This design comes from an exercise in tuning for small area and a short achievable clock period on the open sky130 flow, not from production work. RTL that was checked went through simulation tests only; none was proved equivalent to the original. The series may have gaps, and a smaller design here may also do less where the tests do not look. For runs 2 to 8, only the layout was checked, not whether the RTL still works.

**config.mk**
```make
export PLATFORM = sky130hd
export DESIGN_NAME = resizer
export DESIGN_NICKNAME = resizer
export VERILOG_FILES = /design/flow/design.v
export SDC_FILE = /design/flow/constraint.sdc
export NUM_CORES = 4
export LEC_CHECK = 0
export CAP_MARGIN = 20
export CORE_MARGIN = 2
export CORE_UTILIZATION = 40
export SLEW_MARGIN = 20
```
**constraint.sdc**
```tcl
create_clock -name core_clock -period 6.0 [get_ports {clk}]
set_input_delay 1.2000 -clock core_clock [delete_from_list [all_inputs] [get_ports {clk}]]
set_output_delay 1.2000 -clock core_clock [all_outputs]
set_load 0.01 [all_outputs]
```
**design.v**
```verilog
module slave #(
	parameter	S_KEEP_WIDTH = 3,
					T_DATA_WIDTH = 1,
					BUF_IN_ENTRY_SZ = (2 + T_DATA_WIDTH)* S_KEEP_WIDTH
)(
	input clk,
	input rst,
	input s_valid_i,
	input s_last_i,
	input [S_KEEP_WIDTH-1:0] s_keep_i,
	input [T_DATA_WIDTH*S_KEEP_WIDTH-1:0] s_data_i,
	output wire s_ready_o,
	input en,
	output reg slave_entry_valid,
	output reg [BUF_IN_ENTRY_SZ-1:0] slave_entry
);
assign s_ready_o = en;
reg [BUF_IN_ENTRY_SZ-1:0] packet;
genvar i;
generate
for (i=0; i<S_KEEP_WIDTH; i=i+1)
begin : gen
	always @*
	begin
		packet[i*(2 + T_DATA_WIDTH)]=s_keep_i[i];
		if (i==S_KEEP_WIDTH-1 && s_last_i==1)
			packet[i*(2 + T_DATA_WIDTH)+1]=1;
		else
			packet[i*(2 + T_DATA_WIDTH)+1]=0;
		packet[i*(2 + T_DATA_WIDTH)+1+T_DATA_WIDTH:i*(2 + T_DATA_WIDTH)+2]=s_data_i[i*T_DATA_WIDTH +: T_DATA_WIDTH];
	end 
end
endgenerate
always @(posedge clk)
begin
	if (rst)
	begin
		slave_entry_valid <= 0;
		slave_entry <= 0;
	end
	else
	begin
		slave_entry_valid <= s_valid_i;
		slave_entry <= packet;
	end
end
endmodule
module buffer #(
	parameter	S_KEEP_WIDTH = 3,
					T_DATA_WIDTH = 1,
					M_KEEP_WIDTH = 2,
					BUF_IN_ENTRY_SZ = (2 + T_DATA_WIDTH)* S_KEEP_WIDTH,
					BUF_OUT_ENTRY_SZ = (2 + T_DATA_WIDTH)* M_KEEP_WIDTH,
					MULTIPLIER=2,
					ADDR_W=8
)(
	input clk,
	input rst,
	input slave_entry_valid,
	input [BUF_IN_ENTRY_SZ-1:0] slave_entry,
	input master_entry_ready,
	output reg [BUF_OUT_ENTRY_SZ-1:0] master_entry,
	output reg overflow,
	output reg underflow,
	output reg [BUF_OUT_ENTRY_SZ-1:0] master_entry_nx,
	output reg underflow_nx
);
reg underflowReg;
reg prevUnderflowReg;
reg [ADDR_W-1:0] waddr, raddr;
reg [ADDR_W-1:0] n_waddr, n_raddr;
reg [BUF_IN_ENTRY_SZ*BUF_OUT_ENTRY_SZ*2-1:0] storage;
reg overflow_nx, underflowReg_nx;
reg [ADDR_W-1:0] waddr_nx, raddr_nx;
reg [BUF_IN_ENTRY_SZ*BUF_OUT_ENTRY_SZ*2-1:0] storage_nx;
wire [(1<<ADDR_W)+BUF_OUT_ENTRY_SZ-1:0] storage_pad = storage;
reg [(1<<ADDR_W)+BUF_OUT_ENTRY_SZ-1:0] rd_shift;
reg [BUF_IN_ENTRY_SZ*BUF_OUT_ENTRY_SZ*2-1:0] wmask, wdata;
always @*
begin
	n_waddr = waddr+BUF_IN_ENTRY_SZ;
	n_raddr = raddr+BUF_OUT_ENTRY_SZ;
	if (slave_entry_valid && !overflow)
	begin
		if (n_waddr>=BUF_IN_ENTRY_SZ*BUF_OUT_ENTRY_SZ*MULTIPLIER)
			n_waddr=0;
	end
	if (master_entry_ready && !underflowReg)
	begin
		if (n_raddr>=BUF_IN_ENTRY_SZ*BUF_OUT_ENTRY_SZ*MULTIPLIER)
			n_raddr=0;
	end
end
always @*
begin
	master_entry_nx = master_entry;
	storage_nx = storage;
	overflow_nx = overflow;
	underflowReg_nx = underflowReg;
	waddr_nx = waddr;
	raddr_nx = raddr;
	rd_shift = storage_pad >> raddr;
	if (master_entry_ready)
		master_entry_nx = rd_shift[BUF_OUT_ENTRY_SZ-1:0];
	wmask = {BUF_IN_ENTRY_SZ{1'b1}};
	wmask = wmask << waddr;
	wdata = slave_entry;
	wdata = wdata << waddr;
	if (slave_entry_valid & ~overflow)
		storage_nx = (storage & ~wmask) | wdata;
	if (slave_entry_valid && !overflow_nx)
	begin
		underflowReg_nx=0;
		if (n_raddr-n_waddr<=BUF_IN_ENTRY_SZ && waddr<raddr)
			overflow_nx=1;
	end
	if (master_entry_ready && !underflowReg_nx)
	begin
		if (!(n_raddr-n_waddr<=BUF_IN_ENTRY_SZ && waddr<raddr))
			overflow_nx=0;
		if (n_waddr-n_raddr<=BUF_OUT_ENTRY_SZ && waddr>=raddr && waddr!=0)
			underflowReg_nx=1;
	end
	if (!underflowReg_nx)
	begin
		if (slave_entry_valid && !overflow_nx)
			waddr_nx = (M_KEEP_WIDTH>=S_KEEP_WIDTH)? 0: n_waddr;
		if (master_entry_ready)
			raddr_nx = (waddr!=raddr)? n_raddr: 0;
	end
	else
	begin
		overflow_nx=0;
		underflowReg_nx=1;
		waddr_nx=0;
		raddr_nx=0;
	end
	underflow_nx = M_KEEP_WIDTH>S_KEEP_WIDTH? 1'b1: prevUnderflowReg||underflowReg_nx;
end
always @(posedge clk)
begin
	if (rst)
	begin
		master_entry <= 0;
		storage <= 0;
		overflow <= 0;
		underflowReg <= 1;
		prevUnderflowReg <= 1;
		underflow <= 1;
		waddr <= 0;
		raddr <= 0;
	end
	else
	begin
		master_entry <= master_entry_nx;
		storage <= storage_nx;
		overflow <= overflow_nx;
		underflowReg <= underflowReg_nx;
		prevUnderflowReg <= underflowReg_nx;
		underflow <= underflow_nx;
		waddr <= waddr_nx;
		raddr <= raddr_nx;
	end
end
endmodule
module master#(
	parameter	S_KEEP_WIDTH = 3,
					T_DATA_WIDTH = 1,
					M_KEEP_WIDTH = 2,
					BUF_OUT_ENTRY_SZ = (2 + T_DATA_WIDTH)* M_KEEP_WIDTH
)(
	input clk,
	input rst,
	output reg m_valid_o,
	input m_ready_i,
	output reg m_last_o,
	output reg [M_KEEP_WIDTH-1:0] m_keep_o,
	output reg [T_DATA_WIDTH*M_KEEP_WIDTH-1:0] m_data_o,
	input underflow,
	output wire master_entry_ready,
	input [BUF_OUT_ENTRY_SZ-1:0] master_entry
);
reg prev_underflow;
reg [M_KEEP_WIDTH-1:0] lasts, keep, keepResult, prevKeepResult;
reg repetitive;
integer i, j;
assign master_entry_ready = m_ready_i & !repetitive;
always @*
begin
	for (i=0; i<M_KEEP_WIDTH; i=i+1)
	begin
		lasts[i] = master_entry[i*(2 + T_DATA_WIDTH)+1];
		keep[i] = master_entry[i*(2 + T_DATA_WIDTH)];
	end
	if (lasts!=0)
	begin
		if (repetitive)
			keepResult= ~prevKeepResult;
		else 
			keepResult=((lasts-1)|lasts)&keep;
	end
	else
		keepResult=keep;
end
always @(posedge clk)
begin
	if (rst)
	begin
		repetitive <= 0;
		prev_underflow <= 1;
		m_data_o <= 0;
		m_keep_o <= 0;
		m_valid_o <= 0;
		m_last_o <= 0;
		prevKeepResult <= 0;
	end
	else
	begin
		if (repetitive==1)
			repetitive<=0;
		prev_underflow<=underflow;
		if (lasts!=0  && lasts[M_KEEP_WIDTH-1]==0)
		begin
			if (!underflow && !repetitive)
			begin
				repetitive<=1;
			end
		end
		for (j=0; j<M_KEEP_WIDTH; j=j+1)
		begin : genr 
			m_data_o[j*T_DATA_WIDTH +: T_DATA_WIDTH] <= master_entry[j*(2 + T_DATA_WIDTH)+1+T_DATA_WIDTH -: T_DATA_WIDTH];
		end
		m_keep_o<=keepResult;
		m_valid_o <= !(underflow & prev_underflow) & keepResult!=0;
		m_last_o <= repetitive?0:lasts>0;
		prevKeepResult<=keepResult;
	end
end
endmodule
module resizer #(
	parameter	S_KEEP_WIDTH = 3,
					T_DATA_WIDTH = 4,
					M_KEEP_WIDTH = 2,
					BUF_IN_ENTRY_SZ = (2 + T_DATA_WIDTH)* S_KEEP_WIDTH,
					BUF_OUT_ENTRY_SZ = (2 + T_DATA_WIDTH)* M_KEEP_WIDTH,
					MULTIPLIER=2,
					ADDR_W=9
)(
	input clk,
	input rst,
	input s_valid_i,
	input s_last_i,
	input [S_KEEP_WIDTH-1:0] s_keep_i,
	input [T_DATA_WIDTH*S_KEEP_WIDTH-1:0] s_data_i,
	output wire s_ready_o,
	output m_valid_o,
	input m_ready_i,
	output m_last_o,
	output [M_KEEP_WIDTH-1:0] m_keep_o,
	output [T_DATA_WIDTH*M_KEEP_WIDTH-1:0] m_data_o
);
wire overflow;
wire underflow;
wire underflow_nx;
wire slave_entry_valid;
wire [BUF_IN_ENTRY_SZ-1:0] slave_entry;
wire master_entry_ready;
wire [BUF_OUT_ENTRY_SZ-1:0] master_entry;
wire [BUF_OUT_ENTRY_SZ-1:0] master_entry_nx;
slave #(.S_KEEP_WIDTH(S_KEEP_WIDTH), .T_DATA_WIDTH(T_DATA_WIDTH))
d0(
	.clk(clk),
	.rst(rst),
	.s_valid_i(s_valid_i),
	.s_last_i(s_last_i),
	.s_keep_i(s_keep_i),
	.s_data_i(s_data_i),
	.s_ready_o(s_ready_o),
	.en(~overflow),
	.slave_entry_valid(slave_entry_valid),
	.slave_entry(slave_entry)
);
buffer #(.S_KEEP_WIDTH(S_KEEP_WIDTH), .T_DATA_WIDTH(T_DATA_WIDTH), .M_KEEP_WIDTH(M_KEEP_WIDTH),
	.MULTIPLIER(MULTIPLIER), .ADDR_W(ADDR_W))
d1(
	.clk(clk),
	.rst(rst),
	.slave_entry_valid(slave_entry_valid),
	.slave_entry(slave_entry),
	.master_entry_ready(master_entry_ready),
	.master_entry(master_entry),
	.overflow(overflow),
	.underflow(underflow),
	.master_entry_nx(master_entry_nx),
	.underflow_nx(underflow_nx)
);
master #(.S_KEEP_WIDTH(S_KEEP_WIDTH), .T_DATA_WIDTH(T_DATA_WIDTH), .M_KEEP_WIDTH(M_KEEP_WIDTH))
d2(
	.clk(clk),
	.rst(rst),
	.m_valid_o(m_valid_o),
	.m_ready_i(m_ready_i),
	.m_last_o(m_last_o),
	.m_keep_o(m_keep_o),
	.m_data_o(m_data_o),
	.underflow(underflow_nx),
	.master_entry_ready(master_entry_ready),
	.master_entry(master_entry_nx)
);
endmodule
```
**run.sh**
```bash
#!/bin/bash
# synth_recipe.tcl (not shown) runs the flow's synth.tcl, then flattens the netlist and writes it again
# the make line also repeats each setting of config.mk as NAME=value (left out here)
make -C /OpenROAD-flow-scripts/flow DESIGN_CONFIG=/design/flow/config.mk WORK_HOME=/design/flow/orfs CLKGATE_MAP_FILE= SYNTH_SCRIPT=/design/flow/synth_recipe.tcl finish
```
==> run_1/ff_map.png <==
The bar under the picture is 100 um long.
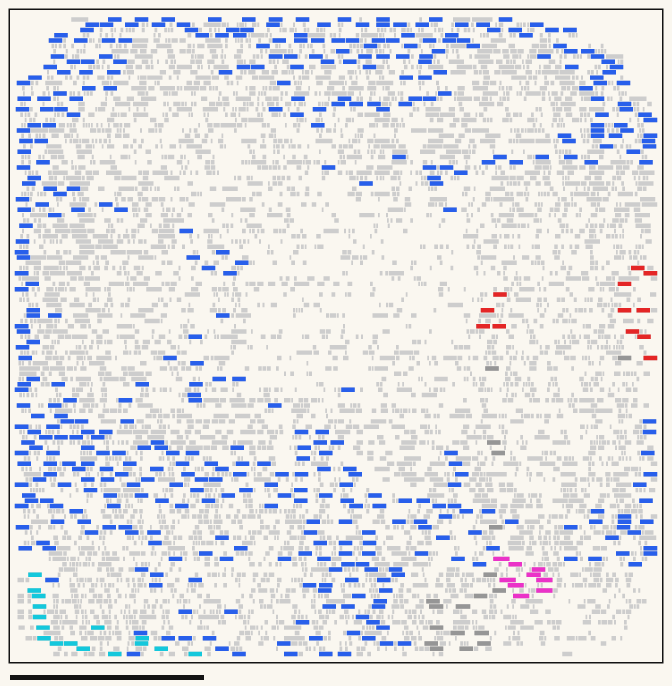
| colour | signal | flops |
|---|---|---|
| magenta | `d1.raddr` | 9 |
| blue | `d1.storage` | 432 |
| cyan | `d0.slave_entry` | 16 |
| red | `d1.master_entry` | 12 |
Seq area share: 20.4%
Reg area: 9780 um2
Final Util: 44.1%

==> run_1/routed.png <==
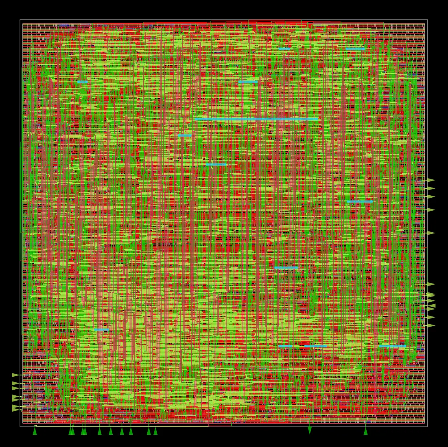
met2 routed WL: 114,000 um
Tot GR Track Use: 51.0%
met3 wire len: 42,000 um
WL/cell: 42.8 um
total wire length: 296,000 um

==> run_1/class_map.png <==
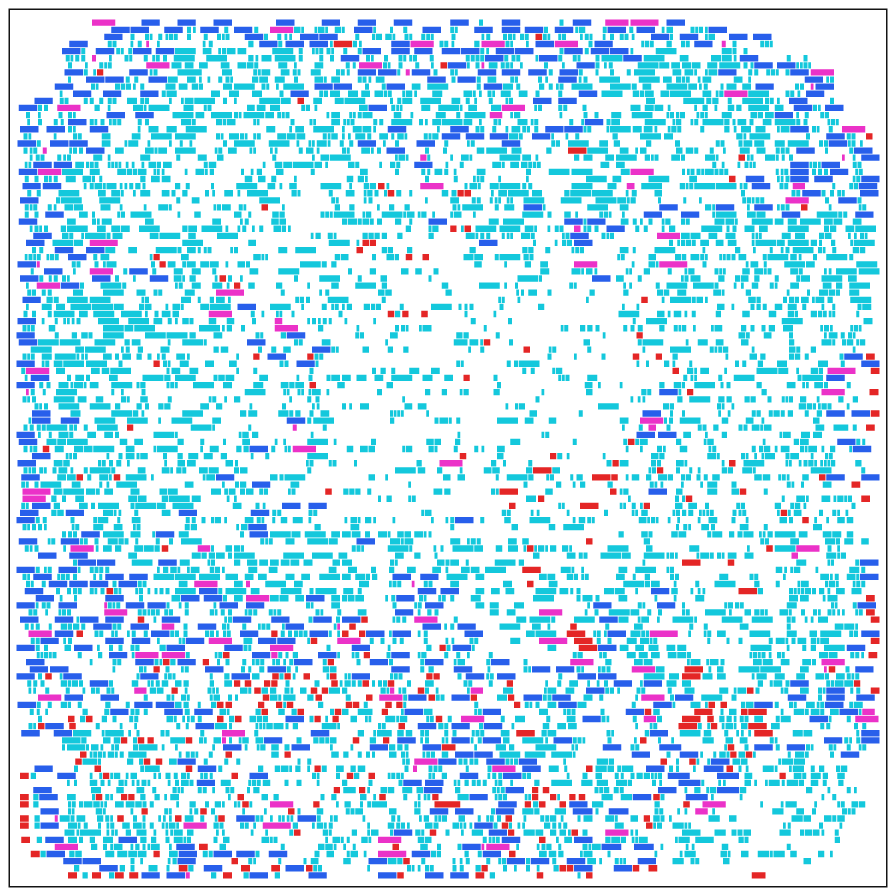
| colour | class | cells |
|---|---|---|
| magenta | clock drivers and dummy loads | 108 |
| cyan | remaining logic cells | 4,562 |
| red | remaining buffers and delay cells | 275 |
| blue | registers | 487 |
Core ar.: 109,000 um2
Rows: 121
post-route cell area: 48,000 um2

==> results.sh, run 1 <==
export IMPL_synth_top_family_by_area="multiplexers"
export IMPL_finalWorstSetupSlack_ns=0.837
export IMPL_multi_input_area_share_pct=65.7
export IMPL_nFlopsAndLatches=487
export IMPL_fill_cells=11129
export IMPL_num_clock_buffers=81
export IMPL_reg2reg_depth=23
export IMPL_min_period_over_period_pct=86.0
export IMPL_buffer_area_share_pct=5.08
export IMPL_r2r_slack_ns=0.84
export IMPL_drtAntennaViolNets=0
export IMPL_ys_flop_type="dfxtp_1"
export IMPL_synth_fa_ha_area_share_pct=1.03
export IMPL_h_tree_depth=2
export IMPL_hp_class="flip-flop to flip-flop"
export IMPL_multiInputGateArea_um2=31500
export IMPL_synth_compound_area_share_pct=24.7
export IMPL_yosysWarnings=3
export IMPL_reg2reg_to="d1.waddr[3]"
export IMPL_cp_startpoint="d1.raddr[3]"
export IMPL_setup_violations=0
export IMPL_end_kind="flip-flop"
export IMPL_cp_top_family="compound AO/OA/AOI/OAI gates"
export IMPL_syn2layout_area_growth_pct=9.31
export IMPL_placed_area_um2=45800
export IMPL_synthDistinctLibCells=78
export IMPL_synthSimpleGateAreaFrac_pct=16.3
export IMPL_worst_clock_skew_ns=0.0680
export IMPL_nets=5441
export IMPL_fin_cells=6910
export IMPL_largest_cell_class="multi-input gates"
export IMPL_worstPathBufferInverterCount=4
export IMPL_dieWidth_um=335
export IMPL_nonClockBufferCount=275
export IMPL_grtUsageMet3_pct=19.2
export IMPL_cts_hold_buffers=0
export IMPL_ioPinCount=33
export IMPL_grt_pass1_wl_um=396000
export IMPL_n_all_inverters=61
export IMPL_pre_cts_slack_ns=0.496
export IMPL_drtPass1Iterations=7
export IMPL_layout_drive_gt1_share_pct=16.1
export IMPL_busiest_layer="met2"
export IMPL_viasPerCell=7.32
export IMPL_clk_share_pct=4.33
export IMPL_path_cells="clkinv_2 -> ha_1 -> nor3_1 -> xnor2_1 -> o21ai_0 -> nor3_1 -> buf_4 -> nor2_1 -> inv_1 -> ha_1 -> fa_1 -> nor2b_1 -> o21ai_0 -> a21oi_1 -> o21ai_0 -> a21oi_1 -> nor2_1 -> a2111oi_0 -> o21ai_0 -> o211ai_1 -> buf_4 -> mux2i_1 -> nor2_1"
export IMPL_antenna_found_initial=51
export IMPL_dieArea_um2=112000
export IMPL_tightest_slew_ns=1.36
export IMPL_cp_common_cell="o21ai_0"
export IMPL_root_buffer="clkbuf_16"
export IMPL_mostFrequentLayoutCells="nand2_1, a21oi_1, o21ai_0"
export IMPL_ys_ff_latch=487
export IMPL_dr_first_iter_drc_count=9388
export IMPL_io_buffers=32
export IMPL_slowest_stage="dfxtp_4"
export IMPL_largest_register_ffs=432
export IMPL_cts_tree="done"
export IMPL_die_h_um=335
export IMPL_required_ns=6.57
export IMPL_finalHoldViolCount=0
export IMPL_max_cap_viol_count=0
export IMPL_drv_slew=0
export IMPL_rsz0062_at_grt="false"
export IMPL_grt_pass1_vias=45363
export IMPL_critPathMaxFanout=24
export IMPL_period_needed_ns=5.16
export IMPL_top_regs="d1.storage (432), d0.slave_entry (16), d1.master_entry (12)"
export IMPL_grt_max_degree=197
export IMPL_setup_tns_ns=0
export IMPL_dr_total_vias=50579
export IMPL_synth_edff_count=0
export IMPL_async_flop_share_pct=0
export IMPL_fin_hold_ws_ns=0.493
export IMPL_syn_nets=5631
export IMPL_grtUsageMet2_pct=68.6
export IMPL_start_kind="flip-flop"
export IMPL_synth_avg_cell_area_um2=7.88
export IMPL_path_depth=23
export IMPL_arrival_ns=5.74
export IMPL_drt_met1_wl_um=112000
export IMPL_cts_sinks=487
export IMPL_rr_startpoint="d1.raddr[3]"
export IMPL_netlist_area_um2=43900
export IMPL_ys_seq_area_share_pct=22.2
export IMPL_status="timing/DRC/antenna clean"
export IMPL_endpoint="d1.waddr[3]"
export IMPL_ctsResizeCount=0
export IMPL_clkTransAtPathRegs_ns=0.06
export IMPL_clockBufferDepth=3
export IMPL_place_congestion=1.15
export IMPL_taps=1414
export IMPL_layout_commonest_cell="nand2_1"
export IMPL_fmax_mhz=194
export IMPL_top_register="d1.storage"
export IMPL_synth_xor_area_share_pct=0.359
export IMPL_antenna_cells=64
export IMPL_grt_ovfl_total=0
export IMPL_grt_met1_usage_pct=64.9
export IMPL_path_class="flip-flop to flip-flop"
export IMPL_dpl_hpwl_um=219000
export IMPL_slew_headroom_pct=9.60
export IMPL_cts_buffers=60
export IMPL_clkLatencyLatePin_ns=0.74
export IMPL_routed_top_layer="met5"
export IMPL_drc=0
export IMPL_synth_cells=5576
run 1: synthesized netlist by cell type, types with 84 or more instances:
library cell	instances	area share, %
nand2_1	934	8.0
a21oi_1	642	7.3
o21ai_0	608	6.9
dfxtp_1	487	22
mux2i_1	453	10
nor2_1	421	3.6
mux4_2	277	14
clkbuf_1	255	2.2
mux2_2	165	4.2
buf_2	120	1.4
a22oi_1	103	1.8
nor2b_1	84	1.2
run 1: how the worst min path moves through the flow:
stage	depth (start not counted)	from	endpoint
2_1_floorplan	2	d1.master_entry[3]	d1.master_entry[3]
3_3_place_gp	2	d1.storage[124]	d1.storage[124]
3_5_place_dp	2	d1.storage[172]	d1.storage[172]
4_1_cts	2	d1.storage[172]	d1.storage[172]
5_1_grt	2	d1.storage[153]	d1.storage[153]
6_report	2	d1.storage[187]	d1.storage[187]
## Run 2: what changed since run 1
==> design.v (replaced) <==
module resizer (
	input clk,
	input rst,
	input s_valid_i,
	input s_last_i,
	input [2:0] s_keep_i,
	input [11:0] s_data_i,
	output wire s_ready_o,
	output m_valid_o,
	input m_ready_i,
	output m_last_o,
	output [1:0] m_keep_o,
	output [7:0] m_data_o
);
reg        sev;         
reg [15:0] se;          
always @(posedge clk) begin
	if (rst) begin
		sev <= 1'b0;
		se  <= 16'd0;
	end else begin
		sev <= s_valid_i;
		se  <= {s_last_i, s_data_i[11:8], s_keep_i[2], s_data_i[7:4], s_keep_i[1], s_data_i[3:0], s_keep_i[0]};
	end
end
reg rst_q;
always @(posedge clk) rst_q <= rst;
reg [4:0] w;        
reg [5:0] r;        
reg ov;             
reg uf;             
reg pu;             
reg rep;            
reg [4:0] keepdat [0:71];    
reg       lastb   [0:23];    
wire wr = sev & ~ov;
genvar gs;
generate
for (gs = 0; gs < 24; gs = gs + 1) begin : slot
	wire en = rst_q | (wr & (w == gs));
	always @(posedge clk) begin
		if (en) begin
			keepdat[3*gs]   <= se[4:0];
			keepdat[3*gs+1] <= se[9:5];
			keepdat[3*gs+2] <= se[14:10];
			lastb[gs]       <= se[15];
		end
	end
end
endgenerate
reg [11:0] rd;
integer i;
always @* begin
	rd = 12'd0;
	for (i = 0; i < 36; i = i + 1) begin
		if (r == i && !rst_q)
			rd = { keepdat[2*i+1][4:1], (((2*i+1)%3)==2) ? lastb[(2*i+1)/3] : 1'b0, keepdat[2*i+1][0],
			       keepdat[2*i][4:1],   (((2*i)%3)==2)   ? lastb[(2*i)/3]   : 1'b0, keepdat[2*i][0] };
	end
end
wire [6:0] W = w * 3;
wire [6:0] R = {r, 1'b0};
reg [4:0] w_n [0:1];
reg [5:0] r_n [0:1];
reg ov_n [0:1];
reg uf_n [0:1];
reg [6:0] nw, nr;
reg c1, c2, mer, ovx, ufx;
integer k;
always @* begin
	for (k = 0; k < 2; k = k + 1) begin
		mer = k;
		nw = W + 7'd3;
		nr = R + 7'd2;
		if (sev && !ov && nw >= 72) nw = 0;
		if (mer && !uf && nr >= 72) nr = 0;
		c1 = (nr - nw) <= 3 && (nr >= nw) && W < R;
		c2 = (nw - nr) <= 2 && (nw >= nr) && W >= R && W != 0;
		ovx = ov; ufx = uf;
		if (sev && !ovx) begin
			ufx = 1'b0;
			if (c1) ovx = 1'b1;
		end
		if (mer && !ufx) begin
			if (!c1) ovx = 1'b0;
			if (c2) ufx = 1'b1;
		end
		w_n[k] = w; r_n[k] = r;
		if (!ufx) begin
			if (sev && !ovx) w_n[k] = (nw == 0) ? 5'd0 : w + 5'd1;
			if (mer) r_n[k] = (W != R) ? ((nr == 0) ? 6'd0 : r + 6'd1) : 6'd0;
		end else begin
			ovx = 1'b0; w_n[k] = 0; r_n[k] = 0;
		end
		ov_n[k] = ovx; uf_n[k] = ufx;
	end
end
reg [11:0] me;       
reg [1:0]  mk;       
reg        mv, ml;
function [1:0] keep_res(input [11:0] e, input rp, input [1:0] pk);
	reg [1:0] la, ke;
	begin
		la = {e[7], e[1]};
		ke = {e[6], e[0]};
		if (la != 0)
			keep_res = rp ? ~pk : (((la - 2'd1) | la) & ke);
		else
			keep_res = ke;
	end
endfunction
wire [11:0] e0 = me, e1 = rd;
wire u0 = uf | uf_n[0];
wire u1 = uf | uf_n[1];
wire [1:0] kr0 = keep_res(e0, rep, mk);
wire [1:0] kr1 = keep_res(e1, rep, mk);
wire mr = m_ready_i & ~rep;
wire [11:0] e_x = mr ? e1 : e0;
wire        u_x = mr ? u1 : u0;
wire [1:0]  kr_x = mr ? kr1 : kr0;
wire [1:0]  la_x = {e_x[7], e_x[1]};
always @(posedge clk) begin
	if (rst) begin
		w <= 0; r <= 0; ov <= 0; uf <= 1; pu <= 1; rep <= 0;
		me <= 0; mk <= 0; mv <= 0; ml <= 0;
	end else begin
		w  <= mr ? w_n[1] : w_n[0];
		r  <= mr ? r_n[1] : r_n[0];
		ov <= mr ? ov_n[1] : ov_n[0];
		uf <= mr ? uf_n[1] : uf_n[0];
		pu <= u_x;
		rep <= !rep && la_x[0] && !la_x[1] && !u_x;
		me <= e_x;
		mk <= kr_x;
		mv <= !(u_x & pu) & (kr_x != 0);
		ml <= rep ? 1'b0 : (la_x != 0);
	end
end
assign s_ready_o = ~ov;
assign m_valid_o = mv;
assign m_last_o  = ml;
assign m_keep_o  = mk;
assign m_data_o  = {me[11:8], me[5:2]};
endmodule
==> run_2/class_map.png <==
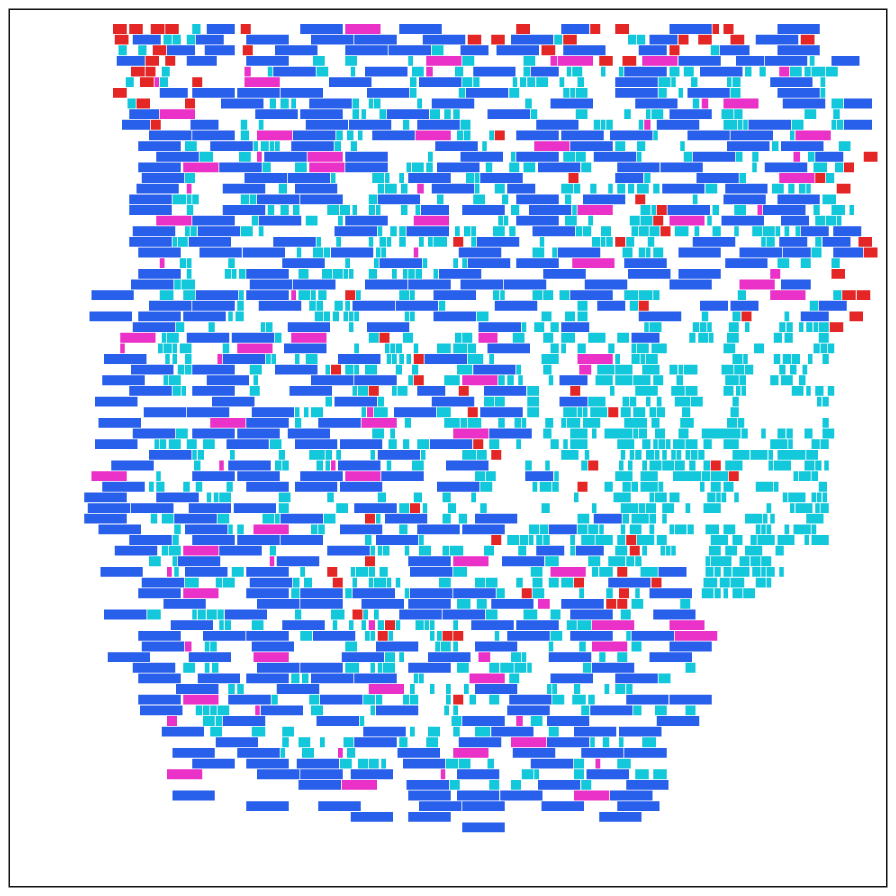
| colour | class | cells |
|---|---|---|
| cyan | remaining logic cells | 1,037 |
| red | remaining buffers and delay cells | 92 |
| magenta | clock drivers and dummy loads | 85 |
| blue | registers | 433 |
post-route cell area: 22,000 um2
Core ar.: 47,700 um2
Rows: 80

==> run_2/routed.png <==
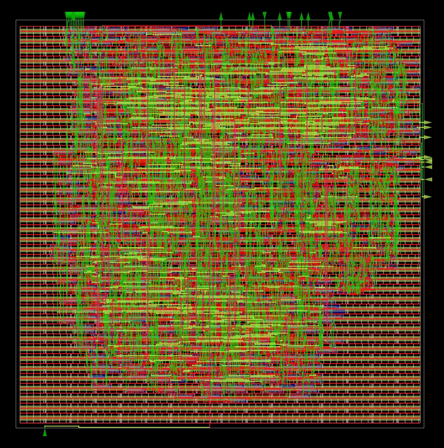
Max Used Layer: met4
WL/cell: 27.7 um
Tot GR Track Use: 25.0%
total wire length: 62,600 um

==> run_2/closeup.png <==
Region (92, 137) to (132, 177) um. Cells in grey, sequential cells in the stronger grey; small squares are vias.
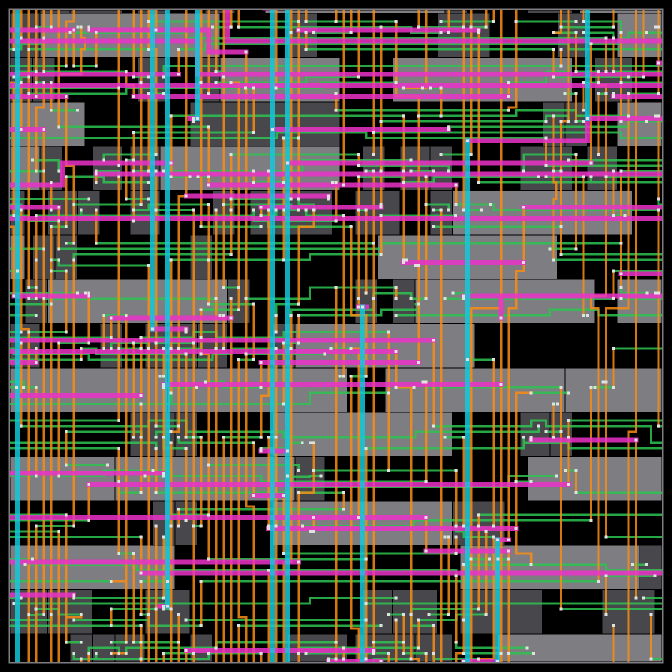
| colour | layer |
|---|---|
| orange | M2 |
| magenta | M3 |
| cyan | M4 |
| green | M1 |
most frequent: edfxtp_1 (20), nand2_1 (16), nor2_1 (12)
sequential cells in the window: 21
netlist names of flops here include: `keepdat` (20), `me` (1)
cells with their middle in the window: 86

==> run 2 against run 1 <==
  * Hold slack improved by 0.0063 ns
  * Critical endpoint is now w[1]
  * Register-to-register slack got worse by 0.50 ns
  * Die area fell by 55%
  * Clock skew fell by 0.049 ns
==> results.sh, run 2 <==
export IMPL_io_buffers=32
export IMPL_grt_pass1_vias=13635
export IMPL_synthSimpleGateAreaFrac_pct=11.9
export IMPL_arrival_ns=6.14
export IMPL_synth_top_family_by_area="compound AO/OA/AOI/OAI gates"
export IMPL_critPathMaxFanout=7
export IMPL_required_ns=6.48
export IMPL_clockBufferDepth=3
export IMPL_viasPerCell=6.32
export IMPL_setup_violations=0
export IMPL_grt_pass1_wl_um=92600
export IMPL_place_congestion=0.931
export IMPL_fin_cells=2262
export IMPL_synth_most_common_cell="edfxtp_1"
export IMPL_finalWorstSetupSlack_ns=0.335
export IMPL_dpl_hpwl_um=40500
export IMPL_grt_ovfl_total=0
export IMPL_cts_sinks=433
export IMPL_layout_commonest_cell="edfxtp_1"
export IMPL_yosysTopAreaCell="edfxtp_1"
export IMPL_placed_area_um2=20600
export IMPL_finalHoldViolCount=0
export IMPL_h_tree_depth=2
export IMPL_synthDistinctLibCells=85
export IMPL_clkTransAtPathRegs_ns=0.06
export IMPL_dr_total_vias=14289
export IMPL_end_kind="flip-flop"
export IMPL_slew_headroom_pct=21.8
export IMPL_synth_compound_area_share_pct=16.9
export IMPL_pre_cts_slack_ns=0.319
export IMPL_syn_nets=1606
export IMPL_synth_area_leaders="edfxtp_1, dfxtp_1, nor2_1, ha_1, nand2_1"
export IMPL_dr_first_iter_drc_count=1997
export IMPL_synth_avg_cell_area_um2=12.5
export IMPL_start_kind="flip-flop"
export IMPL_period_needed_ns=5.66
export IMPL_drv_slew=0
export IMPL_synth_cells=1541
export IMPL_cp_top_family="compound AO/OA/AOI/OAI gates"
export IMPL_ys_seq_area_share_pct=64.7
export IMPL_routed_wl_met2_um=28200
export IMPL_drc=0
export IMPL_grt_max_degree=49
export IMPL_cts_buffers=46
export IMPL_dr_wl_met3_um=6300
export IMPL_tightest_slew_ns=1.16
export IMPL_fin_hold_ws_ns=0.499
export IMPL_antenna_found_initial=0
export IMPL_mostFrequentLayoutCells="edfxtp_1, nor2_1, nand2_1"
export IMPL_layout_drive_gt1_share_pct=9.71
export IMPL_largest_register_ffs=360
export IMPL_synth_common_cells="edfxtp_1, nor2_1, nand2_1"
export IMPL_drt_met1_wl_um=25900
export IMPL_grt_met1_usage_pct=35.6
export IMPL_antenna_cells=0
export IMPL_synth_xor_area_share_pct=0.622
export IMPL_dieWidth_um=224
export IMPL_busiest_layer="met2"
export IMPL_worst_clock_skew_ns=0.0194
export IMPL_clkLatencyLatePin_ns=0.59
export IMPL_fmax_mhz=177
export IMPL_worstPathBufferInverterCount=2
export IMPL_ys_ff_latch=433
export IMPL_max_cap_viol_count=0
export IMPL_ioPinCount=33
export IMPL_ys_flop_type="edfxtp_1"
export IMPL_grtUsageMet2_pct=38.4
export IMPL_netlist_area_um2=19300
export IMPL_async_flop_share_pct=0
export IMPL_root_buffer="clkbuf_16"
export IMPL_drtPass1Iterations=6
export IMPL_slowest_stage="or3_4"
export IMPL_cts_tree="done"
export IMPL_status="timing/DRC/antenna clean"
export IMPL_path_cells="ha_1 -> fa_1 -> xnor2_2 -> inv_2 -> or3_1 -> a211o_1 -> a211oi_4 -> and2_1 -> o21ai_1 -> o21ai_0 -> ha_1 -> inv_1 -> fa_1 -> a21o_1 -> a21oi_1 -> nor2_1 -> a221oi_1 -> nand4_1 -> a21o_1 -> o2111ai_1 -> a22oi_1 -> or3_4 -> mux2i_1"
export IMPL_synth_edff_count=384
export IMPL_hp_class="flip-flop to flip-flop"
export IMPL_final_util_pct=46.1
export IMPL_top_register="keepdat"
export IMPL_min_period_over_period_pct=94.4
export IMPL_grtUsageMet3_pct=4.54
export IMPL_synth_top_area_share_pct=59.7
export IMPL_nets=1675
export IMPL_syn2layout_area_growth_pct=13.9
export IMPL_rsz0062_at_grt="false"
export IMPL_drtAntennaViolNets=0
export IMPL_die_h_um=224
export IMPL_dieArea_um2=50100
export IMPL_yosysWarnings=7
export IMPL_path_class="flip-flop to flip-flop"
export IMPL_setup_tns_ns=0
[run 2: cell types whose count changed after synthesis, moves of 68 or more]
cell / delta
a21oi_1: -572
a22oi_1: -84
buf_2: -116
clkbuf_1: -204
dfxtp_1: -438
edfxtp_1: +384
mux2_2: -165
mux2i_1: -446
mux4_2: -277
nand2_1: -799
nor2_1: -277
o21ai_0: -532
o22ai_1: -68
[run 2: cell type report]
class | instances | area [um2]
clock buffers | 56 | 1220
clock inverters | 29 | 228
fillers | 4247 | 25700
inverters | 43 | 161
multi-input cells | 994 | 6350
flip-flops and latches | 433 | 12500
well taps | 615 | 769
repair buffers | 92 | 766
[run 2: worst paths after layout]
check	start	end	slack [ns]	depth (start not counted)
setup reg to reg	w[1]	w[1]	0.34	23
hold / removal	me[0]	me[0]	0.50	2
hold reg to reg	me[0]	me[0]	0.50	2
setup / recovery	w[1]	w[1]	0.34	23
[run 2: timing repair]
action	CTS	global route
hold buffers	0	0
resized for setup	0	1
setup endpoints to repair	0	5
==> run 3: a larger rewrite; changed files in full <==
==> design.v <==
module resizer (
	input clk,
	input rst,
	input s_valid_i,
	input s_last_i,
	input [2:0] s_keep_i,
	input [11:0] s_data_i,
	output wire s_ready_o,
	output m_valid_o,
	input m_ready_i,
	output m_last_o,
	output [1:0] m_keep_o,
	output [7:0] m_data_o
);
reg        sev;         
reg [15:0] se;          
always @(posedge clk) begin
	if (rst) begin
		sev <= 1'b0;
		se  <= 16'd0;
	end else begin
		sev <= s_valid_i;
		se  <= {s_last_i, s_data_i[11:8], s_keep_i[2], s_data_i[7:4], s_keep_i[1], s_data_i[3:0], s_keep_i[0]};
	end
end
reg rst_q;
always @(posedge clk) rst_q <= rst;
reg [4:0] w;        
reg [5:0] r;        
reg [6:0] q;        
reg ov;             
reg uf;             
reg pu;             
reg rep;            
reg [4:0] keepdat [0:71];    
reg       lastb   [0:23];    
wire wr = sev & ~ov;
genvar gs;
generate
for (gs = 0; gs < 24; gs = gs + 1) begin : slot
	wire en = rst_q | (wr & (w == gs));
	always @(posedge clk) begin
		if (en) begin
			keepdat[3*gs]   <= se[4:0];
			keepdat[3*gs+1] <= se[9:5];
			keepdat[3*gs+2] <= se[14:10];
			lastb[gs]       <= se[15];
		end
	end
end
endgenerate
reg [11:0] rd;
integer i;
always @* begin
	rd = 12'd0;
	for (i = 0; i < 36; i = i + 1) begin
		if (r == i && !rst_q)
			rd = rd | { keepdat[2*i+1][4:1], (((2*i+1)%3)==2) ? lastb[(2*i+1)/3] : 1'b0, keepdat[2*i+1][0],
			            keepdat[2*i][4:1],   (((2*i)%3)==2)   ? lastb[(2*i)/3]   : 1'b0, keepdat[2*i][0] };
	end
end
wire p1  = (q >= 7'd68);           
wire p2  = (q[6:1] == 6'd0);       
wire p0  = (q == 7'd0);
wire w23 = (w == 5'd23);
wire r35 = (r == 6'd35);
wire wz  = (w == 5'd0);
wire a   = sev & ~ov;
wire wrapw = w23 & a;
wire [4:0] winc = w23 ? 5'd0 : w + 5'd1;
wire [5:0] rinc = r35 ? 6'd0 : r + 6'd1;
wire [6:0] q_p3 = (q >= 7'd69) ? q - 7'd69 : q + 7'd3;
wire [6:0] q_m2 = (q <= 7'd1)  ? q + 7'd70 : q - 7'd2;
wire [6:0] q_p1 = (q == 7'd71) ? 7'd0 : q + 7'd1;
reg [4:0] w_n [0:1];
reg [5:0] r_n [0:1];
reg [6:0] q_n [0:1];
reg ov_n [0:1];
reg uf_n [0:1];
reg c1, c2, mer, ovx, ufx, wi, ri;
integer k;
always @* begin
	for (k = 0; k < 2; k = k + 1) begin
		mer = k;
		c1 = p1 & ~(wrapw ^ (r35 & mer & ~uf));
		c2 = p2 & ~wz & ~wrapw;
		ovx = ov; ufx = uf;
		if (a) begin
			ufx = 1'b0;
			if (c1) ovx = 1'b1;
		end
		if (mer && !ufx) begin
			if (!c1) ovx = 1'b0;
			if (c2) ufx = 1'b1;
		end
		wi = sev & ~ovx;
		ri = mer & ~p0;
		w_n[k] = ufx ? 5'd0 : wi ? winc : w;
		r_n[k] = ufx ? 6'd0 : ri ? rinc : r;
		q_n[k] = ufx ? 7'd0 : (wi & ri) ? q_p1 : wi ? q_p3 : ri ? q_m2 : q;
		ov_n[k] = ufx ? 1'b0 : ovx;
		uf_n[k] = ufx;
	end
end
reg [11:0] me;       
reg [1:0]  mk;       
reg        mv, ml;
function [1:0] keep_res(input [11:0] e, input rp, input [1:0] pk);
	reg [1:0] la, ke;
	begin
		la = {e[7], e[1]};
		ke = {e[6], e[0]};
		if (la != 0)
			keep_res = rp ? ~pk : (((la - 2'd1) | la) & ke);
		else
			keep_res = ke;
	end
endfunction
wire u0 = uf | uf_n[0];
wire u1 = uf | uf_n[1];
wire [1:0] kr0 = keep_res(me, rep, mk);
wire [1:0] kr1 = keep_res(rd, 1'b0, mk);
wire rep0 = ~rep & me[1] & ~me[7] & ~u0;
wire rep1 = rd[1] & ~rd[7] & ~u1;
wire mv0 = ~(u0 & pu) & (kr0 != 2'd0);
wire mv1 = ~(u1 & pu) & (kr1 != 2'd0);
wire ml0 = ~rep & (me[1] | me[7]);
wire ml1 = rd[1] | rd[7];
wire mr = m_ready_i & ~rep;
always @(posedge clk) begin
	if (rst) begin
		w <= 0; r <= 0; q <= 0; ov <= 0; uf <= 1; pu <= 1; rep <= 0;
		me <= 0; mk <= 0; mv <= 0; ml <= 0;
	end else begin
		w   <= mr ? w_n[1]  : w_n[0];
		r   <= mr ? r_n[1]  : r_n[0];
		q   <= mr ? q_n[1]  : q_n[0];
		ov  <= mr ? ov_n[1] : ov_n[0];
		uf  <= mr ? uf_n[1] : uf_n[0];
		pu  <= mr ? u1      : u0;
		rep <= mr ? rep1    : rep0;
		me  <= mr ? rd      : me;
		mk  <= mr ? kr1     : kr0;
		mv  <= mr ? mv1     : mv0;
		ml  <= mr ? ml1     : ml0;
	end
end
assign s_ready_o = ~ov;
assign m_valid_o = mv;
assign m_last_o  = ml;
assign m_keep_o  = mk;
assign m_data_o  = {me[11:8], me[5:2]};
endmodule
==> run_3/sizing.png <==
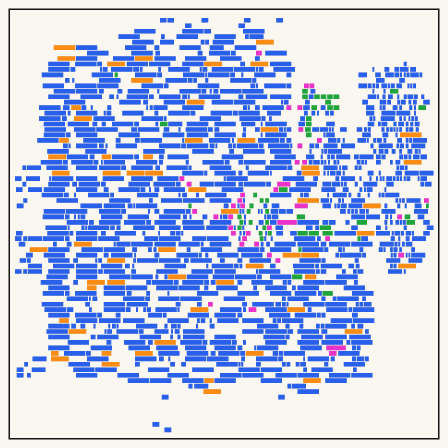
| colour | size | cells |
|---|---|---|
| blue | x1 and smaller | 1,129 |
| magenta | x3 and x4 | 40 |
| green | x2 | 48 |
| orange | x6 and larger | 60 |

==> run_3/closeup.png <==
Region (87, 129) to (127, 169) um. Cells in grey, sequential cells in the stronger grey; small squares are vias.
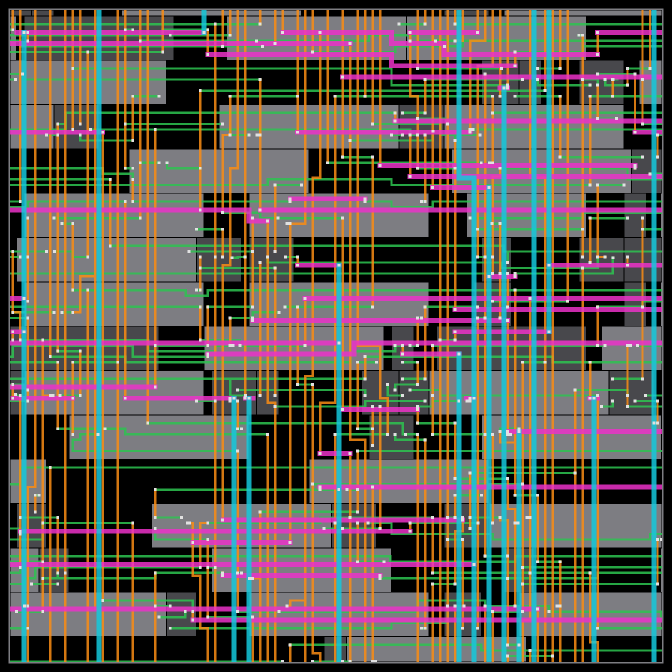
| colour | layer |
|---|---|
| green | M1 |
| cyan | M4 |
| orange | M2 |
| magenta | M3 |
cells with their middle in the window: 57
most frequent: edfxtp_1 (25), a22oi_1 (11)
sequential cells in the window: 26
netlist names of flops here include: `keepdat` (25), `me` (1)

==> run_3/class_map.png <==
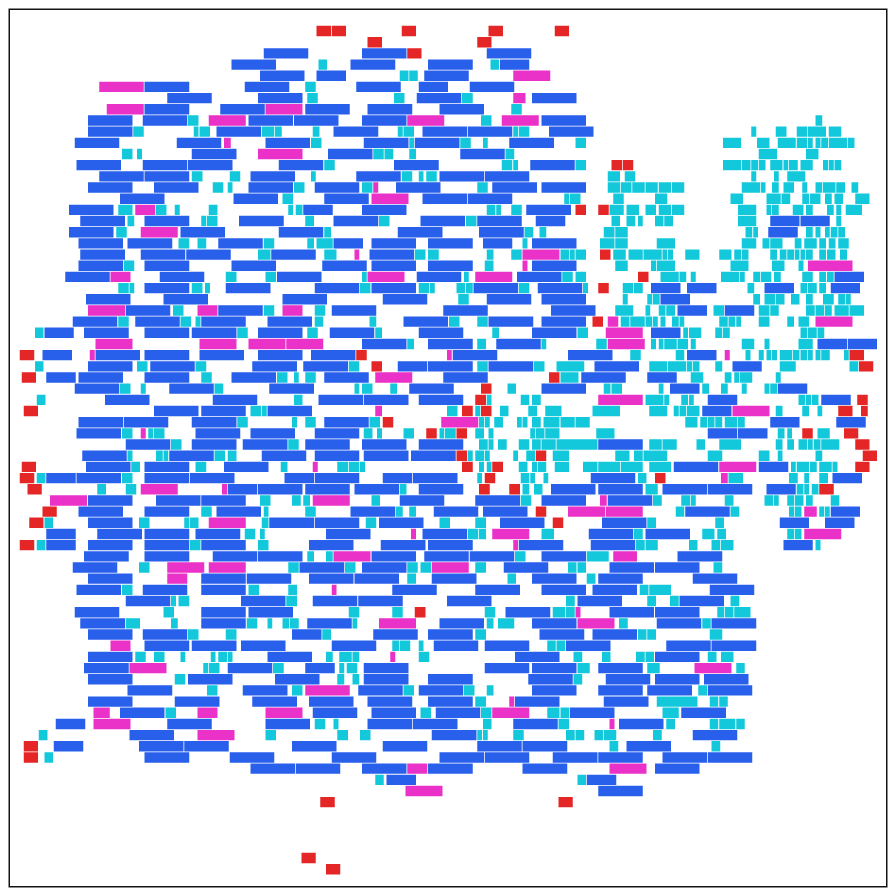
| colour | class | cells |
|---|---|---|
| red | remaining buffers and delay cells | 63 |
| cyan | remaining logic cells | 691 |
| blue | registers | 440 |
| magenta | clock drivers and dummy loads | 83 |

==> run 3 against run 2 <==
  * Cell count is 18% lower
  * Core utilization is 0.33 points higher
  * Global-route usage is 0.80 points lower
  * Non-clock buffer count is 29 lower
  * Clock-buffer cell count is 11 higher
  * Die area is 9.2% lower
  * Still clean on timing, DRC and antenna
  * Largest cell class unchanged
==> results.sh, run 3 <==
export IMPL_endpoint="w[3]"
export IMPL_pre_cts_slack_ns=2.04
export IMPL_placed_area_um2=18500
export IMPL_mostFrequentLayoutCells="edfxtp_1, a22oi_1, nand2_1"
export IMPL_ioPinCount=33
export IMPL_avgRoutedWirePerCell_um=29.2
export IMPL_async_flop_share_pct=0
export IMPL_dieArea_um2=45500
export IMPL_reg2reg_to="mv"
export IMPL_critPathMaxFanout=15
export IMPL_antenna_found_initial=0
export IMPL_routed_top_layer="met4"
export IMPL_path_cells="clkdlybuf4s50_1 -> nand2b_1 -> o21ai_1 -> a211oi_1 -> o21bai_1 -> and2_1 -> o21ai_0 -> o31ai_1"
export IMPL_viasPerCell=6.07
export IMPL_layout_drive_gt1_share_pct=11.6
export IMPL_rsz0062_at_grt="false"
export IMPL_clkTransAtPathRegs_ns=0.06
export IMPL_drc=0
export IMPL_cts_hold_buffers=0
export IMPL_rows=76
export IMPL_yosysTopAreaCell="edfxtp_1"
export IMPL_synth_common_cells="edfxtp_1, a22oi_1, nand2_1"
export IMPL_drv_slew=0
export IMPL_busiest_layer="met2"
export IMPL_clkLatencyLatePin_ns=0.57
export IMPL_io_buffers=32
export IMPL_max_cap_viol_count=0
export IMPL_synth_most_common_cell="edfxtp_1"
export IMPL_rr_startpoint="rst_q"
export IMPL_finalWorstSetupSlack_ns=2.49
export IMPL_grtUsageMet2_pct=37.6
export IMPL_min_period_over_period_pct=58.5
export IMPL_grt_max_degree=41
export IMPL_nets=1281
export IMPL_dr_total_vias=11296
export IMPL_synthDistinctLibCells=73
export IMPL_ys_seq_area_share_pct=72.3
export IMPL_cp_startpoint="m_ready_i"
export IMPL_fin_cells=1862
export IMPL_die_h_um=213
export IMPL_syn_nets=1227
export IMPL_cts_buffers=45
export IMPL_worst_clock_skew_ns=0.0242
export IMPL_grt_pass1_vias=10782
export IMPL_tightest_slew_ns=1.23
export IMPL_hold_path_end="me[0]"
export IMPL_hp_start="me[0]"
export IMPL_layout_commonest_cell="edfxtp_1"
export IMPL_top_register="keepdat"
export IMPL_worstPathBufferInverterCount=1
export IMPL_final_util_pct=46.4
export IMPL_setup_violations=0
export IMPL_required_ns=6.47
export IMPL_slowest_stage="a211oi_1"
export IMPL_status="timing/DRC/antenna clean"
export IMPL_drtAntennaViolNets=0
export IMPL_dr_wl_met3_um=5930
run 3: cell types whose count changed in the layout (fill, tap and decap cells not counted), sizes merged, moves of 25 or more:
cell    delta
a22oi    +123
nor2      -85
nand2     -58
o21ai     -57
and3      +48
a221oi    -45
buf       -29
inv       -26
a21oi     -25
run 3: final cells by class:
cell class	count	area (um2)	share of cell area [%]
clock inverters	16	230	1.15
clock buffers	67	1290	6.43
flip-flops and latches	440	12700	63.1
multi-input cells	674	4530	22.6
well taps	585	732	3.65
repair buffers	63	548	2.73
inverters	17	63.8	0.318
run 3: cells by family after synthesis:
family | after synthesis | share of synthesized area, %
flops | 440 | 72.3
simple gates | 339 | 10.8
compound gates | 296 | 12.3
buf+inv | 73 | 2.20
fa+ha+maj | 20 | 1.43
xor+xnor | 13 | 0.650
mux | 6 | 0.350
## Run 4: files that changed since run 3, shown whole
==> design.v <==
module rz_ao222n (
	input a0, b0, a1, b1, a2, b2,
	output y
);
assign y = ~((a0 & b0) | (a1 & b1) | (a2 & b2));
endmodule
module rz_rdec (
	input  [5:0]  r,
	input         rst_q,
	output [35:0] sel
);
genvar i;
generate
for (i = 0; i < 36; i = i + 1) begin : g
	assign sel[i] = (r == i) & ~rst_q;
end
endgenerate
endmodule
module rz_read (
	input  [359:0] kd,       
	input  [23:0]  lb,       
	input  [5:0]   r,
	input          rst_q,
	output [11:0]  rd
);
wire [35:0] sel;
rz_rdec u_dec (.r(r), .rst_q(rst_q), .sel(sel));
genvar b, g;
generate
for (b = 0; b < 12; b = b + 1) begin : bt
	if ((b % 6) == 1) begin : lastbit
		localparam integer OFF = (b / 6);       
		localparam integer I0 = (OFF == 0) ? 1 : 2;
		wire [3:0] y;
		for (g = 0; g < 4; g = g + 1) begin : grp
			rz_ao222n u (
				.a0(sel[I0 + 9*g]),     .b0(lb[(2*(I0 + 9*g)     + OFF) / 3]),
				.a1(sel[I0 + 9*g + 3]), .b1(lb[(2*(I0 + 9*g + 3) + OFF) / 3]),
				.a2(sel[I0 + 9*g + 6]), .b2(lb[(2*(I0 + 9*g + 6) + OFF) / 3]),
				.y(y[g]));
		end
		assign rd[b] = ~&y;
	end else begin : kdbit
		localparam integer OFF = (b / 6);
		localparam integer F = b % 6;
		localparam integer KB = (F == 0) ? 0 : F - 1;    
		wire [11:0] y;
		for (g = 0; g < 12; g = g + 1) begin : grp
			rz_ao222n u (
				.a0(sel[3*g]),   .b0(kd[5*(2*(3*g)   + OFF) + KB]),
				.a1(sel[3*g+1]), .b1(kd[5*(2*(3*g+1) + OFF) + KB]),
				.a2(sel[3*g+2]), .b2(kd[5*(2*(3*g+2) + OFF) + KB]),
				.y(y[g]));
		end
		assign rd[b] = ~&y;
	end
end
endgenerate
endmodule
module rz_wen (
	input  [4:0]  w,
	input         wr,
	input         rst_q,
	output [23:0] en
);
genvar gs;
generate
for (gs = 0; gs < 24; gs = gs + 1) begin : slot
	assign en[gs] = rst_q | (wr & (w == gs));
end
endgenerate
endmodule
module rz_next (
	input  [4:0]  w,
	input  [5:0]  r,
	input  [6:0]  q,
	input         ov, uf, pu, rep, sev,
	input  [11:0] me,
	input  [1:0]  mk,
	input  [11:0] rd,
	output [4:0]  w_0, w_1,
	output [5:0]  r_0, r_1,
	output [6:0]  q_0, q_1,
	output        ov_0, ov_1, uf_0, uf_1, pu_0, pu_1, rep_0, rep_1,
	output [1:0]  mk_0, mk_1,
	output        mv_0, mv_1, ml_0, ml_1
);
wire p1  = (q >= 7'd68);           
wire p2  = (q[6:1] == 6'd0);       
wire p0  = (q == 7'd0);
wire w23 = (w == 5'd23);
wire r35 = (r == 6'd35);
wire wz  = (w == 5'd0);
wire a   = sev & ~ov;
wire wrapw = w23 & a;
wire [4:0] winc = w23 ? 5'd0 : w + 5'd1;
wire [5:0] rinc = r35 ? 6'd0 : r + 6'd1;
wire [6:0] q_p3 = (q >= 7'd69) ? q - 7'd69 : q + 7'd3;
wire [6:0] q_m2 = (q <= 7'd1)  ? q + 7'd70 : q - 7'd2;
wire [6:0] q_p1 = (q == 7'd71) ? 7'd0 : q + 7'd1;
reg [4:0] w_n [0:1];
reg [5:0] r_n [0:1];
reg [6:0] q_n [0:1];
reg ov_n [0:1];
reg uf_n [0:1];
reg c1, c2, mer, ovx, ufx, wi, ri;
integer k;
always @* begin
	for (k = 0; k < 2; k = k + 1) begin
		mer = k;
		c1 = p1 & ~(wrapw ^ (r35 & mer & ~uf));
		c2 = p2 & ~wz & ~wrapw;
		ovx = ov; ufx = uf;
		if (a) begin
			ufx = 1'b0;
			if (c1) ovx = 1'b1;
		end
		if (mer && !ufx) begin
			if (!c1) ovx = 1'b0;
			if (c2) ufx = 1'b1;
		end
		wi = sev & ~ovx;
		ri = mer & ~p0;
		w_n[k] = ufx ? 5'd0 : wi ? winc : w;
		r_n[k] = ufx ? 6'd0 : ri ? rinc : r;
		q_n[k] = ufx ? 7'd0 : (wi & ri) ? q_p1 : wi ? q_p3 : ri ? q_m2 : q;
		ov_n[k] = ufx ? 1'b0 : ovx;
		uf_n[k] = ufx;
	end
end
function [1:0] keep_res(input [11:0] e, input rp, input [1:0] pk);
	reg [1:0] la, ke;
	begin
		la = {e[7], e[1]};
		ke = {e[6], e[0]};
		if (la != 0)
			keep_res = rp ? ~pk : (((la - 2'd1) | la) & ke);
		else
			keep_res = ke;
	end
endfunction
wire u0 = uf | uf_n[0];
wire u1 = uf | uf_n[1];
wire [1:0] kr0 = keep_res(me, rep, mk);
wire [1:0] kr1 = keep_res(rd, 1'b0, mk);
assign w_0   = w_n[0];
assign r_0   = r_n[0];
assign q_0   = q_n[0];
assign ov_0  = ov_n[0];
assign uf_0  = uf_n[0];
assign pu_0  = u0;
assign rep_0 = ~rep & me[1] & ~me[7] & ~u0;
assign mk_0  = kr0;
assign mv_0  = ~(u0 & pu) & (kr0 != 2'd0);
assign ml_0  = ~rep & (me[1] | me[7]);
assign w_1   = rep ? w_0  : w_n[1];
assign r_1   = rep ? r_0  : r_n[1];
assign q_1   = rep ? q_0  : q_n[1];
assign ov_1  = rep ? ov_0 : ov_n[1];
assign uf_1  = rep ? uf_0 : uf_n[1];
assign pu_1  = rep ? pu_0 : u1;
assign rep_1 = rep ? rep_0 : (rd[1] & ~rd[7] & ~u1);
assign mk_1  = rep ? mk_0 : kr1;
assign mv_1  = rep ? mv_0 : (~(u1 & pu) & (kr1 != 2'd0));
assign ml_1  = rep ? ml_0 : (rd[1] | rd[7]);
endmodule
module resizer (
	input clk,
	input rst,
	input s_valid_i,
	input s_last_i,
	input [2:0] s_keep_i,
	input [11:0] s_data_i,
	output wire s_ready_o,
	output m_valid_o,
	input m_ready_i,
	output m_last_o,
	output [1:0] m_keep_o,
	output [7:0] m_data_o
);
reg        sev;         
reg [15:0] se;          
always @(posedge clk) begin
	if (rst) begin
		sev <= 1'b0;
		se  <= 16'd0;
	end else begin
		sev <= s_valid_i;
		se  <= {s_last_i, s_data_i[11:8], s_keep_i[2], s_data_i[7:4], s_keep_i[1], s_data_i[3:0], s_keep_i[0]};
	end
end
reg rst_q;
always @(posedge clk) rst_q <= rst;
reg [4:0] w;        
reg [5:0] r;        
reg [6:0] q;        
reg nov;            
reg uf;             
reg pu;             
reg rep;            
reg [11:0] me;      
reg [1:0]  mk;      
reg        mv, ml;
reg [359:0] kd;     
reg [23:0]  lb;     
wire [23:0] en;
rz_wen u_wen (.w(w), .wr(sev & nov), .rst_q(rst_q), .en(en));
genvar gs;
generate
for (gs = 0; gs < 24; gs = gs + 1) begin : slot
	always @(posedge clk) begin
		if (en[gs]) begin
			kd[15*gs +: 15] <= se[14:0];
			lb[gs]          <= se[15];
		end
	end
end
endgenerate
wire [11:0] rd;
rz_read u_read (.kd(kd), .lb(lb), .r(r), .rst_q(rst_q), .rd(rd));
wire [4:0] w_0, w_1;
wire [5:0] r_0, r_1;
wire [6:0] q_0, q_1;
wire ov_0, ov_1, uf_0, uf_1, pu_0, pu_1, rep_0, rep_1, mv_0, mv_1, ml_0, ml_1;
wire [1:0] mk_0, mk_1;
rz_next u_next (
	.w(w), .r(r), .q(q), .ov(~nov), .uf(uf), .pu(pu), .rep(rep), .sev(sev),
	.me(me), .mk(mk), .rd(rd),
	.w_0(w_0), .w_1(w_1), .r_0(r_0), .r_1(r_1), .q_0(q_0), .q_1(q_1),
	.ov_0(ov_0), .ov_1(ov_1), .uf_0(uf_0), .uf_1(uf_1), .pu_0(pu_0), .pu_1(pu_1),
	.rep_0(rep_0), .rep_1(rep_1), .mk_0(mk_0), .mk_1(mk_1),
	.mv_0(mv_0), .mv_1(mv_1), .ml_0(ml_0), .ml_1(ml_1));
wire mr = m_ready_i;
always @(posedge clk) begin
	if (rst) begin
		w <= 0; r <= 0; q <= 0; nov <= 1; uf <= 1; pu <= 1; rep <= 0;
		mk <= 0; mv <= 0; ml <= 0;
	end else begin
		w   <= mr ? w_1   : w_0;
		r   <= mr ? r_1   : r_0;
		q   <= mr ? q_1   : q_0;
		nov <= mr ? ~ov_1 : ~ov_0;
		uf  <= mr ? uf_1  : uf_0;
		pu  <= mr ? pu_1  : pu_0;
		rep <= mr ? rep_1 : rep_0;
		mk  <= mr ? mk_1  : mk_0;
		mv  <= mr ? mv_1  : mv_0;
		ml  <= mr ? ml_1  : ml_0;
	end
end
always @(posedge clk) begin
	if (rst)
		me <= 0;
	else if (mr & ~rep)
		me <= rd;
end
assign s_ready_o = nov;
assign m_valid_o = mv;
assign m_last_o  = ml;
assign m_keep_o  = mk;
assign m_data_o  = {me[11:8], me[5:2]};
endmodule
==> config.mk <==
export PLATFORM = sky130hd
export DESIGN_NAME = resizer
export DESIGN_NICKNAME = resizer
export VERILOG_FILES = /design/flow/design.v
export SDC_FILE = /design/flow/constraint.sdc
export NUM_CORES = 4
export LEC_CHECK = 0
export CAP_MARGIN = 20
export CORE_MARGIN = 2
export CORE_UTILIZATION = 40
export SLEW_MARGIN = 20
export SYNTH_HIERARCHICAL = 1
==> run_4/sizing.png <==
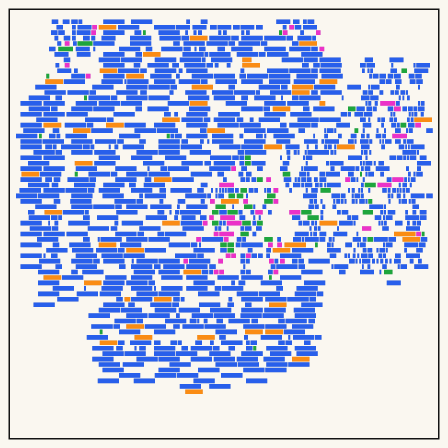
| colour | size | cells |
|---|---|---|
| blue | x1 and smaller | 1,062 |
| orange | x6 and larger | 51 |
| green | x2 | 48 |
| magenta | x3 and x4 | 47 |
area grow syn2layout: 13.8%
bufs w/o clock: 66
post-route cell area: 20,100 um2

==> run_4/ff_map.png <==
The bar under the picture is 50 um long.
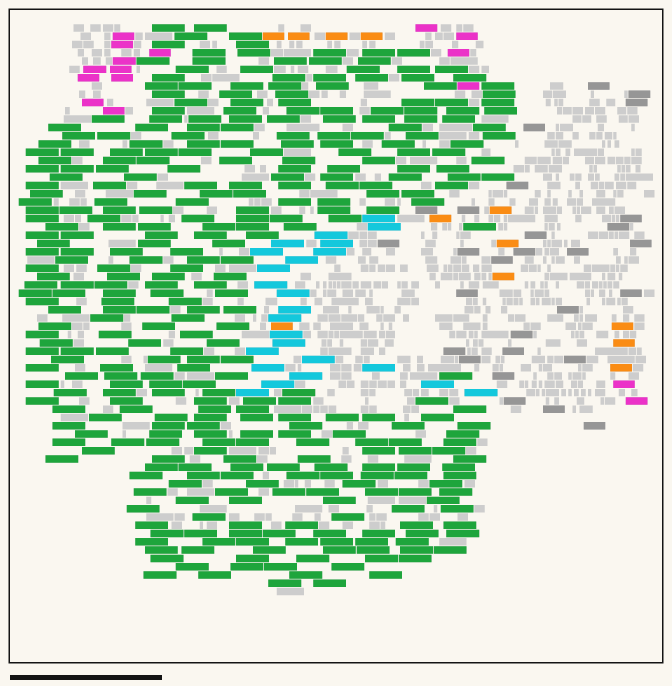
| colour | signal | flops |
|---|---|---|
| cyan | `lb` | 24 |
| magenta | `se` | 16 |
| orange | `me` | 12 |
| green | `kd` | 360 |
Reg area: 12,700 um2

==> run_4/closeup.png <==
Region (87, 130) to (127, 170) um. Cells in grey, sequential cells in the stronger grey; small squares are vias.
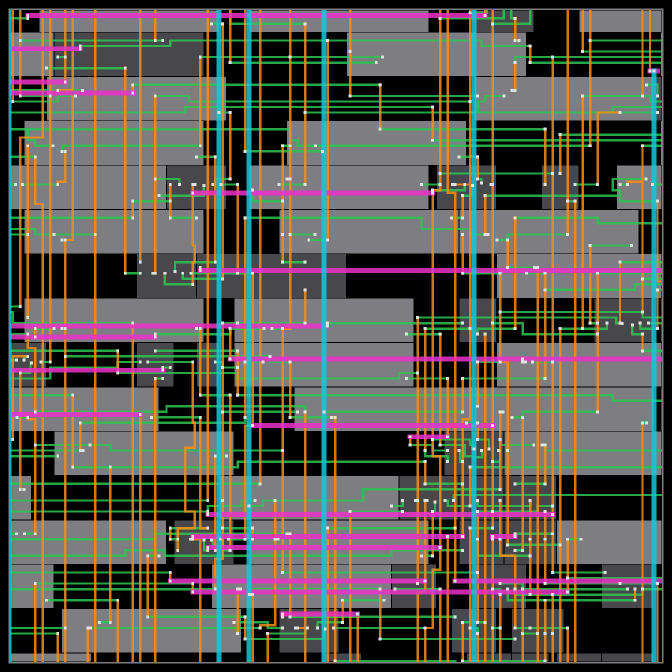
| colour | layer |
|---|---|
| cyan | M4 |
| orange | M2 |
| green | M1 |
| magenta | M3 |
netlist names of flops here include: `kd` (18), `lb` (7)
cells with their middle in the window: 50
sequential cells in the window: 26
most frequent: edfxtp_1 (25), a222oi_1 (9)

==> run 4 against run 3 <==
  * First-iteration DRC count increased by 8.1%
  * Hold slack got worse by 0.034 ns
  * Area after synthesis increased by 0.73%
  * Largest cell class unchanged
  * Highest routed layer unchanged
==> results.sh, run 4 <==
export IMPL_status="timing/DRC/antenna clean"
export IMPL_routed_top_layer="met4"
export IMPL_grt_met1_usage_pct=28.2
export IMPL_dr_wl_met3_um=3830
export IMPL_ioPinCount=33
export IMPL_critPathMaxFanout=19
export IMPL_ys_ff_latch=440
export IMPL_top_regs="kd (360), lb (24), se (16)"
export IMPL_synth_area_mux_share_pct=1.94
export IMPL_synth_avg_cell_area_um2=15.9
export IMPL_top_register="kd"
export IMPL_dpl_hpwl_um=28200
export IMPL_layout_drive_gt1_share_pct=12.1
export IMPL_synth_fa_ha_area_share_pct=0.993
export IMPL_antenna_cells=0
export IMPL_reg2reg_to="mv"
export IMPL_cts_tree="done"
export IMPL_max_cap_viol_count=0
export IMPL_async_flop_share_pct=0
export IMPL_io_buffers=32
export IMPL_root_buffer="clkbuf_16"
export IMPL_ys_flop_type="edfxtp_1"
export IMPL_min_period_over_period_pct=61.9
export IMPL_rows=76
export IMPL_dieWidth_um=214
export IMPL_synthSimpleGateAreaFrac_pct=10.1
export IMPL_layout_commonest_cell="edfxtp_1"
export IMPL_yosysWarnings=13
export IMPL_r2r_slack_ns=2.28
export IMPL_synth_most_common_cell="edfxtp_1"
export IMPL_cts_hold_buffers=0
export IMPL_netlist_area_um2=17600
export IMPL_slowest_stage="dfxtp_1"
export IMPL_viasPerCell=6.06
export IMPL_period_needed_ns=3.72
export IMPL_synth_common_cells="edfxtp_1, a222oi_1, nor2_1"
export IMPL_hp_class="flip-flop to flip-flop"
export IMPL_ys_seq_area_share_pct=71.7
export IMPL_grtUsageMet3_pct=3.31
export IMPL_synth_cells=1111
export IMPL_ctsResizeCount=0
export IMPL_fmax_mhz=269
export IMPL_finalHoldViolCount=0
export IMPL_syn_nets=1145
export IMPL_avgRoutedWirePerCell_um=25.0
export IMPL_wl_um=44800
export IMPL_synth_area_leaders="edfxtp_1, a222oi_1, dfxtp_1, mux2i_1, nand4_1"
export IMPL_antenna_found_initial=1
export IMPL_cts_buffers=44
export IMPL_clkLatencyLatePin_ns=0.59
export IMPL_nets=1206
export IMPL_largest_register_ffs=360
export IMPL_mostFrequentLayoutCells="edfxtp_1, a222oi_1, nor2_1"
export IMPL_slew_headroom_pct=21.2
export IMPL_rsz0062_at_grt="false"
export IMPL_drtPass1Iterations=8
export IMPL_endpoint="mv"
export IMPL_drv_slew=0
export IMPL_dieArea_um2=45800
export IMPL_grt_ovfl_total=0
export IMPL_routed_wl_met2_um=20200
export IMPL_clockBufferDepth=3
export IMPL_required_ns=6.44
export IMPL_synth_top_area_share_pct=65.4
export IMPL_synthDistinctLibCells=79
export IMPL_grt_pass1_vias=10417
export IMPL_synth_top_family_by_area="compound AO/OA/AOI/OAI gates"
export IMPL_synth_xor_area_share_pct=0.596
export IMPL_path_class="flip-flop to flip-flop"
export IMPL_hold_path_end="me[10]"
export IMPL_tightest_slew_ns=1.18
-- run 4: cell count changes after synthesis, sizes merged, moves of 11 or more --
cell,delta
a22oi,-142
a222oi,+126
and3,-58
nand2,-35
a21oi,-31
nand4,+28
mux2i,+27
nand3,-15
o21ai,+15
clkbuf,-14
a2111oi,-13
nand2b,+11
-- run 4: worst max-delay path, delay by kind of cell, from the launching register on --
kind	cells	cell delay (ns)
AOI/OAI and AO/OA	3	0.62
DFF	1	0.82
muxes	1	0.12
and+or+nand+nor	6	2.01
-- run 4: final cells by class --
type / instances / area, um2
Fill cell: 3732 / 23200
Timing Repair Buffer: 66 / 566
Inverter: 13 / 48.8
Tap cell: 585 / 732
Multi-Input combinational cell: 607 / 4680
Sequential cell: 440 / 12700
Clock buffer: 57 / 1160
Clock inverter: 25 / 226
-- run 4: through the flow --
step | hold slack (ns) | std cells | setup slack (ns)
floorplan | 0.438 | 1111 | 2.99
global placement | 0.454 | 1711 | 2.27
detailed placement | 0.454 | 1711 | 2.21
CTS | 0.465 | 1793 | 2.23
global route | 0.479 | 1793 | 2.05
finish | 0.462 | 1793 | 2.28
## Run 5: what changed since run 4
--- a/config.mk
+++ b/config.mk
@@ -9,4 +9,5 @@
 export CORE_MARGIN = 2
 export CORE_UTILIZATION = 40
+export SETUP_SLACK_MARGIN = 3.6
 export SLEW_MARGIN = 20
 export SYNTH_HIERARCHICAL = 1
==> run_5/sizing.png <==
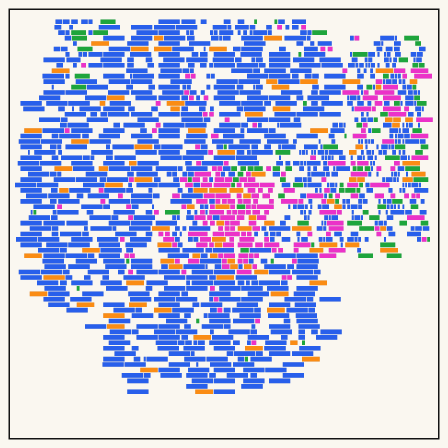
| colour | size | cells |
|---|---|---|
| orange | x6 and larger | 94 |
| magenta | x3 and x4 | 207 |
| green | x2 | 87 |
| blue | x1 and smaller | 937 |

==> run_5/class_map.png <==
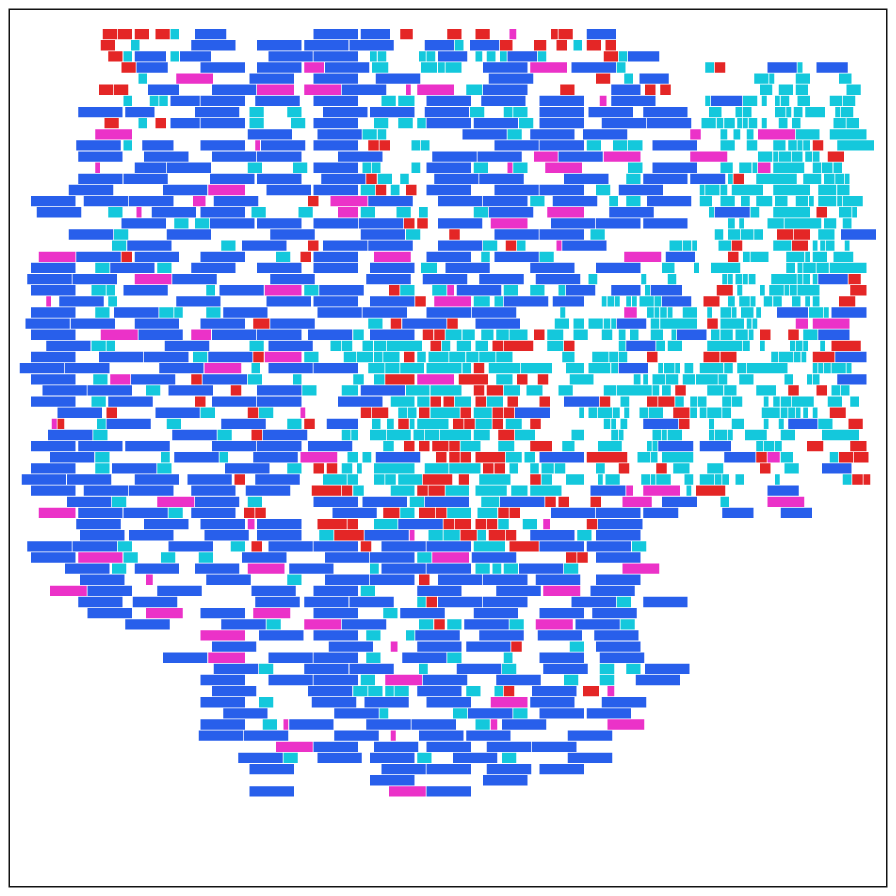
| colour | class | cells |
|---|---|---|
| magenta | clock drivers and dummy loads | 81 |
| blue | registers | 440 |
| red | remaining buffers and delay cells | 183 |
| cyan | remaining logic cells | 621 |
Core ar.: 43,300 um2
post-route cell area: 22,000 um2
Rows: 76

==> run_5/ff_map.png <==
The bar under the picture is 50 um long.
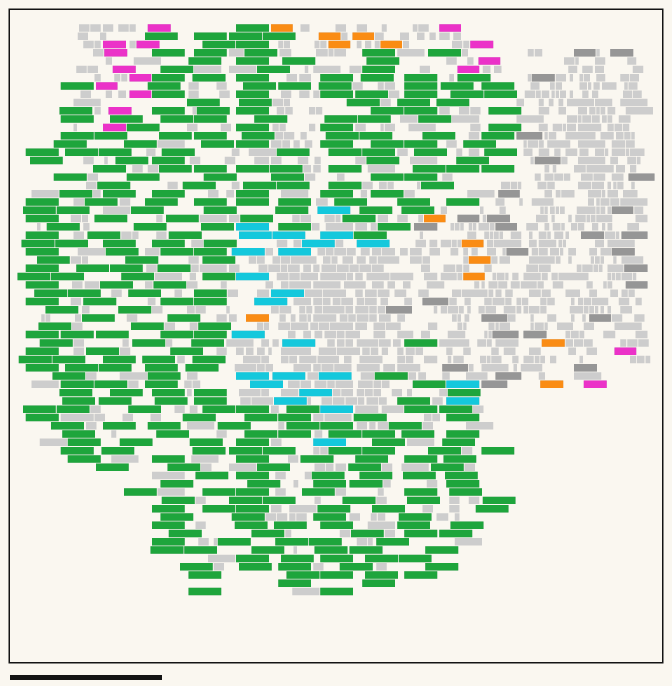
| colour | signal | flops |
|---|---|---|
| magenta | `se` | 16 |
| orange | `me` | 12 |
| cyan | `lb` | 24 |
| green | `kd` | 360 |
not coloured: 28

==> run 5 against run 4 <==
  * Routed wire length grew 6.7%
  * Register-to-register slack better by 0.98 ns
  * Setup slack gained 0.98 ns
  * Global-route usage rose by 1.1 points
  * Maximum frequency up 36%
  * Via count rose by 6.1%
  * Area after synthesis unchanged
  * Clock-buffer cell count decreased by 1
  * Synthesized cell count stayed put
  * First-iteration DRC count shrank 11%
==> results.sh, run 5 <==
export IMPL_io_buffers=32
export IMPL_ys_seq_area_share_pct=71.7
export IMPL_path_depth=9
export IMPL_start_kind="flip-flop"
export IMPL_slew_headroom_pct=32.8
export IMPL_placed_area_um2=18700
export IMPL_layout_commonest_cell="edfxtp_1"
export IMPL_setup_tns_ns=0
export IMPL_synth_common_cells="edfxtp_1, a222oi_1, nor2_1"
export IMPL_antenna_cells=0
export IMPL_viasPerCell=6.03
export IMPL_synth_edff_count=384
export IMPL_drtPass1Iterations=6
export IMPL_max_cap_viol_count=0
export IMPL_endpoint="me[11]"
export IMPL_layout_drive_gt1_share_pct=29.3
export IMPL_busiest_layer="met2"
export IMPL_tightest_slew_ns=1.01
export IMPL_hold_depth=2
export IMPL_finalHoldViolCount=0
export IMPL_place_congestion=0.868
export IMPL_ioPinCount=33
export IMPL_taps=585
export IMPL_num_clock_buffers=56
export IMPL_dr_first_iter_drc_count=1609
export IMPL_drv_slew=0
export IMPL_cts_tree="done"
export IMPL_nets=1324
export IMPL_multi_input_area_share_pct=24.3
export IMPL_slowest_stage="a222oi_1"
export IMPL_largest_cell_class="registers"
export IMPL_synth_most_common_cell="edfxtp_1"
export IMPL_final_util_pct=50.8
export IMPL_routed_top_layer="met4"
export IMPL_fin_hold_ws_ns=0.462
export IMPL_cp_top_family="simple AND/OR/NAND/NOR gates"
export IMPL_synth_area_leaders="edfxtp_1, a222oi_1, dfxtp_1, mux2i_1, nand4_1"
export IMPL_buffer_area_share_pct=7.71
export IMPL_arrival_ns=3.18
export IMPL_rsz0062_at_grt="true"
export IMPL_clockBufferDepth=3
export IMPL_status="timing/DRC/antenna clean"
export IMPL_cp_startpoint="r[5]"
export IMPL_path_cells="or3b_4 -> nor4_4 -> buf_4 -> buf_12 -> a222oi_1 -> nand4_1 -> or3_1 -> nand4bb_1 -> o21ai_1"
export IMPL_drt_met1_wl_um=20700
export IMPL_period_needed_ns=2.73
export IMPL_async_flop_share_pct=0
export IMPL_seq_share_pct=57.9
export IMPL_routed_wl_met2_um=21700
export IMPL_cts_buffers=44
export IMPL_required_ns=6.45
export IMPL_dr_total_vias=11522
export IMPL_grtUsageMet3_pct=2.98
export IMPL_ys_flop_type="edfxtp_1"
export IMPL_grt_usage_pct=20.4
export IMPL_mostFrequentLayoutCells="edfxtp_1, a222oi_1, buf_4"
export IMPL_wl_um=47800
export IMPL_cts_hold_buffers=0
export IMPL_synth_cells=1111
export IMPL_top_register="kd"
export IMPL_avgRoutedWirePerCell_um=25.0
export IMPL_cts_setup_buffers=90
export IMPL_clkLatencyLatePin_ns=0.58
export IMPL_worstPathBufferInverterCount=2
export IMPL_nonClockBufferCount=183
export IMPL_grt_max_degree=69
export IMPL_syn2layout_area_growth_pct=24.7
export IMPL_ys_ff_latch=440
export IMPL_synthDistinctLibCells=79
export IMPL_top_regs="kd (360), lb (24), se (16)"
export IMPL_root_buffer="clkbuf_16"
export IMPL_n_all_inverters=13
export IMPL_dpl_hpwl_um=28300
export IMPL_syn_nets=1145
export IMPL_grtUsageMet2_pct=30.5
export IMPL_start_util_pct=40.8
export IMPL_nFlopsAndLatches=440
export IMPL_rr_startpoint="r[5]"
export IMPL_grt_met1_usage_pct=29.9
export IMPL_hold_path_end="me[10]"
export IMPL_worst_clock_skew_ns=0.0279
export IMPL_dieWidth_um=214
export IMPL_r2r_slack_ns=3.27
export IMPL_clk_share_pct=6.48
export IMPL_fmax_mhz=366
export IMPL_cts_sinks=440
export IMPL_drc=0
export IMPL_min_period_over_period_pct=45.6
export IMPL_grt_pass1_wl_um=71100
export IMPL_die_h_um=214
export IMPL_hp_start="me[10]"
export IMPL_grt_ovfl_total=0
export IMPL_drtAntennaViolNets=0
export IMPL_synth_avg_cell_area_um2=15.9
export IMPL_max_stage_delay_ns=0.53
export IMPL_yosysWarnings=13
export IMPL_ctsResizeCount=130
export IMPL_reg2reg_depth=9
export IMPL_hp_class="flip-flop to flip-flop"
export IMPL_path_class="flip-flop to flip-flop"
export IMPL_critPathMaxFanout=7
export IMPL_fill_cells=3495
export IMPL_largest_register_ffs=360
export IMPL_reg2reg_to="me[11]"
export IMPL_clkTransAtPathRegs_ns=0.07
export IMPL_setup_violations=0
export IMPL_seqCellArea_um2=12700
export IMPL_h_tree_depth=2
export IMPL_grt_pass1_vias=11037
export IMPL_end_kind="flip-flop"
export IMPL_multiInputGateArea_um2=5350
export IMPL_synth_top_area_share_pct=65.4
export IMPL_yosysTopAreaCell="edfxtp_1"
export IMPL_antenna_found_initial=0
export IMPL_netlist_area_um2=17600
export IMPL_dieArea_um2=45800
export IMPL_dr_wl_met3_um=3660
export IMPL_num_multi_input_gates=608
==> run 5: changes by cell type in the layout (fill, tap and decap cells not counted), moves of 8 or more <==
cell and change:
dfxtp_1 -30, ha_1 -9, dfxtp_2 +19, clkdlybuf4s50_1 -13
dfxtp_4 +11, buf_6 +22, buf_4 +81, nor2_4 +9
buf_12 +11, nor2_1 -14, nor3_4 +11, ha_4 +8
==> run 5: kinds of logic after synthesis <==
family / synth area share [%]
AO/OA/AOI/OAI: 12.5
adder cells (fa/ha/maj): 0.993
flip-flops: 71.7
XOR/XNOR: 0.596
multiplexers: 1.94
buffers and inverters: 2.14
AND/OR/NAND/NOR: 10.1
==> run 5: worst min-delay path, cell delays in order (launching register included) <==
cell and delay [ns]:
dfxtp_1 0.30, nand2b_1 0.06, o21ai_1 0.05
==> run 5: stage by stage <==
step / worst slack, ns / std cells
2_1_floorplan: 3.53 / 1111
3_3_place_gp: 2.28 / 1700
3_5_place_dp: 2.30 / 1700
4_1_cts: 3.33 / 1873
5_1_grt: 3.19 / 1910
6_report: 3.27 / 1910
## Run 6: what changed since run 5
--- a/design.v
+++ b/design.v
@@ -5,25 +5,17 @@
 assign y = ~((a0 & b0) | (a1 & b1) | (a2 & b2));
 endmodule
-module rz_rdec (
-	input  [5:0]  r,
-	input         rst_q,
-	output [35:0] sel
-);
-genvar i;
-generate
-for (i = 0; i < 36; i = i + 1) begin : g
-	assign sel[i] = (r == i) & ~rst_q;
-end
-endgenerate
-endmodule
 module rz_read (
 	input  [359:0] kd,       
 	input  [23:0]  lb,       
-	input  [5:0]   r,
-	input          rst_q,
+	input  [11:0]  r,        
 	output [11:0]  rd
 );
 wire [35:0] sel;
-rz_rdec u_dec (.r(r), .rst_q(rst_q), .sel(sel));
+genvar s;
+generate
+for (s = 0; s < 36; s = s + 1) begin : dec
+	assign sel[s] = r[6 + s/6] & r[s%6];
+end
+endgenerate
 genvar b, g;
 generate
@@ -73,5 +65,5 @@
 module rz_next (
 	input  [4:0]  w,
-	input  [5:0]  r,
+	input  [11:0] r,        
 	input  [6:0]  q,
 	input         ov, uf, pu, rep, sev,
@@ -80,5 +72,5 @@
 	input  [11:0] rd,
 	output [4:0]  w_0, w_1,
-	output [5:0]  r_0, r_1,
+	output [11:0] r_0, r_1,
 	output [6:0]  q_0, q_1,
 	output        ov_0, ov_1, uf_0, uf_1, pu_0, pu_1, rep_0, rep_1,
@@ -86,19 +78,19 @@
 	output        mv_0, mv_1, ml_0, ml_1
 );
-wire p1  = (q >= 7'd68);           
+wire p1  = q[6] & q[2];            
 wire p2  = (q[6:1] == 6'd0);       
 wire p0  = (q == 7'd0);
 wire w23 = (w == 5'd23);
-wire r35 = (r == 6'd35);
+wire r35 = r[11] & r[5];
 wire wz  = (w == 5'd0);
 wire a   = sev & ~ov;
 wire wrapw = w23 & a;
 wire [4:0] winc = w23 ? 5'd0 : w + 5'd1;
-wire [5:0] rinc = r35 ? 6'd0 : r + 6'd1;
+wire [11:0] rinc = {r[5] ? {r[10:6], r[11]} : r[11:6], r[4:0], r[5]};
 wire [6:0] q_p3 = (q >= 7'd69) ? q - 7'd69 : q + 7'd3;
 wire [6:0] q_m2 = (q <= 7'd1)  ? q + 7'd70 : q - 7'd2;
 wire [6:0] q_p1 = (q == 7'd71) ? 7'd0 : q + 7'd1;
 reg [4:0] w_n [0:1];
-reg [5:0] r_n [0:1];
+reg [11:0] r_n [0:1];
 reg [6:0] q_n [0:1];
 reg ov_n [0:1];
@@ -123,5 +115,5 @@
 		ri = mer & ~p0;
 		w_n[k] = ufx ? 5'd0 : wi ? winc : w;
-		r_n[k] = ufx ? 6'd0 : ri ? rinc : r;
+		r_n[k] = ufx ? 12'b000001_000001 : ri ? rinc : r;
 		q_n[k] = ufx ? 7'd0 : (wi & ri) ? q_p1 : wi ? q_p3 : ri ? q_m2 : q;
 		ov_n[k] = ufx ? 1'b0 : ovx;
@@ -160,8 +152,8 @@
 assign uf_1  = rep ? uf_0 : uf_n[1];
 assign pu_1  = rep ? pu_0 : u1;
-assign rep_1 = rep ? rep_0 : (rd[1] & ~rd[7] & ~u1);
-assign mk_1  = rep ? mk_0 : kr1;
-assign mv_1  = rep ? mv_0 : (~(u1 & pu) & (kr1 != 2'd0));
-assign ml_1  = rep ? ml_0 : (rd[1] | rd[7]);
+assign rep_1 = rd[1] & ~rd[7] & ~u1;
+assign mk_1  = kr1;
+assign mv_1  = ~(u1 & pu) & (kr1 != 2'd0);
+assign ml_1  = rd[1] | rd[7];
 endmodule
 module resizer (
@@ -193,5 +185,5 @@
 always @(posedge clk) rst_q <= rst;
 reg [4:0] w;        
-reg [5:0] r;        
+reg [11:0] r;       
 reg [6:0] q;        
 reg nov;            
@@ -218,7 +210,7 @@
 endgenerate
 wire [11:0] rd;
-rz_read u_read (.kd(kd), .lb(lb), .r(r), .rst_q(rst_q), .rd(rd));
+rz_read u_read (.kd(kd), .lb(lb), .r(r), .rd(rd));
 wire [4:0] w_0, w_1;
-wire [5:0] r_0, r_1;
+wire [11:0] r_0, r_1;
 wire [6:0] q_0, q_1;
 wire ov_0, ov_1, uf_0, uf_1, pu_0, pu_1, rep_0, rep_1, mv_0, mv_1, ml_0, ml_1;
@@ -231,16 +223,16 @@
 	.rep_0(rep_0), .rep_1(rep_1), .mk_0(mk_0), .mk_1(mk_1),
 	.mv_0(mv_0), .mv_1(mv_1), .ml_0(ml_0), .ml_1(ml_1));
-wire mr = m_ready_i;
+wire mr = m_ready_i & ~rep;    
 always @(posedge clk) begin
 	if (rst) begin
-		w <= 0; r <= 0; q <= 0; nov <= 1; uf <= 1; pu <= 1; rep <= 0;
+		w <= 0; r <= 12'd0; q <= 0; nov <= 1; uf <= 1; pu <= 1; rep <= 0;
 		mk <= 0; mv <= 0; ml <= 0;
 	end else begin
-		w   <= mr ? w_1   : w_0;
-		r   <= mr ? r_1   : r_0;
-		q   <= mr ? q_1   : q_0;
-		nov <= mr ? ~ov_1 : ~ov_0;
-		uf  <= mr ? uf_1  : uf_0;
-		pu  <= mr ? pu_1  : pu_0;
+		w   <= m_ready_i ? w_1   : w_0;
+		r   <= m_ready_i ? r_1   : r_0;
+		q   <= m_ready_i ? q_1   : q_0;
+		nov <= m_ready_i ? ~ov_1 : ~ov_0;
+		uf  <= m_ready_i ? uf_1  : uf_0;
+		pu  <= m_ready_i ? pu_1  : pu_0;
 		rep <= mr ? rep_1 : rep_0;
 		mk  <= mr ? mk_1  : mk_0;
@@ -251,7 +243,7 @@
 always @(posedge clk) begin
 	if (rst)
-		me <= 0;
-	else if (mr & ~rep)
-		me <= rd;
+		me <= 12'd0;
+	else
+		me <= mr ? rd : me;
 end
 assign s_ready_o = nov;
==> run_6/closeup.png <==
Region (87, 130) to (127, 170) um. Cells in grey, sequential cells in the stronger grey; small squares are vias.
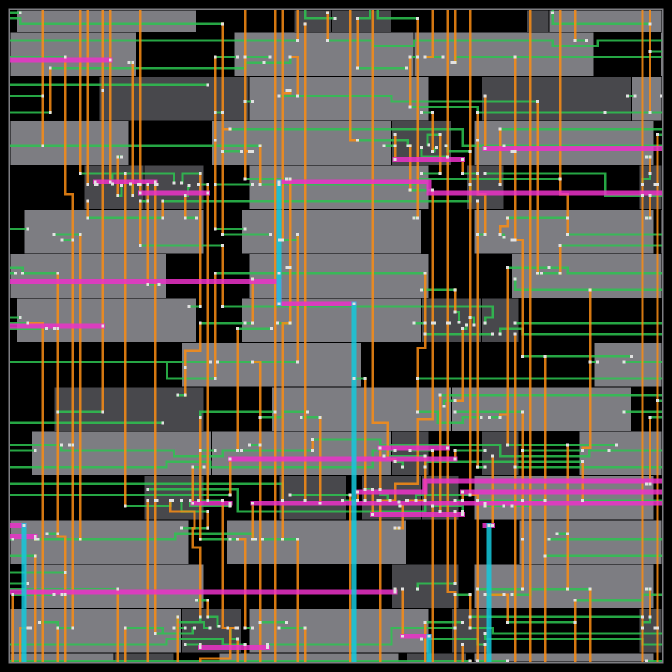
| colour | layer |
|---|---|
| cyan | M4 |
| magenta | M3 |
| orange | M2 |
| green | M1 |
most frequent: edfxtp_1 (29), a222oi_1 (7), nand4_1 (4)
cells with their middle in the window: 47
sequential cells in the window: 29
netlist names of flops here include: `kd` (29)

==> run_6/ff_map.png <==
The bar under the picture is 50 um long.
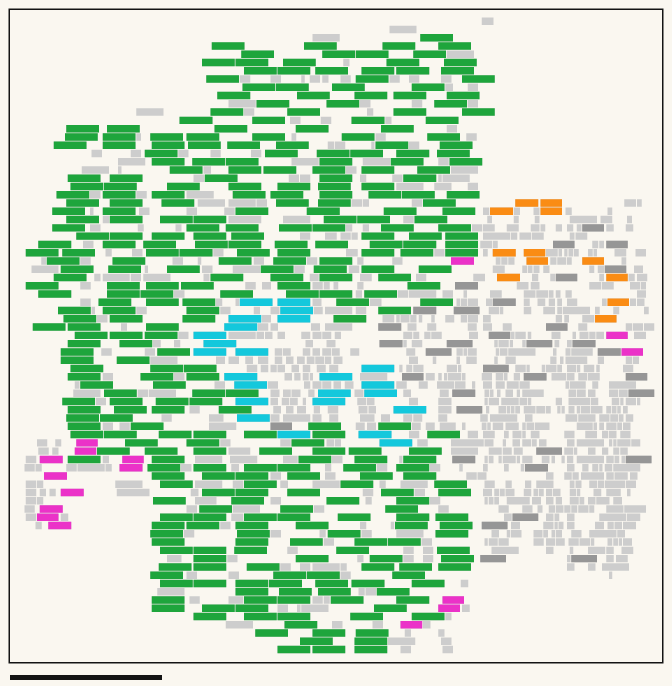
| colour | signal | flops |
|---|---|---|
| orange | `me` | 12 |
| magenta | `se` | 16 |
| green | `kd` | 360 |
| cyan | `lb` | 24 |
not coloured: 34

==> run_6/class_map.png <==
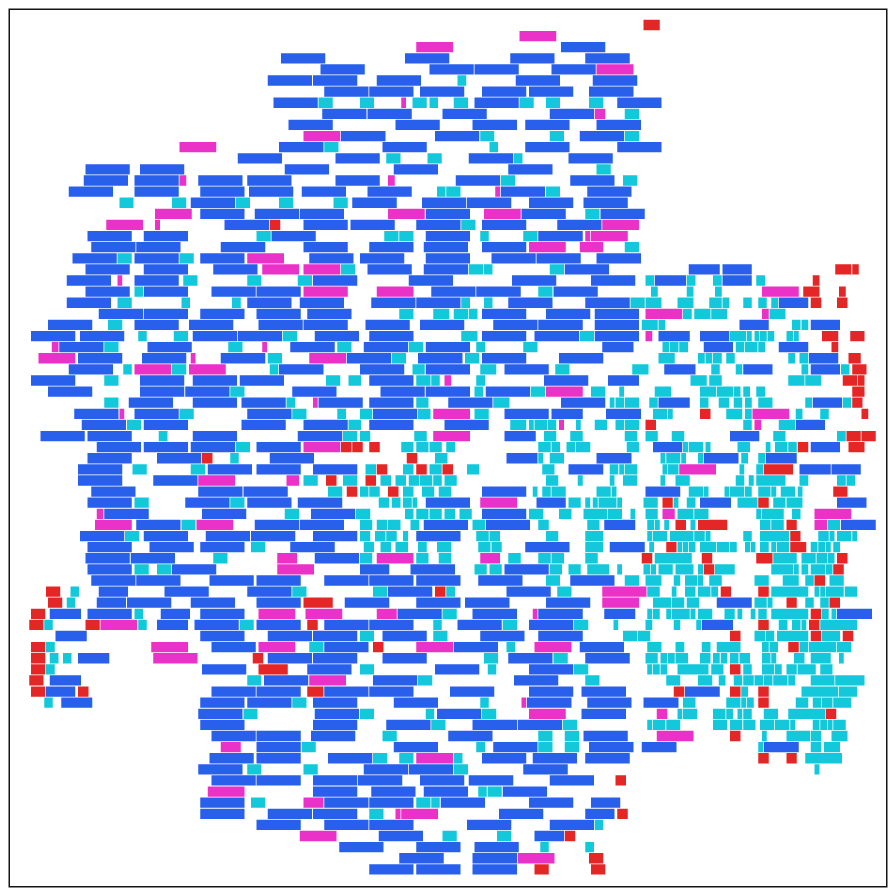
| colour | class | cells |
|---|---|---|
| blue | registers | 446 |
| magenta | clock drivers and dummy loads | 86 |
| red | remaining buffers and delay cells | 98 |
| cyan | remaining logic cells | 609 |
Core ar.: 43,900 um2
Final Util: 47.8%

==> run 6 against run 5 <==
  * Clock skew down 0.0045 ns
  * Cell count down 4.1%
  * Hold slack better by 0.0068 ns
  * Final area down 4.5%
  * Register-to-register slack better by 0.18 ns
  * Sequential cell count up 6
  * Clock-buffer cell count up 8
  * Core utilization down 3.0 points
==> results.sh, run 6 <==
export IMPL_period_needed_ns=2.56
export IMPL_path_cells="nor4_4 -> o21ai_4 -> ha_4 -> or3_4 -> o221a_4 -> xnor2_2 -> mux2i_1 -> o32ai_1 -> mux2i_1 -> nor2_1"
export IMPL_cts_sinks=446
export IMPL_status="timing/DRC/antenna clean"
export IMPL_synth_area_mux_share_pct=1.98
export IMPL_path_depth=10
export IMPL_grtUsageMet2_pct=28.9
export IMPL_ioPinCount=33
export IMPL_dr_total_vias=10899
export IMPL_nets=1235
export IMPL_synth_top_area_share_pct=65.1
export IMPL_yosysTopAreaCell="edfxtp_1"
export IMPL_clkTransAtPathRegs_ns=0.06
export IMPL_r2r_slack_ns=3.44
export IMPL_top_register="kd"
export IMPL_dp_cells=1695
export IMPL_min_period_over_period_pct=42.6
export IMPL_drc=0
export IMPL_cp_common_cell="mux2i_1"
export IMPL_start_kind="flip-flop"
export IMPL_root_buffer="clkbuf_16"
export IMPL_grt_met1_usage_pct=27.1
export IMPL_hp_start="me[8]"
export IMPL_cts_hold_buffers=0
export IMPL_worstPathBufferInverterCount=0
export IMPL_required_ns=6.49
export IMPL_antenna_cells=0
export IMPL_cp_top_family="simple AND/OR/NAND/NOR gates"
export IMPL_synth_avg_cell_area_um2=16.1
export IMPL_reg2reg_to="q[6]"
export IMPL_drt_met1_wl_um=19700
export IMPL_place_congestion=0.833
export IMPL_synthSimpleGateAreaFrac_pct=9.76
export IMPL_largest_register_ffs=360
export IMPL_setup_tns_ns=0
export IMPL_drtPass1Iterations=6
export IMPL_hold_depth=2
export IMPL_ys_flop_type="edfxtp_1"
export IMPL_slew_headroom_pct=25.7
export IMPL_layout_drive_gt1_share_pct=22.5
export IMPL_rsz0062_at_grt="true"
export IMPL_setup_violations=0
export IMPL_max_cap_viol_count=0
export IMPL_critPathMaxFanout=6
export IMPL_start_util_pct=40.3
export IMPL_viasPerCell=5.95
export IMPL_drtAntennaViolNets=0
export IMPL_dieArea_um2=46000
export IMPL_grtUsageMet3_pct=3.70
export IMPL_cts_tree="done"
export IMPL_cp_startpoint="q[6]"
export IMPL_clockBufferDepth=3
export IMPL_fin_cells=1831
export IMPL_worst_clock_skew_ns=0.0234
export IMPL_synthDistinctLibCells=78
export IMPL_grt_max_degree=80
export IMPL_synth_xor_area_share_pct=0.346
export IMPL_rows=77
export IMPL_synth_compound_area_share_pct=12.6
export IMPL_synth_area_leaders="edfxtp_1, a222oi_1, dfxtp_1, mux2i_1, and2_1"
export IMPL_grt_pass1_wl_um=66400
export IMPL_busiest_layer="met2"
## run 6: changes by cell type in the layout (fill, tap and decap cells not counted), moves of 8 or more
cell and change:
buf_6 -19, a22o_1 +10, nand2_1 -14, and2_4 +34, nand2b_1 +9, buf_4 -56
nor3_4 -11, nor4_4 -9, nor2_2 -8
## run 6: final cells by class
type / instances / area (um2)
clock buffer: 64 / 1380
clock inverter: 22 / 206
fill: 3760 / 22900
inverter: 16 / 67.6
multi-input combinational: 593 / 4900
sequential: 446 / 12800
tap: 592 / 741
timing repair buffer: 98 / 851
## run 6: Yosys stat by module, one instance, submodules excluded
module	cells inside	cell area (um2)
rz_read	78	488
rz_ao222n	1	10.0
rz_wen	41	319
rz_next	260	1790
resizer	594	13800
## run 6: through the flow
stage          worst slack [ns]  hold slack [ns]  area, um2
2_1_floorplan              3.56            0.439      17800
6_report                   3.44            0.469      21000
4_1_cts                    3.45            0.471      20600
3_5_place_dp               3.10            0.465      18600
5_1_grt                    3.34            0.491      21000
3_3_place_gp               3.12            0.460      18600
## Run 7: what changed since run 6
--- a/config.mk
+++ b/config.mk
@@ -8,5 +8,6 @@
 export CAP_MARGIN = 20
 export CORE_MARGIN = 2
-export CORE_UTILIZATION = 40
+export CORE_UTILIZATION = 55
+export CTS_BUF_LIST = sky130_fd_sc_hd__clkbuf_8
 export SETUP_SLACK_MARGIN = 3.6
 export SLEW_MARGIN = 20
==> run_7/class_map.png <==
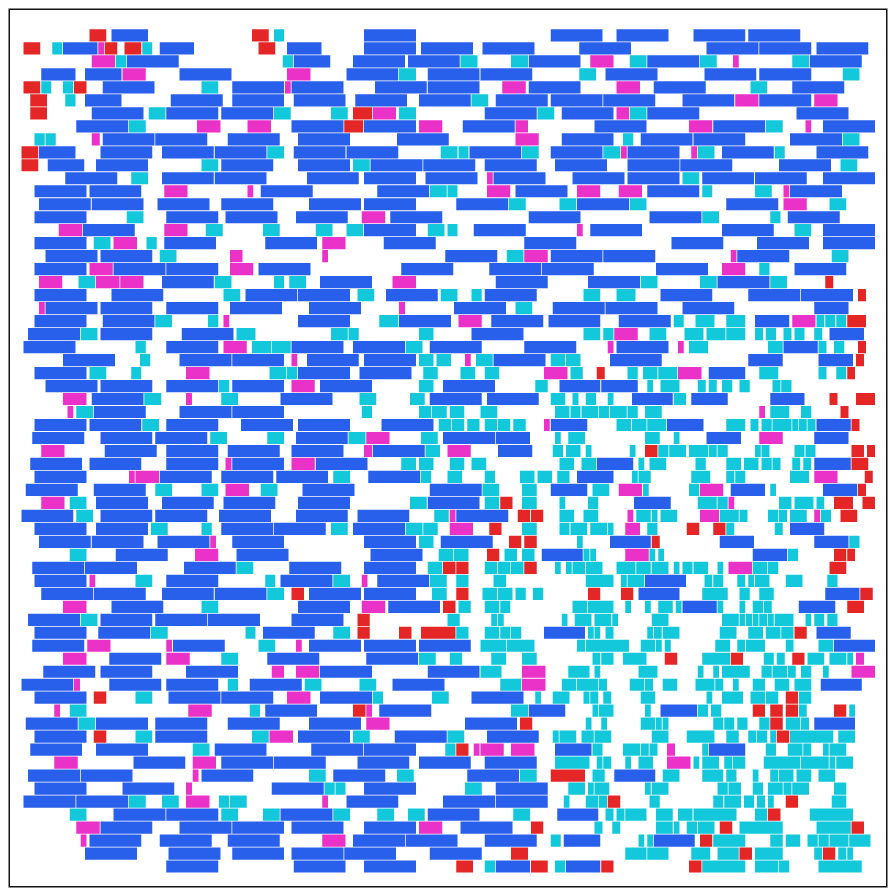
| colour | class | cells |
|---|---|---|
| blue | registers | 446 |
| cyan | remaining logic cells | 608 |
| magenta | clock drivers and dummy loads | 130 |
| red | remaining buffers and delay cells | 92 |

==> run_7/sizing.png <==
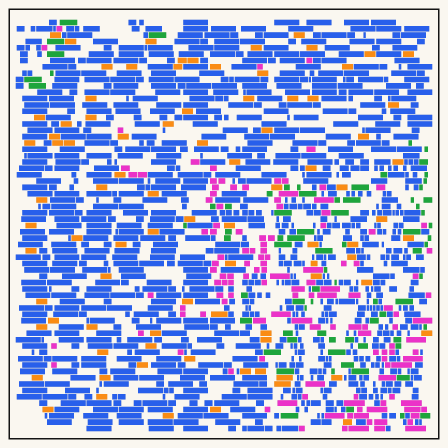
| colour | size | cells |
|---|---|---|
| orange | x6 and larger | 86 |
| blue | x1 and smaller | 982 |
| magenta | x3 and x4 | 132 |
| green | x2 | 76 |
post-route cell area: 20,300 um2
setup slack after layout: 3.47 ns

==> run_7/closeup.png <==
Region (72, 108) to (112, 148) um. Cells in grey, sequential cells in the stronger grey; small squares are vias.
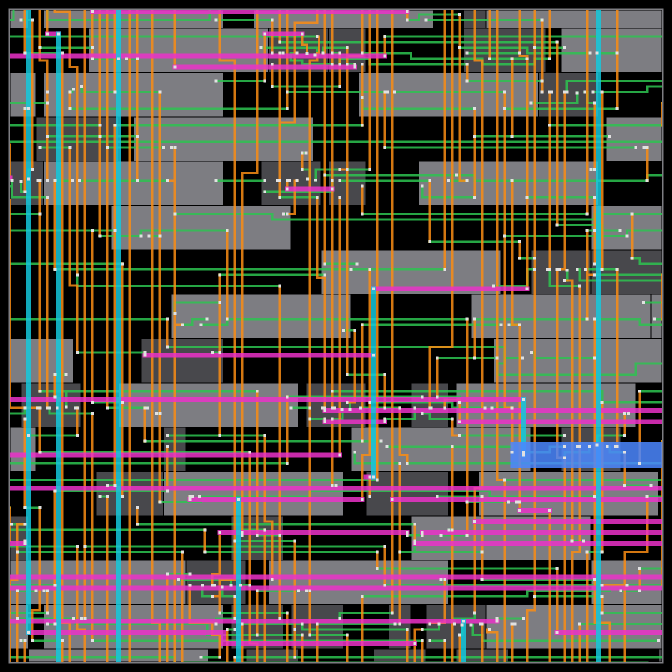
| colour | layer |
|---|---|
| blue | M5 |
| cyan | M4 |
| magenta | M3 |
| orange | M2 |
| green | M1 |
sequential cells in the window: 22
cells with their middle in the window: 46
netlist names of flops here include: `kd` (18), `lb` (4)
most frequent: edfxtp_1 (22), a222oi_1 (10), clkbuf_8 (5)

==> run 7 against run 6 <==
  * Still clean
  * Routed wire length up 3.7%
  * Die area down 27%
  * Sequential cell count unchanged
  * Non-clock buffer count down 6
  * Sequential share of layout area up 2.0 points
  * Setup slack better by 0.023 ns
  * Final area down 3.1%
  * Via count up 1.2%
  * Clock skew down 0.0021 ns
  * Critical endpoint unchanged
  * Largest cell class unchanged
==> results.sh, run 7 <==
export IMPL_yosysTopAreaCell="edfxtp_1"
export IMPL_worstPathBufferInverterCount=1
export IMPL_wl_um=46600
export IMPL_fmax_mhz=395
export IMPL_max_cap_viol_count=0
export IMPL_setup_violations=0
export IMPL_grt_pass1_wl_um=68400
export IMPL_cts_buffers=73
export IMPL_ioPinCount=33
export IMPL_grtUsageMet3_pct=5.45
export IMPL_hp_class="flip-flop to flip-flop"
export IMPL_rsz0062_at_grt="true"
export IMPL_dp_cells=1505
export IMPL_final_util_pct=64.3
export IMPL_path_cells="inv_8 -> ha_4 -> a21boi_4 -> o21ai_4 -> ha_4 -> or3_4 -> o221a_4 -> xnor2_2 -> mux2i_1 -> o32ai_2 -> mux2i_1 -> nor2_1"
export IMPL_clkLatencyLatePin_ns=0.62
export IMPL_synth_edff_count=384
export IMPL_hold_path_end="me[9]"
export IMPL_synth_area_leaders="edfxtp_1, a222oi_1, dfxtp_1, mux2i_1, and2_1"
export IMPL_critPathMaxFanout=5
export IMPL_viasPerCell=6.58
export IMPL_dieWidth_um=183
export IMPL_grt_pass1_vias=10806
export IMPL_synth_fa_ha_area_share_pct=0.918
export IMPL_required_ns=6.54
export IMPL_cts_hold_buffers=0
export IMPL_avgRoutedWirePerCell_um=27.7
export IMPL_drtPass1Iterations=6
export IMPL_synth_common_cells="edfxtp_1, a222oi_1, dfxtp_1"
export IMPL_synth_top_family_by_area="compound AO/OA/AOI/OAI gates"
export IMPL_syn_nets=1134
export IMPL_cp_startpoint="q[1]"
export IMPL_fin_hold_ws_ns=0.460
export IMPL_dr_first_iter_drc_count=1615
export IMPL_grtUsageMet2_pct=44.1
export IMPL_fin_cells=1678
export IMPL_cp_top_family="compound AO/OA/AOI/OAI gates"
export IMPL_routed_top_layer="met5"
export IMPL_start_util_pct=56.0
export IMPL_routed_wl_met2_um=21700
export IMPL_dr_total_vias=11035
export IMPL_drtAntennaViolNets=0
export IMPL_arrival_ns=3.07
export IMPL_busiest_layer="met2"
export IMPL_layout_commonest_cell="edfxtp_1"
export IMPL_dieArea_um2=33700
export IMPL_h_tree_depth=3
export IMPL_clockBufferDepth=3
export IMPL_largest_register_ffs=360
export IMPL_root_buffer="clkbuf_8"
export IMPL_synth_area_mux_share_pct=1.98
export IMPL_tightest_slew_ns=1.09
export IMPL_netlist_area_um2=17700
export IMPL_drv_slew=0
export IMPL_synth_top_area_share_pct=65.1
export IMPL_rr_startpoint="q[1]"
export IMPL_status="timing/DRC/antenna clean"
export IMPL_worst_clock_skew_ns=0.0213
export IMPL_ys_flop_type="edfxtp_1"
export IMPL_die_h_um=183
export IMPL_mostFrequentLayoutCells="edfxtp_1, a222oi_1, clkbuf_8"
export IMPL_nets=1254
export IMPL_synth_cells=1101
export IMPL_cts_sinks=446
export IMPL_slew_headroom_pct=27.6
export IMPL_core_area_um2=31600
export IMPL_synth_compound_area_share_pct=12.6
export IMPL_reg2reg_to="q[6]"
export IMPL_layout_drive_gt1_share_pct=23.0
export IMPL_top_register="kd"
export IMPL_top_regs="kd (360), lb (24), se (16)"
export IMPL_pre_cts_slack_ns=2.89
export IMPL_grt_max_degree=80
export IMPL_antenna_found_initial=1
export IMPL_yosysWarnings=13
export IMPL_place_congestion=0.835
export IMPL_clkTransAtPathRegs_ns=0.06
export IMPL_dr_wl_met3_um=3690
export IMPL_dpl_hpwl_um=27600
export IMPL_synth_avg_cell_area_um2=16.1
export IMPL_end_kind="flip-flop"
export IMPL_grt_ovfl_total=0
export IMPL_synthDistinctLibCells=78
export IMPL_min_period_over_period_pct=42.2
export IMPL_finalHoldViolCount=0
export IMPL_period_needed_ns=2.53
export IMPL_io_buffers=32
export IMPL_rows=65
export IMPL_grt_met1_usage_pct=39.5
export IMPL_synth_xor_area_share_pct=0.346
export IMPL_syn2layout_area_growth_pct=14.8
export IMPL_path_class="flip-flop to flip-flop"
export IMPL_max_stage_delay_ns=0.38
export IMPL_r2r_slack_ns=3.47
export IMPL_reg2reg_depth=12
export IMPL_synthSimpleGateAreaFrac_pct=9.76
export IMPL_placed_area_um2=18400
export IMPL_hp_start="me[9]"
export IMPL_ys_seq_area_share_pct=72.1
export IMPL_start_kind="flip-flop"
export IMPL_setup_tns_ns=0
export IMPL_drt_met1_wl_um=19800
export IMPL_drc=0
export IMPL_antenna_cells=0
export IMPL_async_flop_share_pct=0
export IMPL_grt_usage_pct=28.1
export IMPL_synth_most_common_cell="edfxtp_1"
export IMPL_endpoint="q[6]"
export IMPL_cts_tree="done"
export IMPL_hold_depth=2
export IMPL_slowest_stage="dfxtp_4"
export IMPL_ys_ff_latch=446
export IMPL_path_depth=12
-- run 7: tightest hold or removal path: stages, from the launching register on --
cell and delay, ns:
dfxtp_1 0.30, nand2b_1 0.06, o21ai_1 0.05
-- run 7: kinds of logic (layout without fill, tap and decap cells) --
logic type | Yosys count | in the layout
AND/OR/NAND/NOR | 276 | 276
XOR/XNOR | 7 | 7
adder cells (fa/ha/maj) | 13 | 13
flip-flops | 446 | 446
buffers and inverters | 64 | 238
AO/OA/AOI/OAI | 260 | 261
multiplexers | 35 | 35
-- run 7: final cells by class --
| type | instances | area, um2 |
|---|---|---|
| tap | 402 | 503 |
| inverter | 16 | 70.1 |
| sequential | 446 | 12800 |
| clock inverter | 52 | 228 |
| clock buffer | 78 | 1070 |
| fill | 2337 | 11300 |
| multi-input combinational | 592 | 4880 |
| timing repair buffer | 92 | 742 |
-- run 7: timing repair --
action	CTS	global route
gates resized for setup	170	33
pin swaps	27	46
setup buffers	19	23
setup endpoints to repair	50	45
gates cloned	0	1
## Run 8: what changed since run 7
--- a/design.v
+++ b/design.v
@@ -9,4 +9,5 @@
 	input  [23:0]  lb,       
 	input  [11:0]  r,        
+	input          rst_qn,   
 	output [11:0]  rd
 );
@@ -32,5 +33,5 @@
 				.y(y[g]));
 		end
-		assign rd[b] = ~&y;
+		assign rd[b] = ~&y & rst_qn;
 	end else begin : kdbit
 		localparam integer OFF = (b / 6);
@@ -45,5 +46,5 @@
 				.y(y[g]));
 		end
-		assign rd[b] = ~&y;
+		assign rd[b] = ~&y & rst_qn;
 	end
 end
@@ -146,10 +147,10 @@
 assign mv_0  = ~(u0 & pu) & (kr0 != 2'd0);
 assign ml_0  = ~rep & (me[1] | me[7]);
-assign w_1   = rep ? w_0  : w_n[1];
-assign r_1   = rep ? r_0  : r_n[1];
-assign q_1   = rep ? q_0  : q_n[1];
-assign ov_1  = rep ? ov_0 : ov_n[1];
-assign uf_1  = rep ? uf_0 : uf_n[1];
-assign pu_1  = rep ? pu_0 : u1;
+assign w_1   = w_n[1];
+assign r_1   = r_n[1];
+assign q_1   = q_n[1];
+assign ov_1  = ov_n[1];
+assign uf_1  = uf_n[1];
+assign pu_1  = u1;
 assign rep_1 = rd[1] & ~rd[7] & ~u1;
 assign mk_1  = kr1;
@@ -182,6 +183,9 @@
 	end
 end
-reg rst_q;
-always @(posedge clk) rst_q <= rst;
+reg rst_q, rst_qn;
+always @(posedge clk) begin
+	rst_q  <= rst;
+	rst_qn <= ~rst;
+end
 reg [4:0] w;        
 reg [11:0] r;       
@@ -210,5 +214,5 @@
 endgenerate
 wire [11:0] rd;
-rz_read u_read (.kd(kd), .lb(lb), .r(r), .rd(rd));
+rz_read u_read (.kd(kd), .lb(lb), .r(r), .rst_qn(rst_qn), .rd(rd));
 wire [4:0] w_0, w_1;
 wire [11:0] r_0, r_1;
@@ -223,16 +227,16 @@
 	.rep_0(rep_0), .rep_1(rep_1), .mk_0(mk_0), .mk_1(mk_1),
 	.mv_0(mv_0), .mv_1(mv_1), .ml_0(ml_0), .ml_1(ml_1));
-wire mr = m_ready_i & ~rep;    
+wire mr = m_ready_i & ~rep;
 always @(posedge clk) begin
 	if (rst) begin
-		w <= 0; r <= 12'd0; q <= 0; nov <= 1; uf <= 1; pu <= 1; rep <= 0;
+		w <= 0; r <= 12'b000001_000001; q <= 0; nov <= 1; uf <= 1; pu <= 1; rep <= 0;
 		mk <= 0; mv <= 0; ml <= 0;
 	end else begin
-		w   <= m_ready_i ? w_1   : w_0;
-		r   <= m_ready_i ? r_1   : r_0;
-		q   <= m_ready_i ? q_1   : q_0;
-		nov <= m_ready_i ? ~ov_1 : ~ov_0;
-		uf  <= m_ready_i ? uf_1  : uf_0;
-		pu  <= m_ready_i ? pu_1  : pu_0;
+		w   <= mr ? w_1   : w_0;
+		r   <= mr ? r_1   : r_0;
+		q   <= mr ? q_1   : q_0;
+		nov <= mr ? ~ov_1 : ~ov_0;
+		uf  <= mr ? uf_1  : uf_0;
+		pu  <= mr ? pu_1  : pu_0;
 		rep <= mr ? rep_1 : rep_0;
 		mk  <= mr ? mk_1  : mk_0;
@@ -241,10 +245,9 @@
 	end
 end
-always @(posedge clk) begin
-	if (rst)
-		me <= 12'd0;
-	else
-		me <= mr ? rd : me;
-end
+wire        me_en = mr | rst;
+wire [11:0] me_d  = rd & {12{~rst}};
+always @(posedge clk)
+	if (me_en)
+		me <= me_d;
 assign s_ready_o = nov;
 assign m_valid_o = mv;
--- a/config.mk
+++ b/config.mk
@@ -8,6 +8,5 @@
 export CAP_MARGIN = 20
 export CORE_MARGIN = 2
-export CORE_UTILIZATION = 55
-export CTS_BUF_LIST = sky130_fd_sc_hd__clkbuf_8
+export CORE_UTILIZATION = 40
 export SETUP_SLACK_MARGIN = 3.6
 export SLEW_MARGIN = 20
==> run_8/sizing.png <==
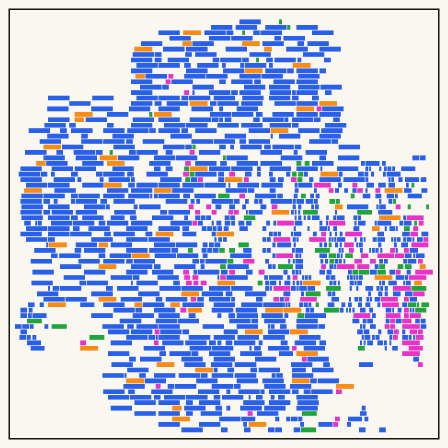
| colour | size | cells |
|---|---|---|
| orange | x6 and larger | 61 |
| blue | x1 and smaller | 987 |
| green | x2 | 65 |
| magenta | x3 and x4 | 106 |

==> run_8/closeup.png <==
Region (87, 130) to (127, 170) um. Cells in grey, sequential cells in the stronger grey; small squares are vias.
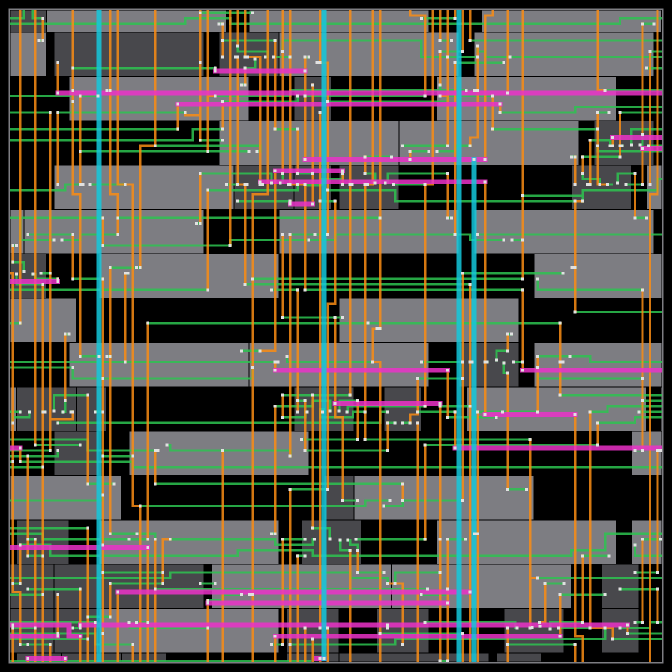
| colour | layer |
|---|---|
| green | M1 |
| magenta | M3 |
| orange | M2 |
| cyan | M4 |
netlist names of flops here include: `kd` (21), `lb` (4)
most frequent: edfxtp_1 (25), a222oi_1 (11)
cells with their middle in the window: 52
sequential cells in the window: 25

==> run_8/class_map.png <==
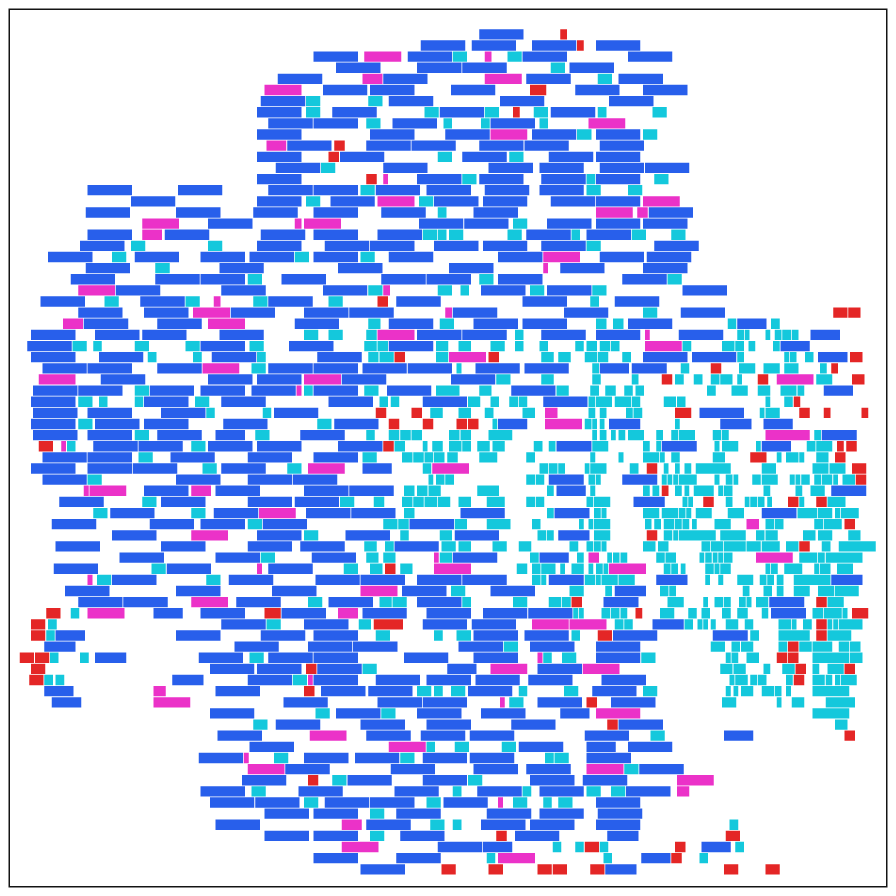
| colour | class | cells |
|---|---|---|
| blue | registers | 447 |
| red | remaining buffers and delay cells | 86 |
| cyan | remaining logic cells | 607 |
| magenta | clock drivers and dummy loads | 79 |
Core ar.: 43,300 um2
Seq area share: 63.0%
Final Util: 47.6%

==> run 8 against run 7 <==
  * Still clean
  * Synthesized cell count grew 0.36%
  * Clock skew shrank 0.0093 ns
  * Register-to-register slack gained 0.09 ns
  * Non-clock buffer count shrank 6
  * Global-route usage shrank 8.5 points
  * Clock-buffer cell count shrank 18
  * Routed wire length shrank 2.3%
==> results.sh, run 8 <==
export IMPL_status="timing/DRC/antenna clean"
export IMPL_avgRoutedWirePerCell_um=25.2
export IMPL_nets=1219
export IMPL_root_buffer="clkbuf_16"
export IMPL_synth_edff_count=396
export IMPL_synth_area_leaders="edfxtp_1, a222oi_1, dfxtp_1, nand4bb_1, and2_1"
export IMPL_cts_setup_buffers=19
export IMPL_dr_total_vias=10759
export IMPL_largest_register_ffs=360
export IMPL_start_kind="flip-flop"
export IMPL_cts_buffers=44
export IMPL_hp_start="pu"
export IMPL_hp_class="flip-flop to flip-flop"
export IMPL_worst_clock_skew_ns=0.0119
export IMPL_cp_common_cell="and2_4"
export IMPL_ys_seq_area_share_pct=73.2
export IMPL_routed_top_layer="met4"
export IMPL_dpl_hpwl_um=27200
export IMPL_drv_slew=0
export IMPL_synthDistinctLibCells=71
export IMPL_syn_nets=1138
export IMPL_io_buffers=32
export IMPL_top_regs="kd (360), lb (24), se (16)"
export IMPL_synth_top_family_by_area="compound AO/OA/AOI/OAI gates"
export IMPL_dr_first_iter_drc_count=1526
export IMPL_grt_pass1_wl_um=67700
export IMPL_worstPathBufferInverterCount=0
export IMPL_rsz0062_at_grt="true"
export IMPL_synth_compound_area_share_pct=12.4
export IMPL_path_cells="and2_4 -> a222oi_1 -> nand4_1 -> o31a_1 -> and2_4 -> a2bb2oi_1 -> nand4bb_1 -> o21ai_1"
export IMPL_slowest_stage="a222oi_1"
export IMPL_viasPerCell=5.96
export IMPL_rows=76
export IMPL_drtAntennaViolNets=0
export IMPL_syn2layout_area_growth_pct=16.7
export IMPL_arrival_ns=2.88
export IMPL_synth_cells=1105
export IMPL_routed_wl_met2_um=21700
export IMPL_synth_area_mux_share_pct=0.397
export IMPL_async_flop_share_pct=0
export IMPL_max_cap_viol_count=0
export IMPL_max_stage_delay_ns=0.54
export IMPL_dieArea_um2=45800
export IMPL_top_register="kd"
export IMPL_grt_usage_pct=19.6
export IMPL_clkTransAtPathRegs_ns=0.06
export IMPL_hold_path_end="mv"
export IMPL_place_congestion=0.830
export IMPL_reg2reg_depth=8
export IMPL_tightest_slew_ns=1.09
export IMPL_start_util_pct=40.8
export IMPL_cts_sinks=447
export IMPL_layout_drive_gt1_share_pct=19.0
export IMPL_cp_top_family="compound AO/OA/AOI/OAI gates"
export IMPL_min_period_over_period_pct=40.7
export IMPL_critPathMaxFanout=8
export IMPL_cts_tree="done"
export IMPL_rr_startpoint="r[0]"
export IMPL_synth_most_common_cell="edfxtp_1"
export IMPL_mostFrequentLayoutCells="edfxtp_1, a222oi_1, buf_4"
export IMPL_cts_hold_buffers=0
export IMPL_clockBufferDepth=3
export IMPL_die_h_um=214
export IMPL_yosysWarnings=13
export IMPL_drtPass1Iterations=6
export IMPL_synth_xor_area_share_pct=0.596
export IMPL_fin_hold_ws_ns=0.596
export IMPL_synth_fa_ha_area_share_pct=0.922
export IMPL_finalHoldViolCount=0
export IMPL_grt_ovfl_total=0
export IMPL_synth_common_cells="edfxtp_1, a222oi_1, dfxtp_1"
export IMPL_synth_avg_cell_area_um2=16.0
export IMPL_drc=0
export IMPL_endpoint="mv"
export IMPL_ctsResizeCount=121
export IMPL_h_tree_depth=2
export IMPL_synth_top_area_share_pct=67.4
export IMPL_layout_commonest_cell="edfxtp_1"
export IMPL_required_ns=6.44
export IMPL_path_depth=8
export IMPL_netlist_area_um2=17600
export IMPL_wl_um=45500
export IMPL_ioPinCount=33
export IMPL_hold_depth=3
export IMPL_setup_tns_ns=0
export IMPL_fmax_mhz=410
export IMPL_synthSimpleGateAreaFrac_pct=10.7
export IMPL_dieWidth_um=214
export IMPL_clkLatencyLatePin_ns=0.57
export IMPL_path_class="flip-flop to flip-flop"
export IMPL_r2r_slack_ns=3.56
export IMPL_ys_flop_type="edfxtp_1"
export IMPL_reg2reg_to="mv"
export IMPL_drt_met1_wl_um=19600
export IMPL_end_kind="flip-flop"
export IMPL_cp_startpoint="r[0]"
export IMPL_antenna_found_initial=0
[run 8: kinds of logic after synthesis]
logic type | Yosys count
xor+xnor | 12
fa+ha+maj | 13
buf+inv | 64
flops | 447
mux | 7
simple gates | 299
compound gates | 263
[run 8: layout make-up]
cell class                      count  area [um2]
Antenna cell                        1        2.50
Clock buffer                       60        1250
Clock inverter                     19         158
Fill cell                        3750       22700
Inverter                           13        61.3
Multi-Input combinational cell    594        4700
Sequential cell                   447       13000
Tap cell                          585         732
Timing Repair Buffer               86         706
[run 8: metal layers]
layer	global-route usage [%]	vias to the layer above
met5	0	-
met2	31.1	428
met1	27.6	5499
li1	-	4774
met3	3.22	58
met4	6.08	0
[run 8: metrics by stage]
step	instance area, um2	worst slack [ns]	cells
after floorplan	17700	3.61	1105
after global placement	18600	3.00	1688
after detailed placement	18600	2.96	1688
after CTS	20300	3.59	1786
after global routing	20600	3.49	1804
final	20600	3.56	1805

==> gallery <==
Sequential cells grouped by signal name.
The bar under the picture is 50 um long.
shot_01.png
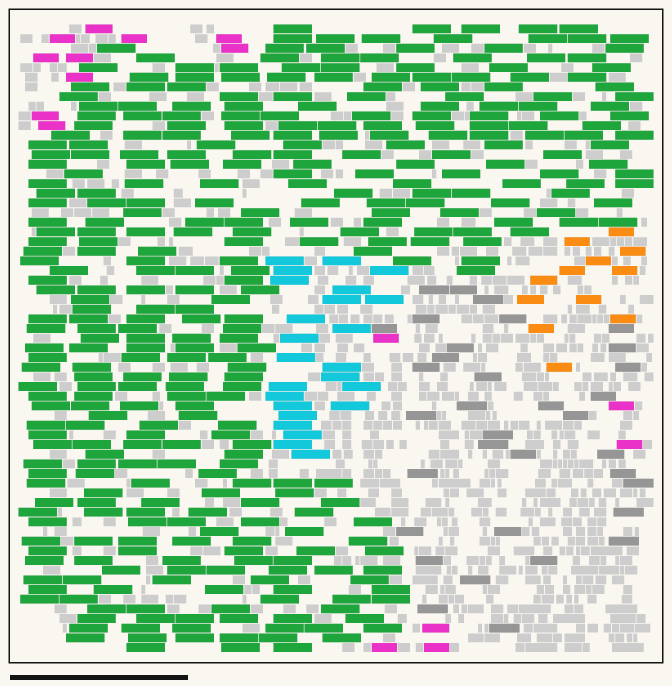
shot_02.png
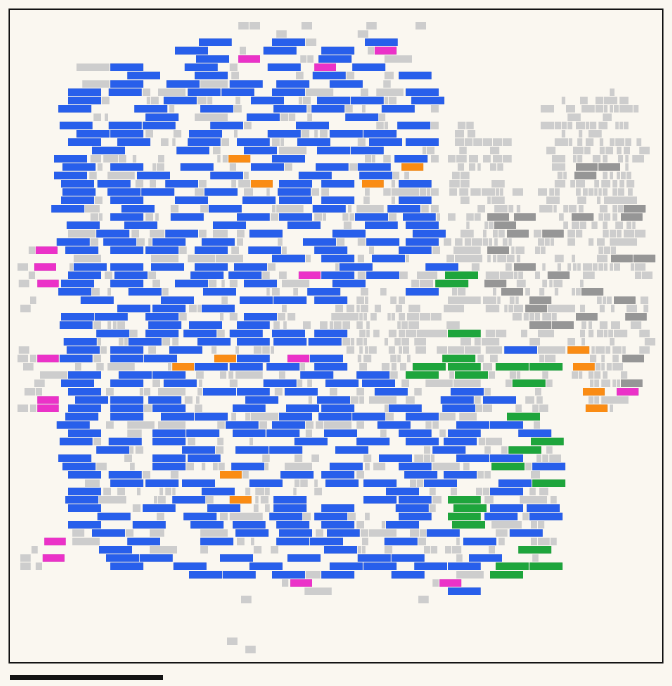
shot_03.png
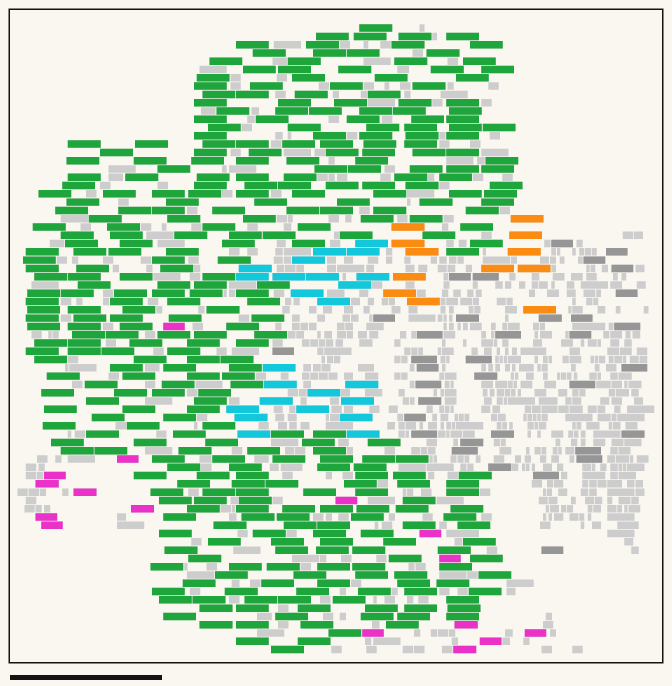
shot_04.png
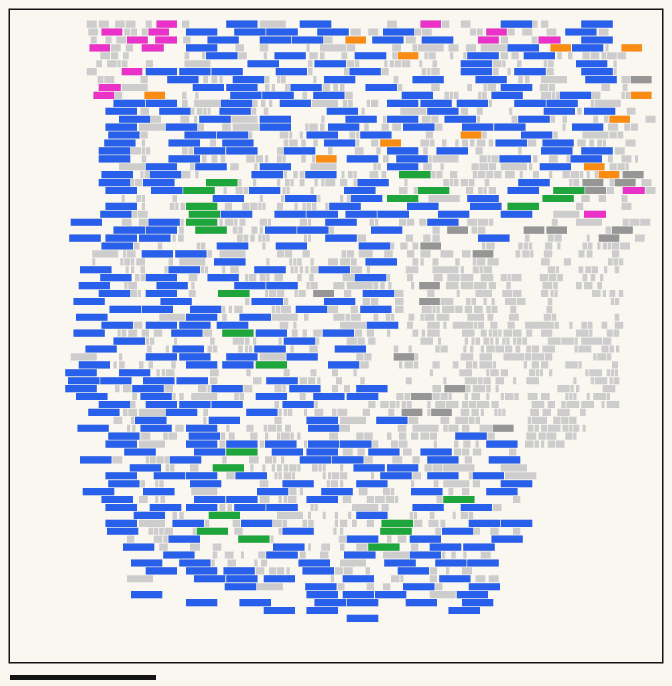
- run 8 = shot_03.png
- run 7 = shot_01.png
- run 3 = shot_02.png
- run 2 = shot_04.png
- most cells: shot_04.png

Key to shot_01.png:
| colour | signal | flops | where |
|---|---|---|---|
| magenta | `se` | 16 | all over the die |
| orange | `me` | 12 | right middle |
| green | `kd` | 360 | all over the die |
| cyan | `lb` | 24 | middle |
not coloured: 34


==> screenshots <==
Wires after detailed routing.
picture 1
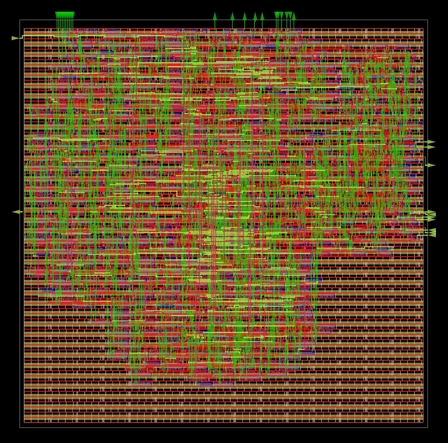
picture 2
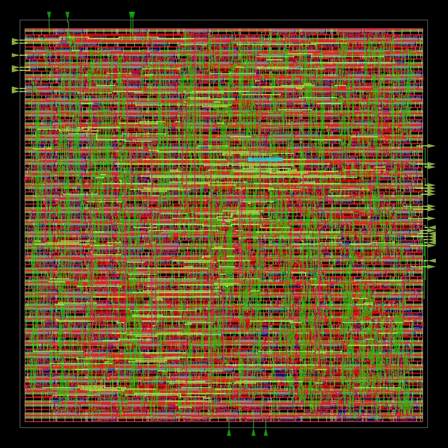
- picture 2 = run 7
- picture 1 = run 5

## static timing again, ports no longer ideal
Ports are ideal in the flow. The routed layouts listed here were re-timed in OpenROAD. Step 1, drivers: a clkbuf_16 drives clk and a buf_2 each remaining input, both assumed. Step 2 adds t to the input delays and takes it off the output delays; t is the mean of the earliest and latest rising clock arrival at the registers after step 1. Input paths then give back, and output paths get back, about the clock's delay inside the block. Three values: ideal ports, drivers, drivers and shift; two values: the first two.
run	t, ns	slack for setup (ns)	worst setup path after step 2
run 1	0.781	0.837 / 0.837 / 0.367	input to register
run 2	0.633	0.335 / 0.335 / 0.335	register to register
run 3	0.611	2.490 / 2.520 / 1.909	input to register
run 4	0.633	2.285 / 2.285 / 2.285	register to register
run 5	0.629	3.266 / 3.266 / 3.266	register to register
run 6	0.630	3.444 / 3.444 / 3.113	input to register
run 7	0.661	3.467 / 3.467 / 3.125	input to register
run 8	0.615	3.560 / 3.559 / 3.130	input to register
After both steps setup and hold are still met in every run listed. The setup slack of run 3, which loses most, moves by +0.030 ns with the drivers and by -0.581 ns with both steps.
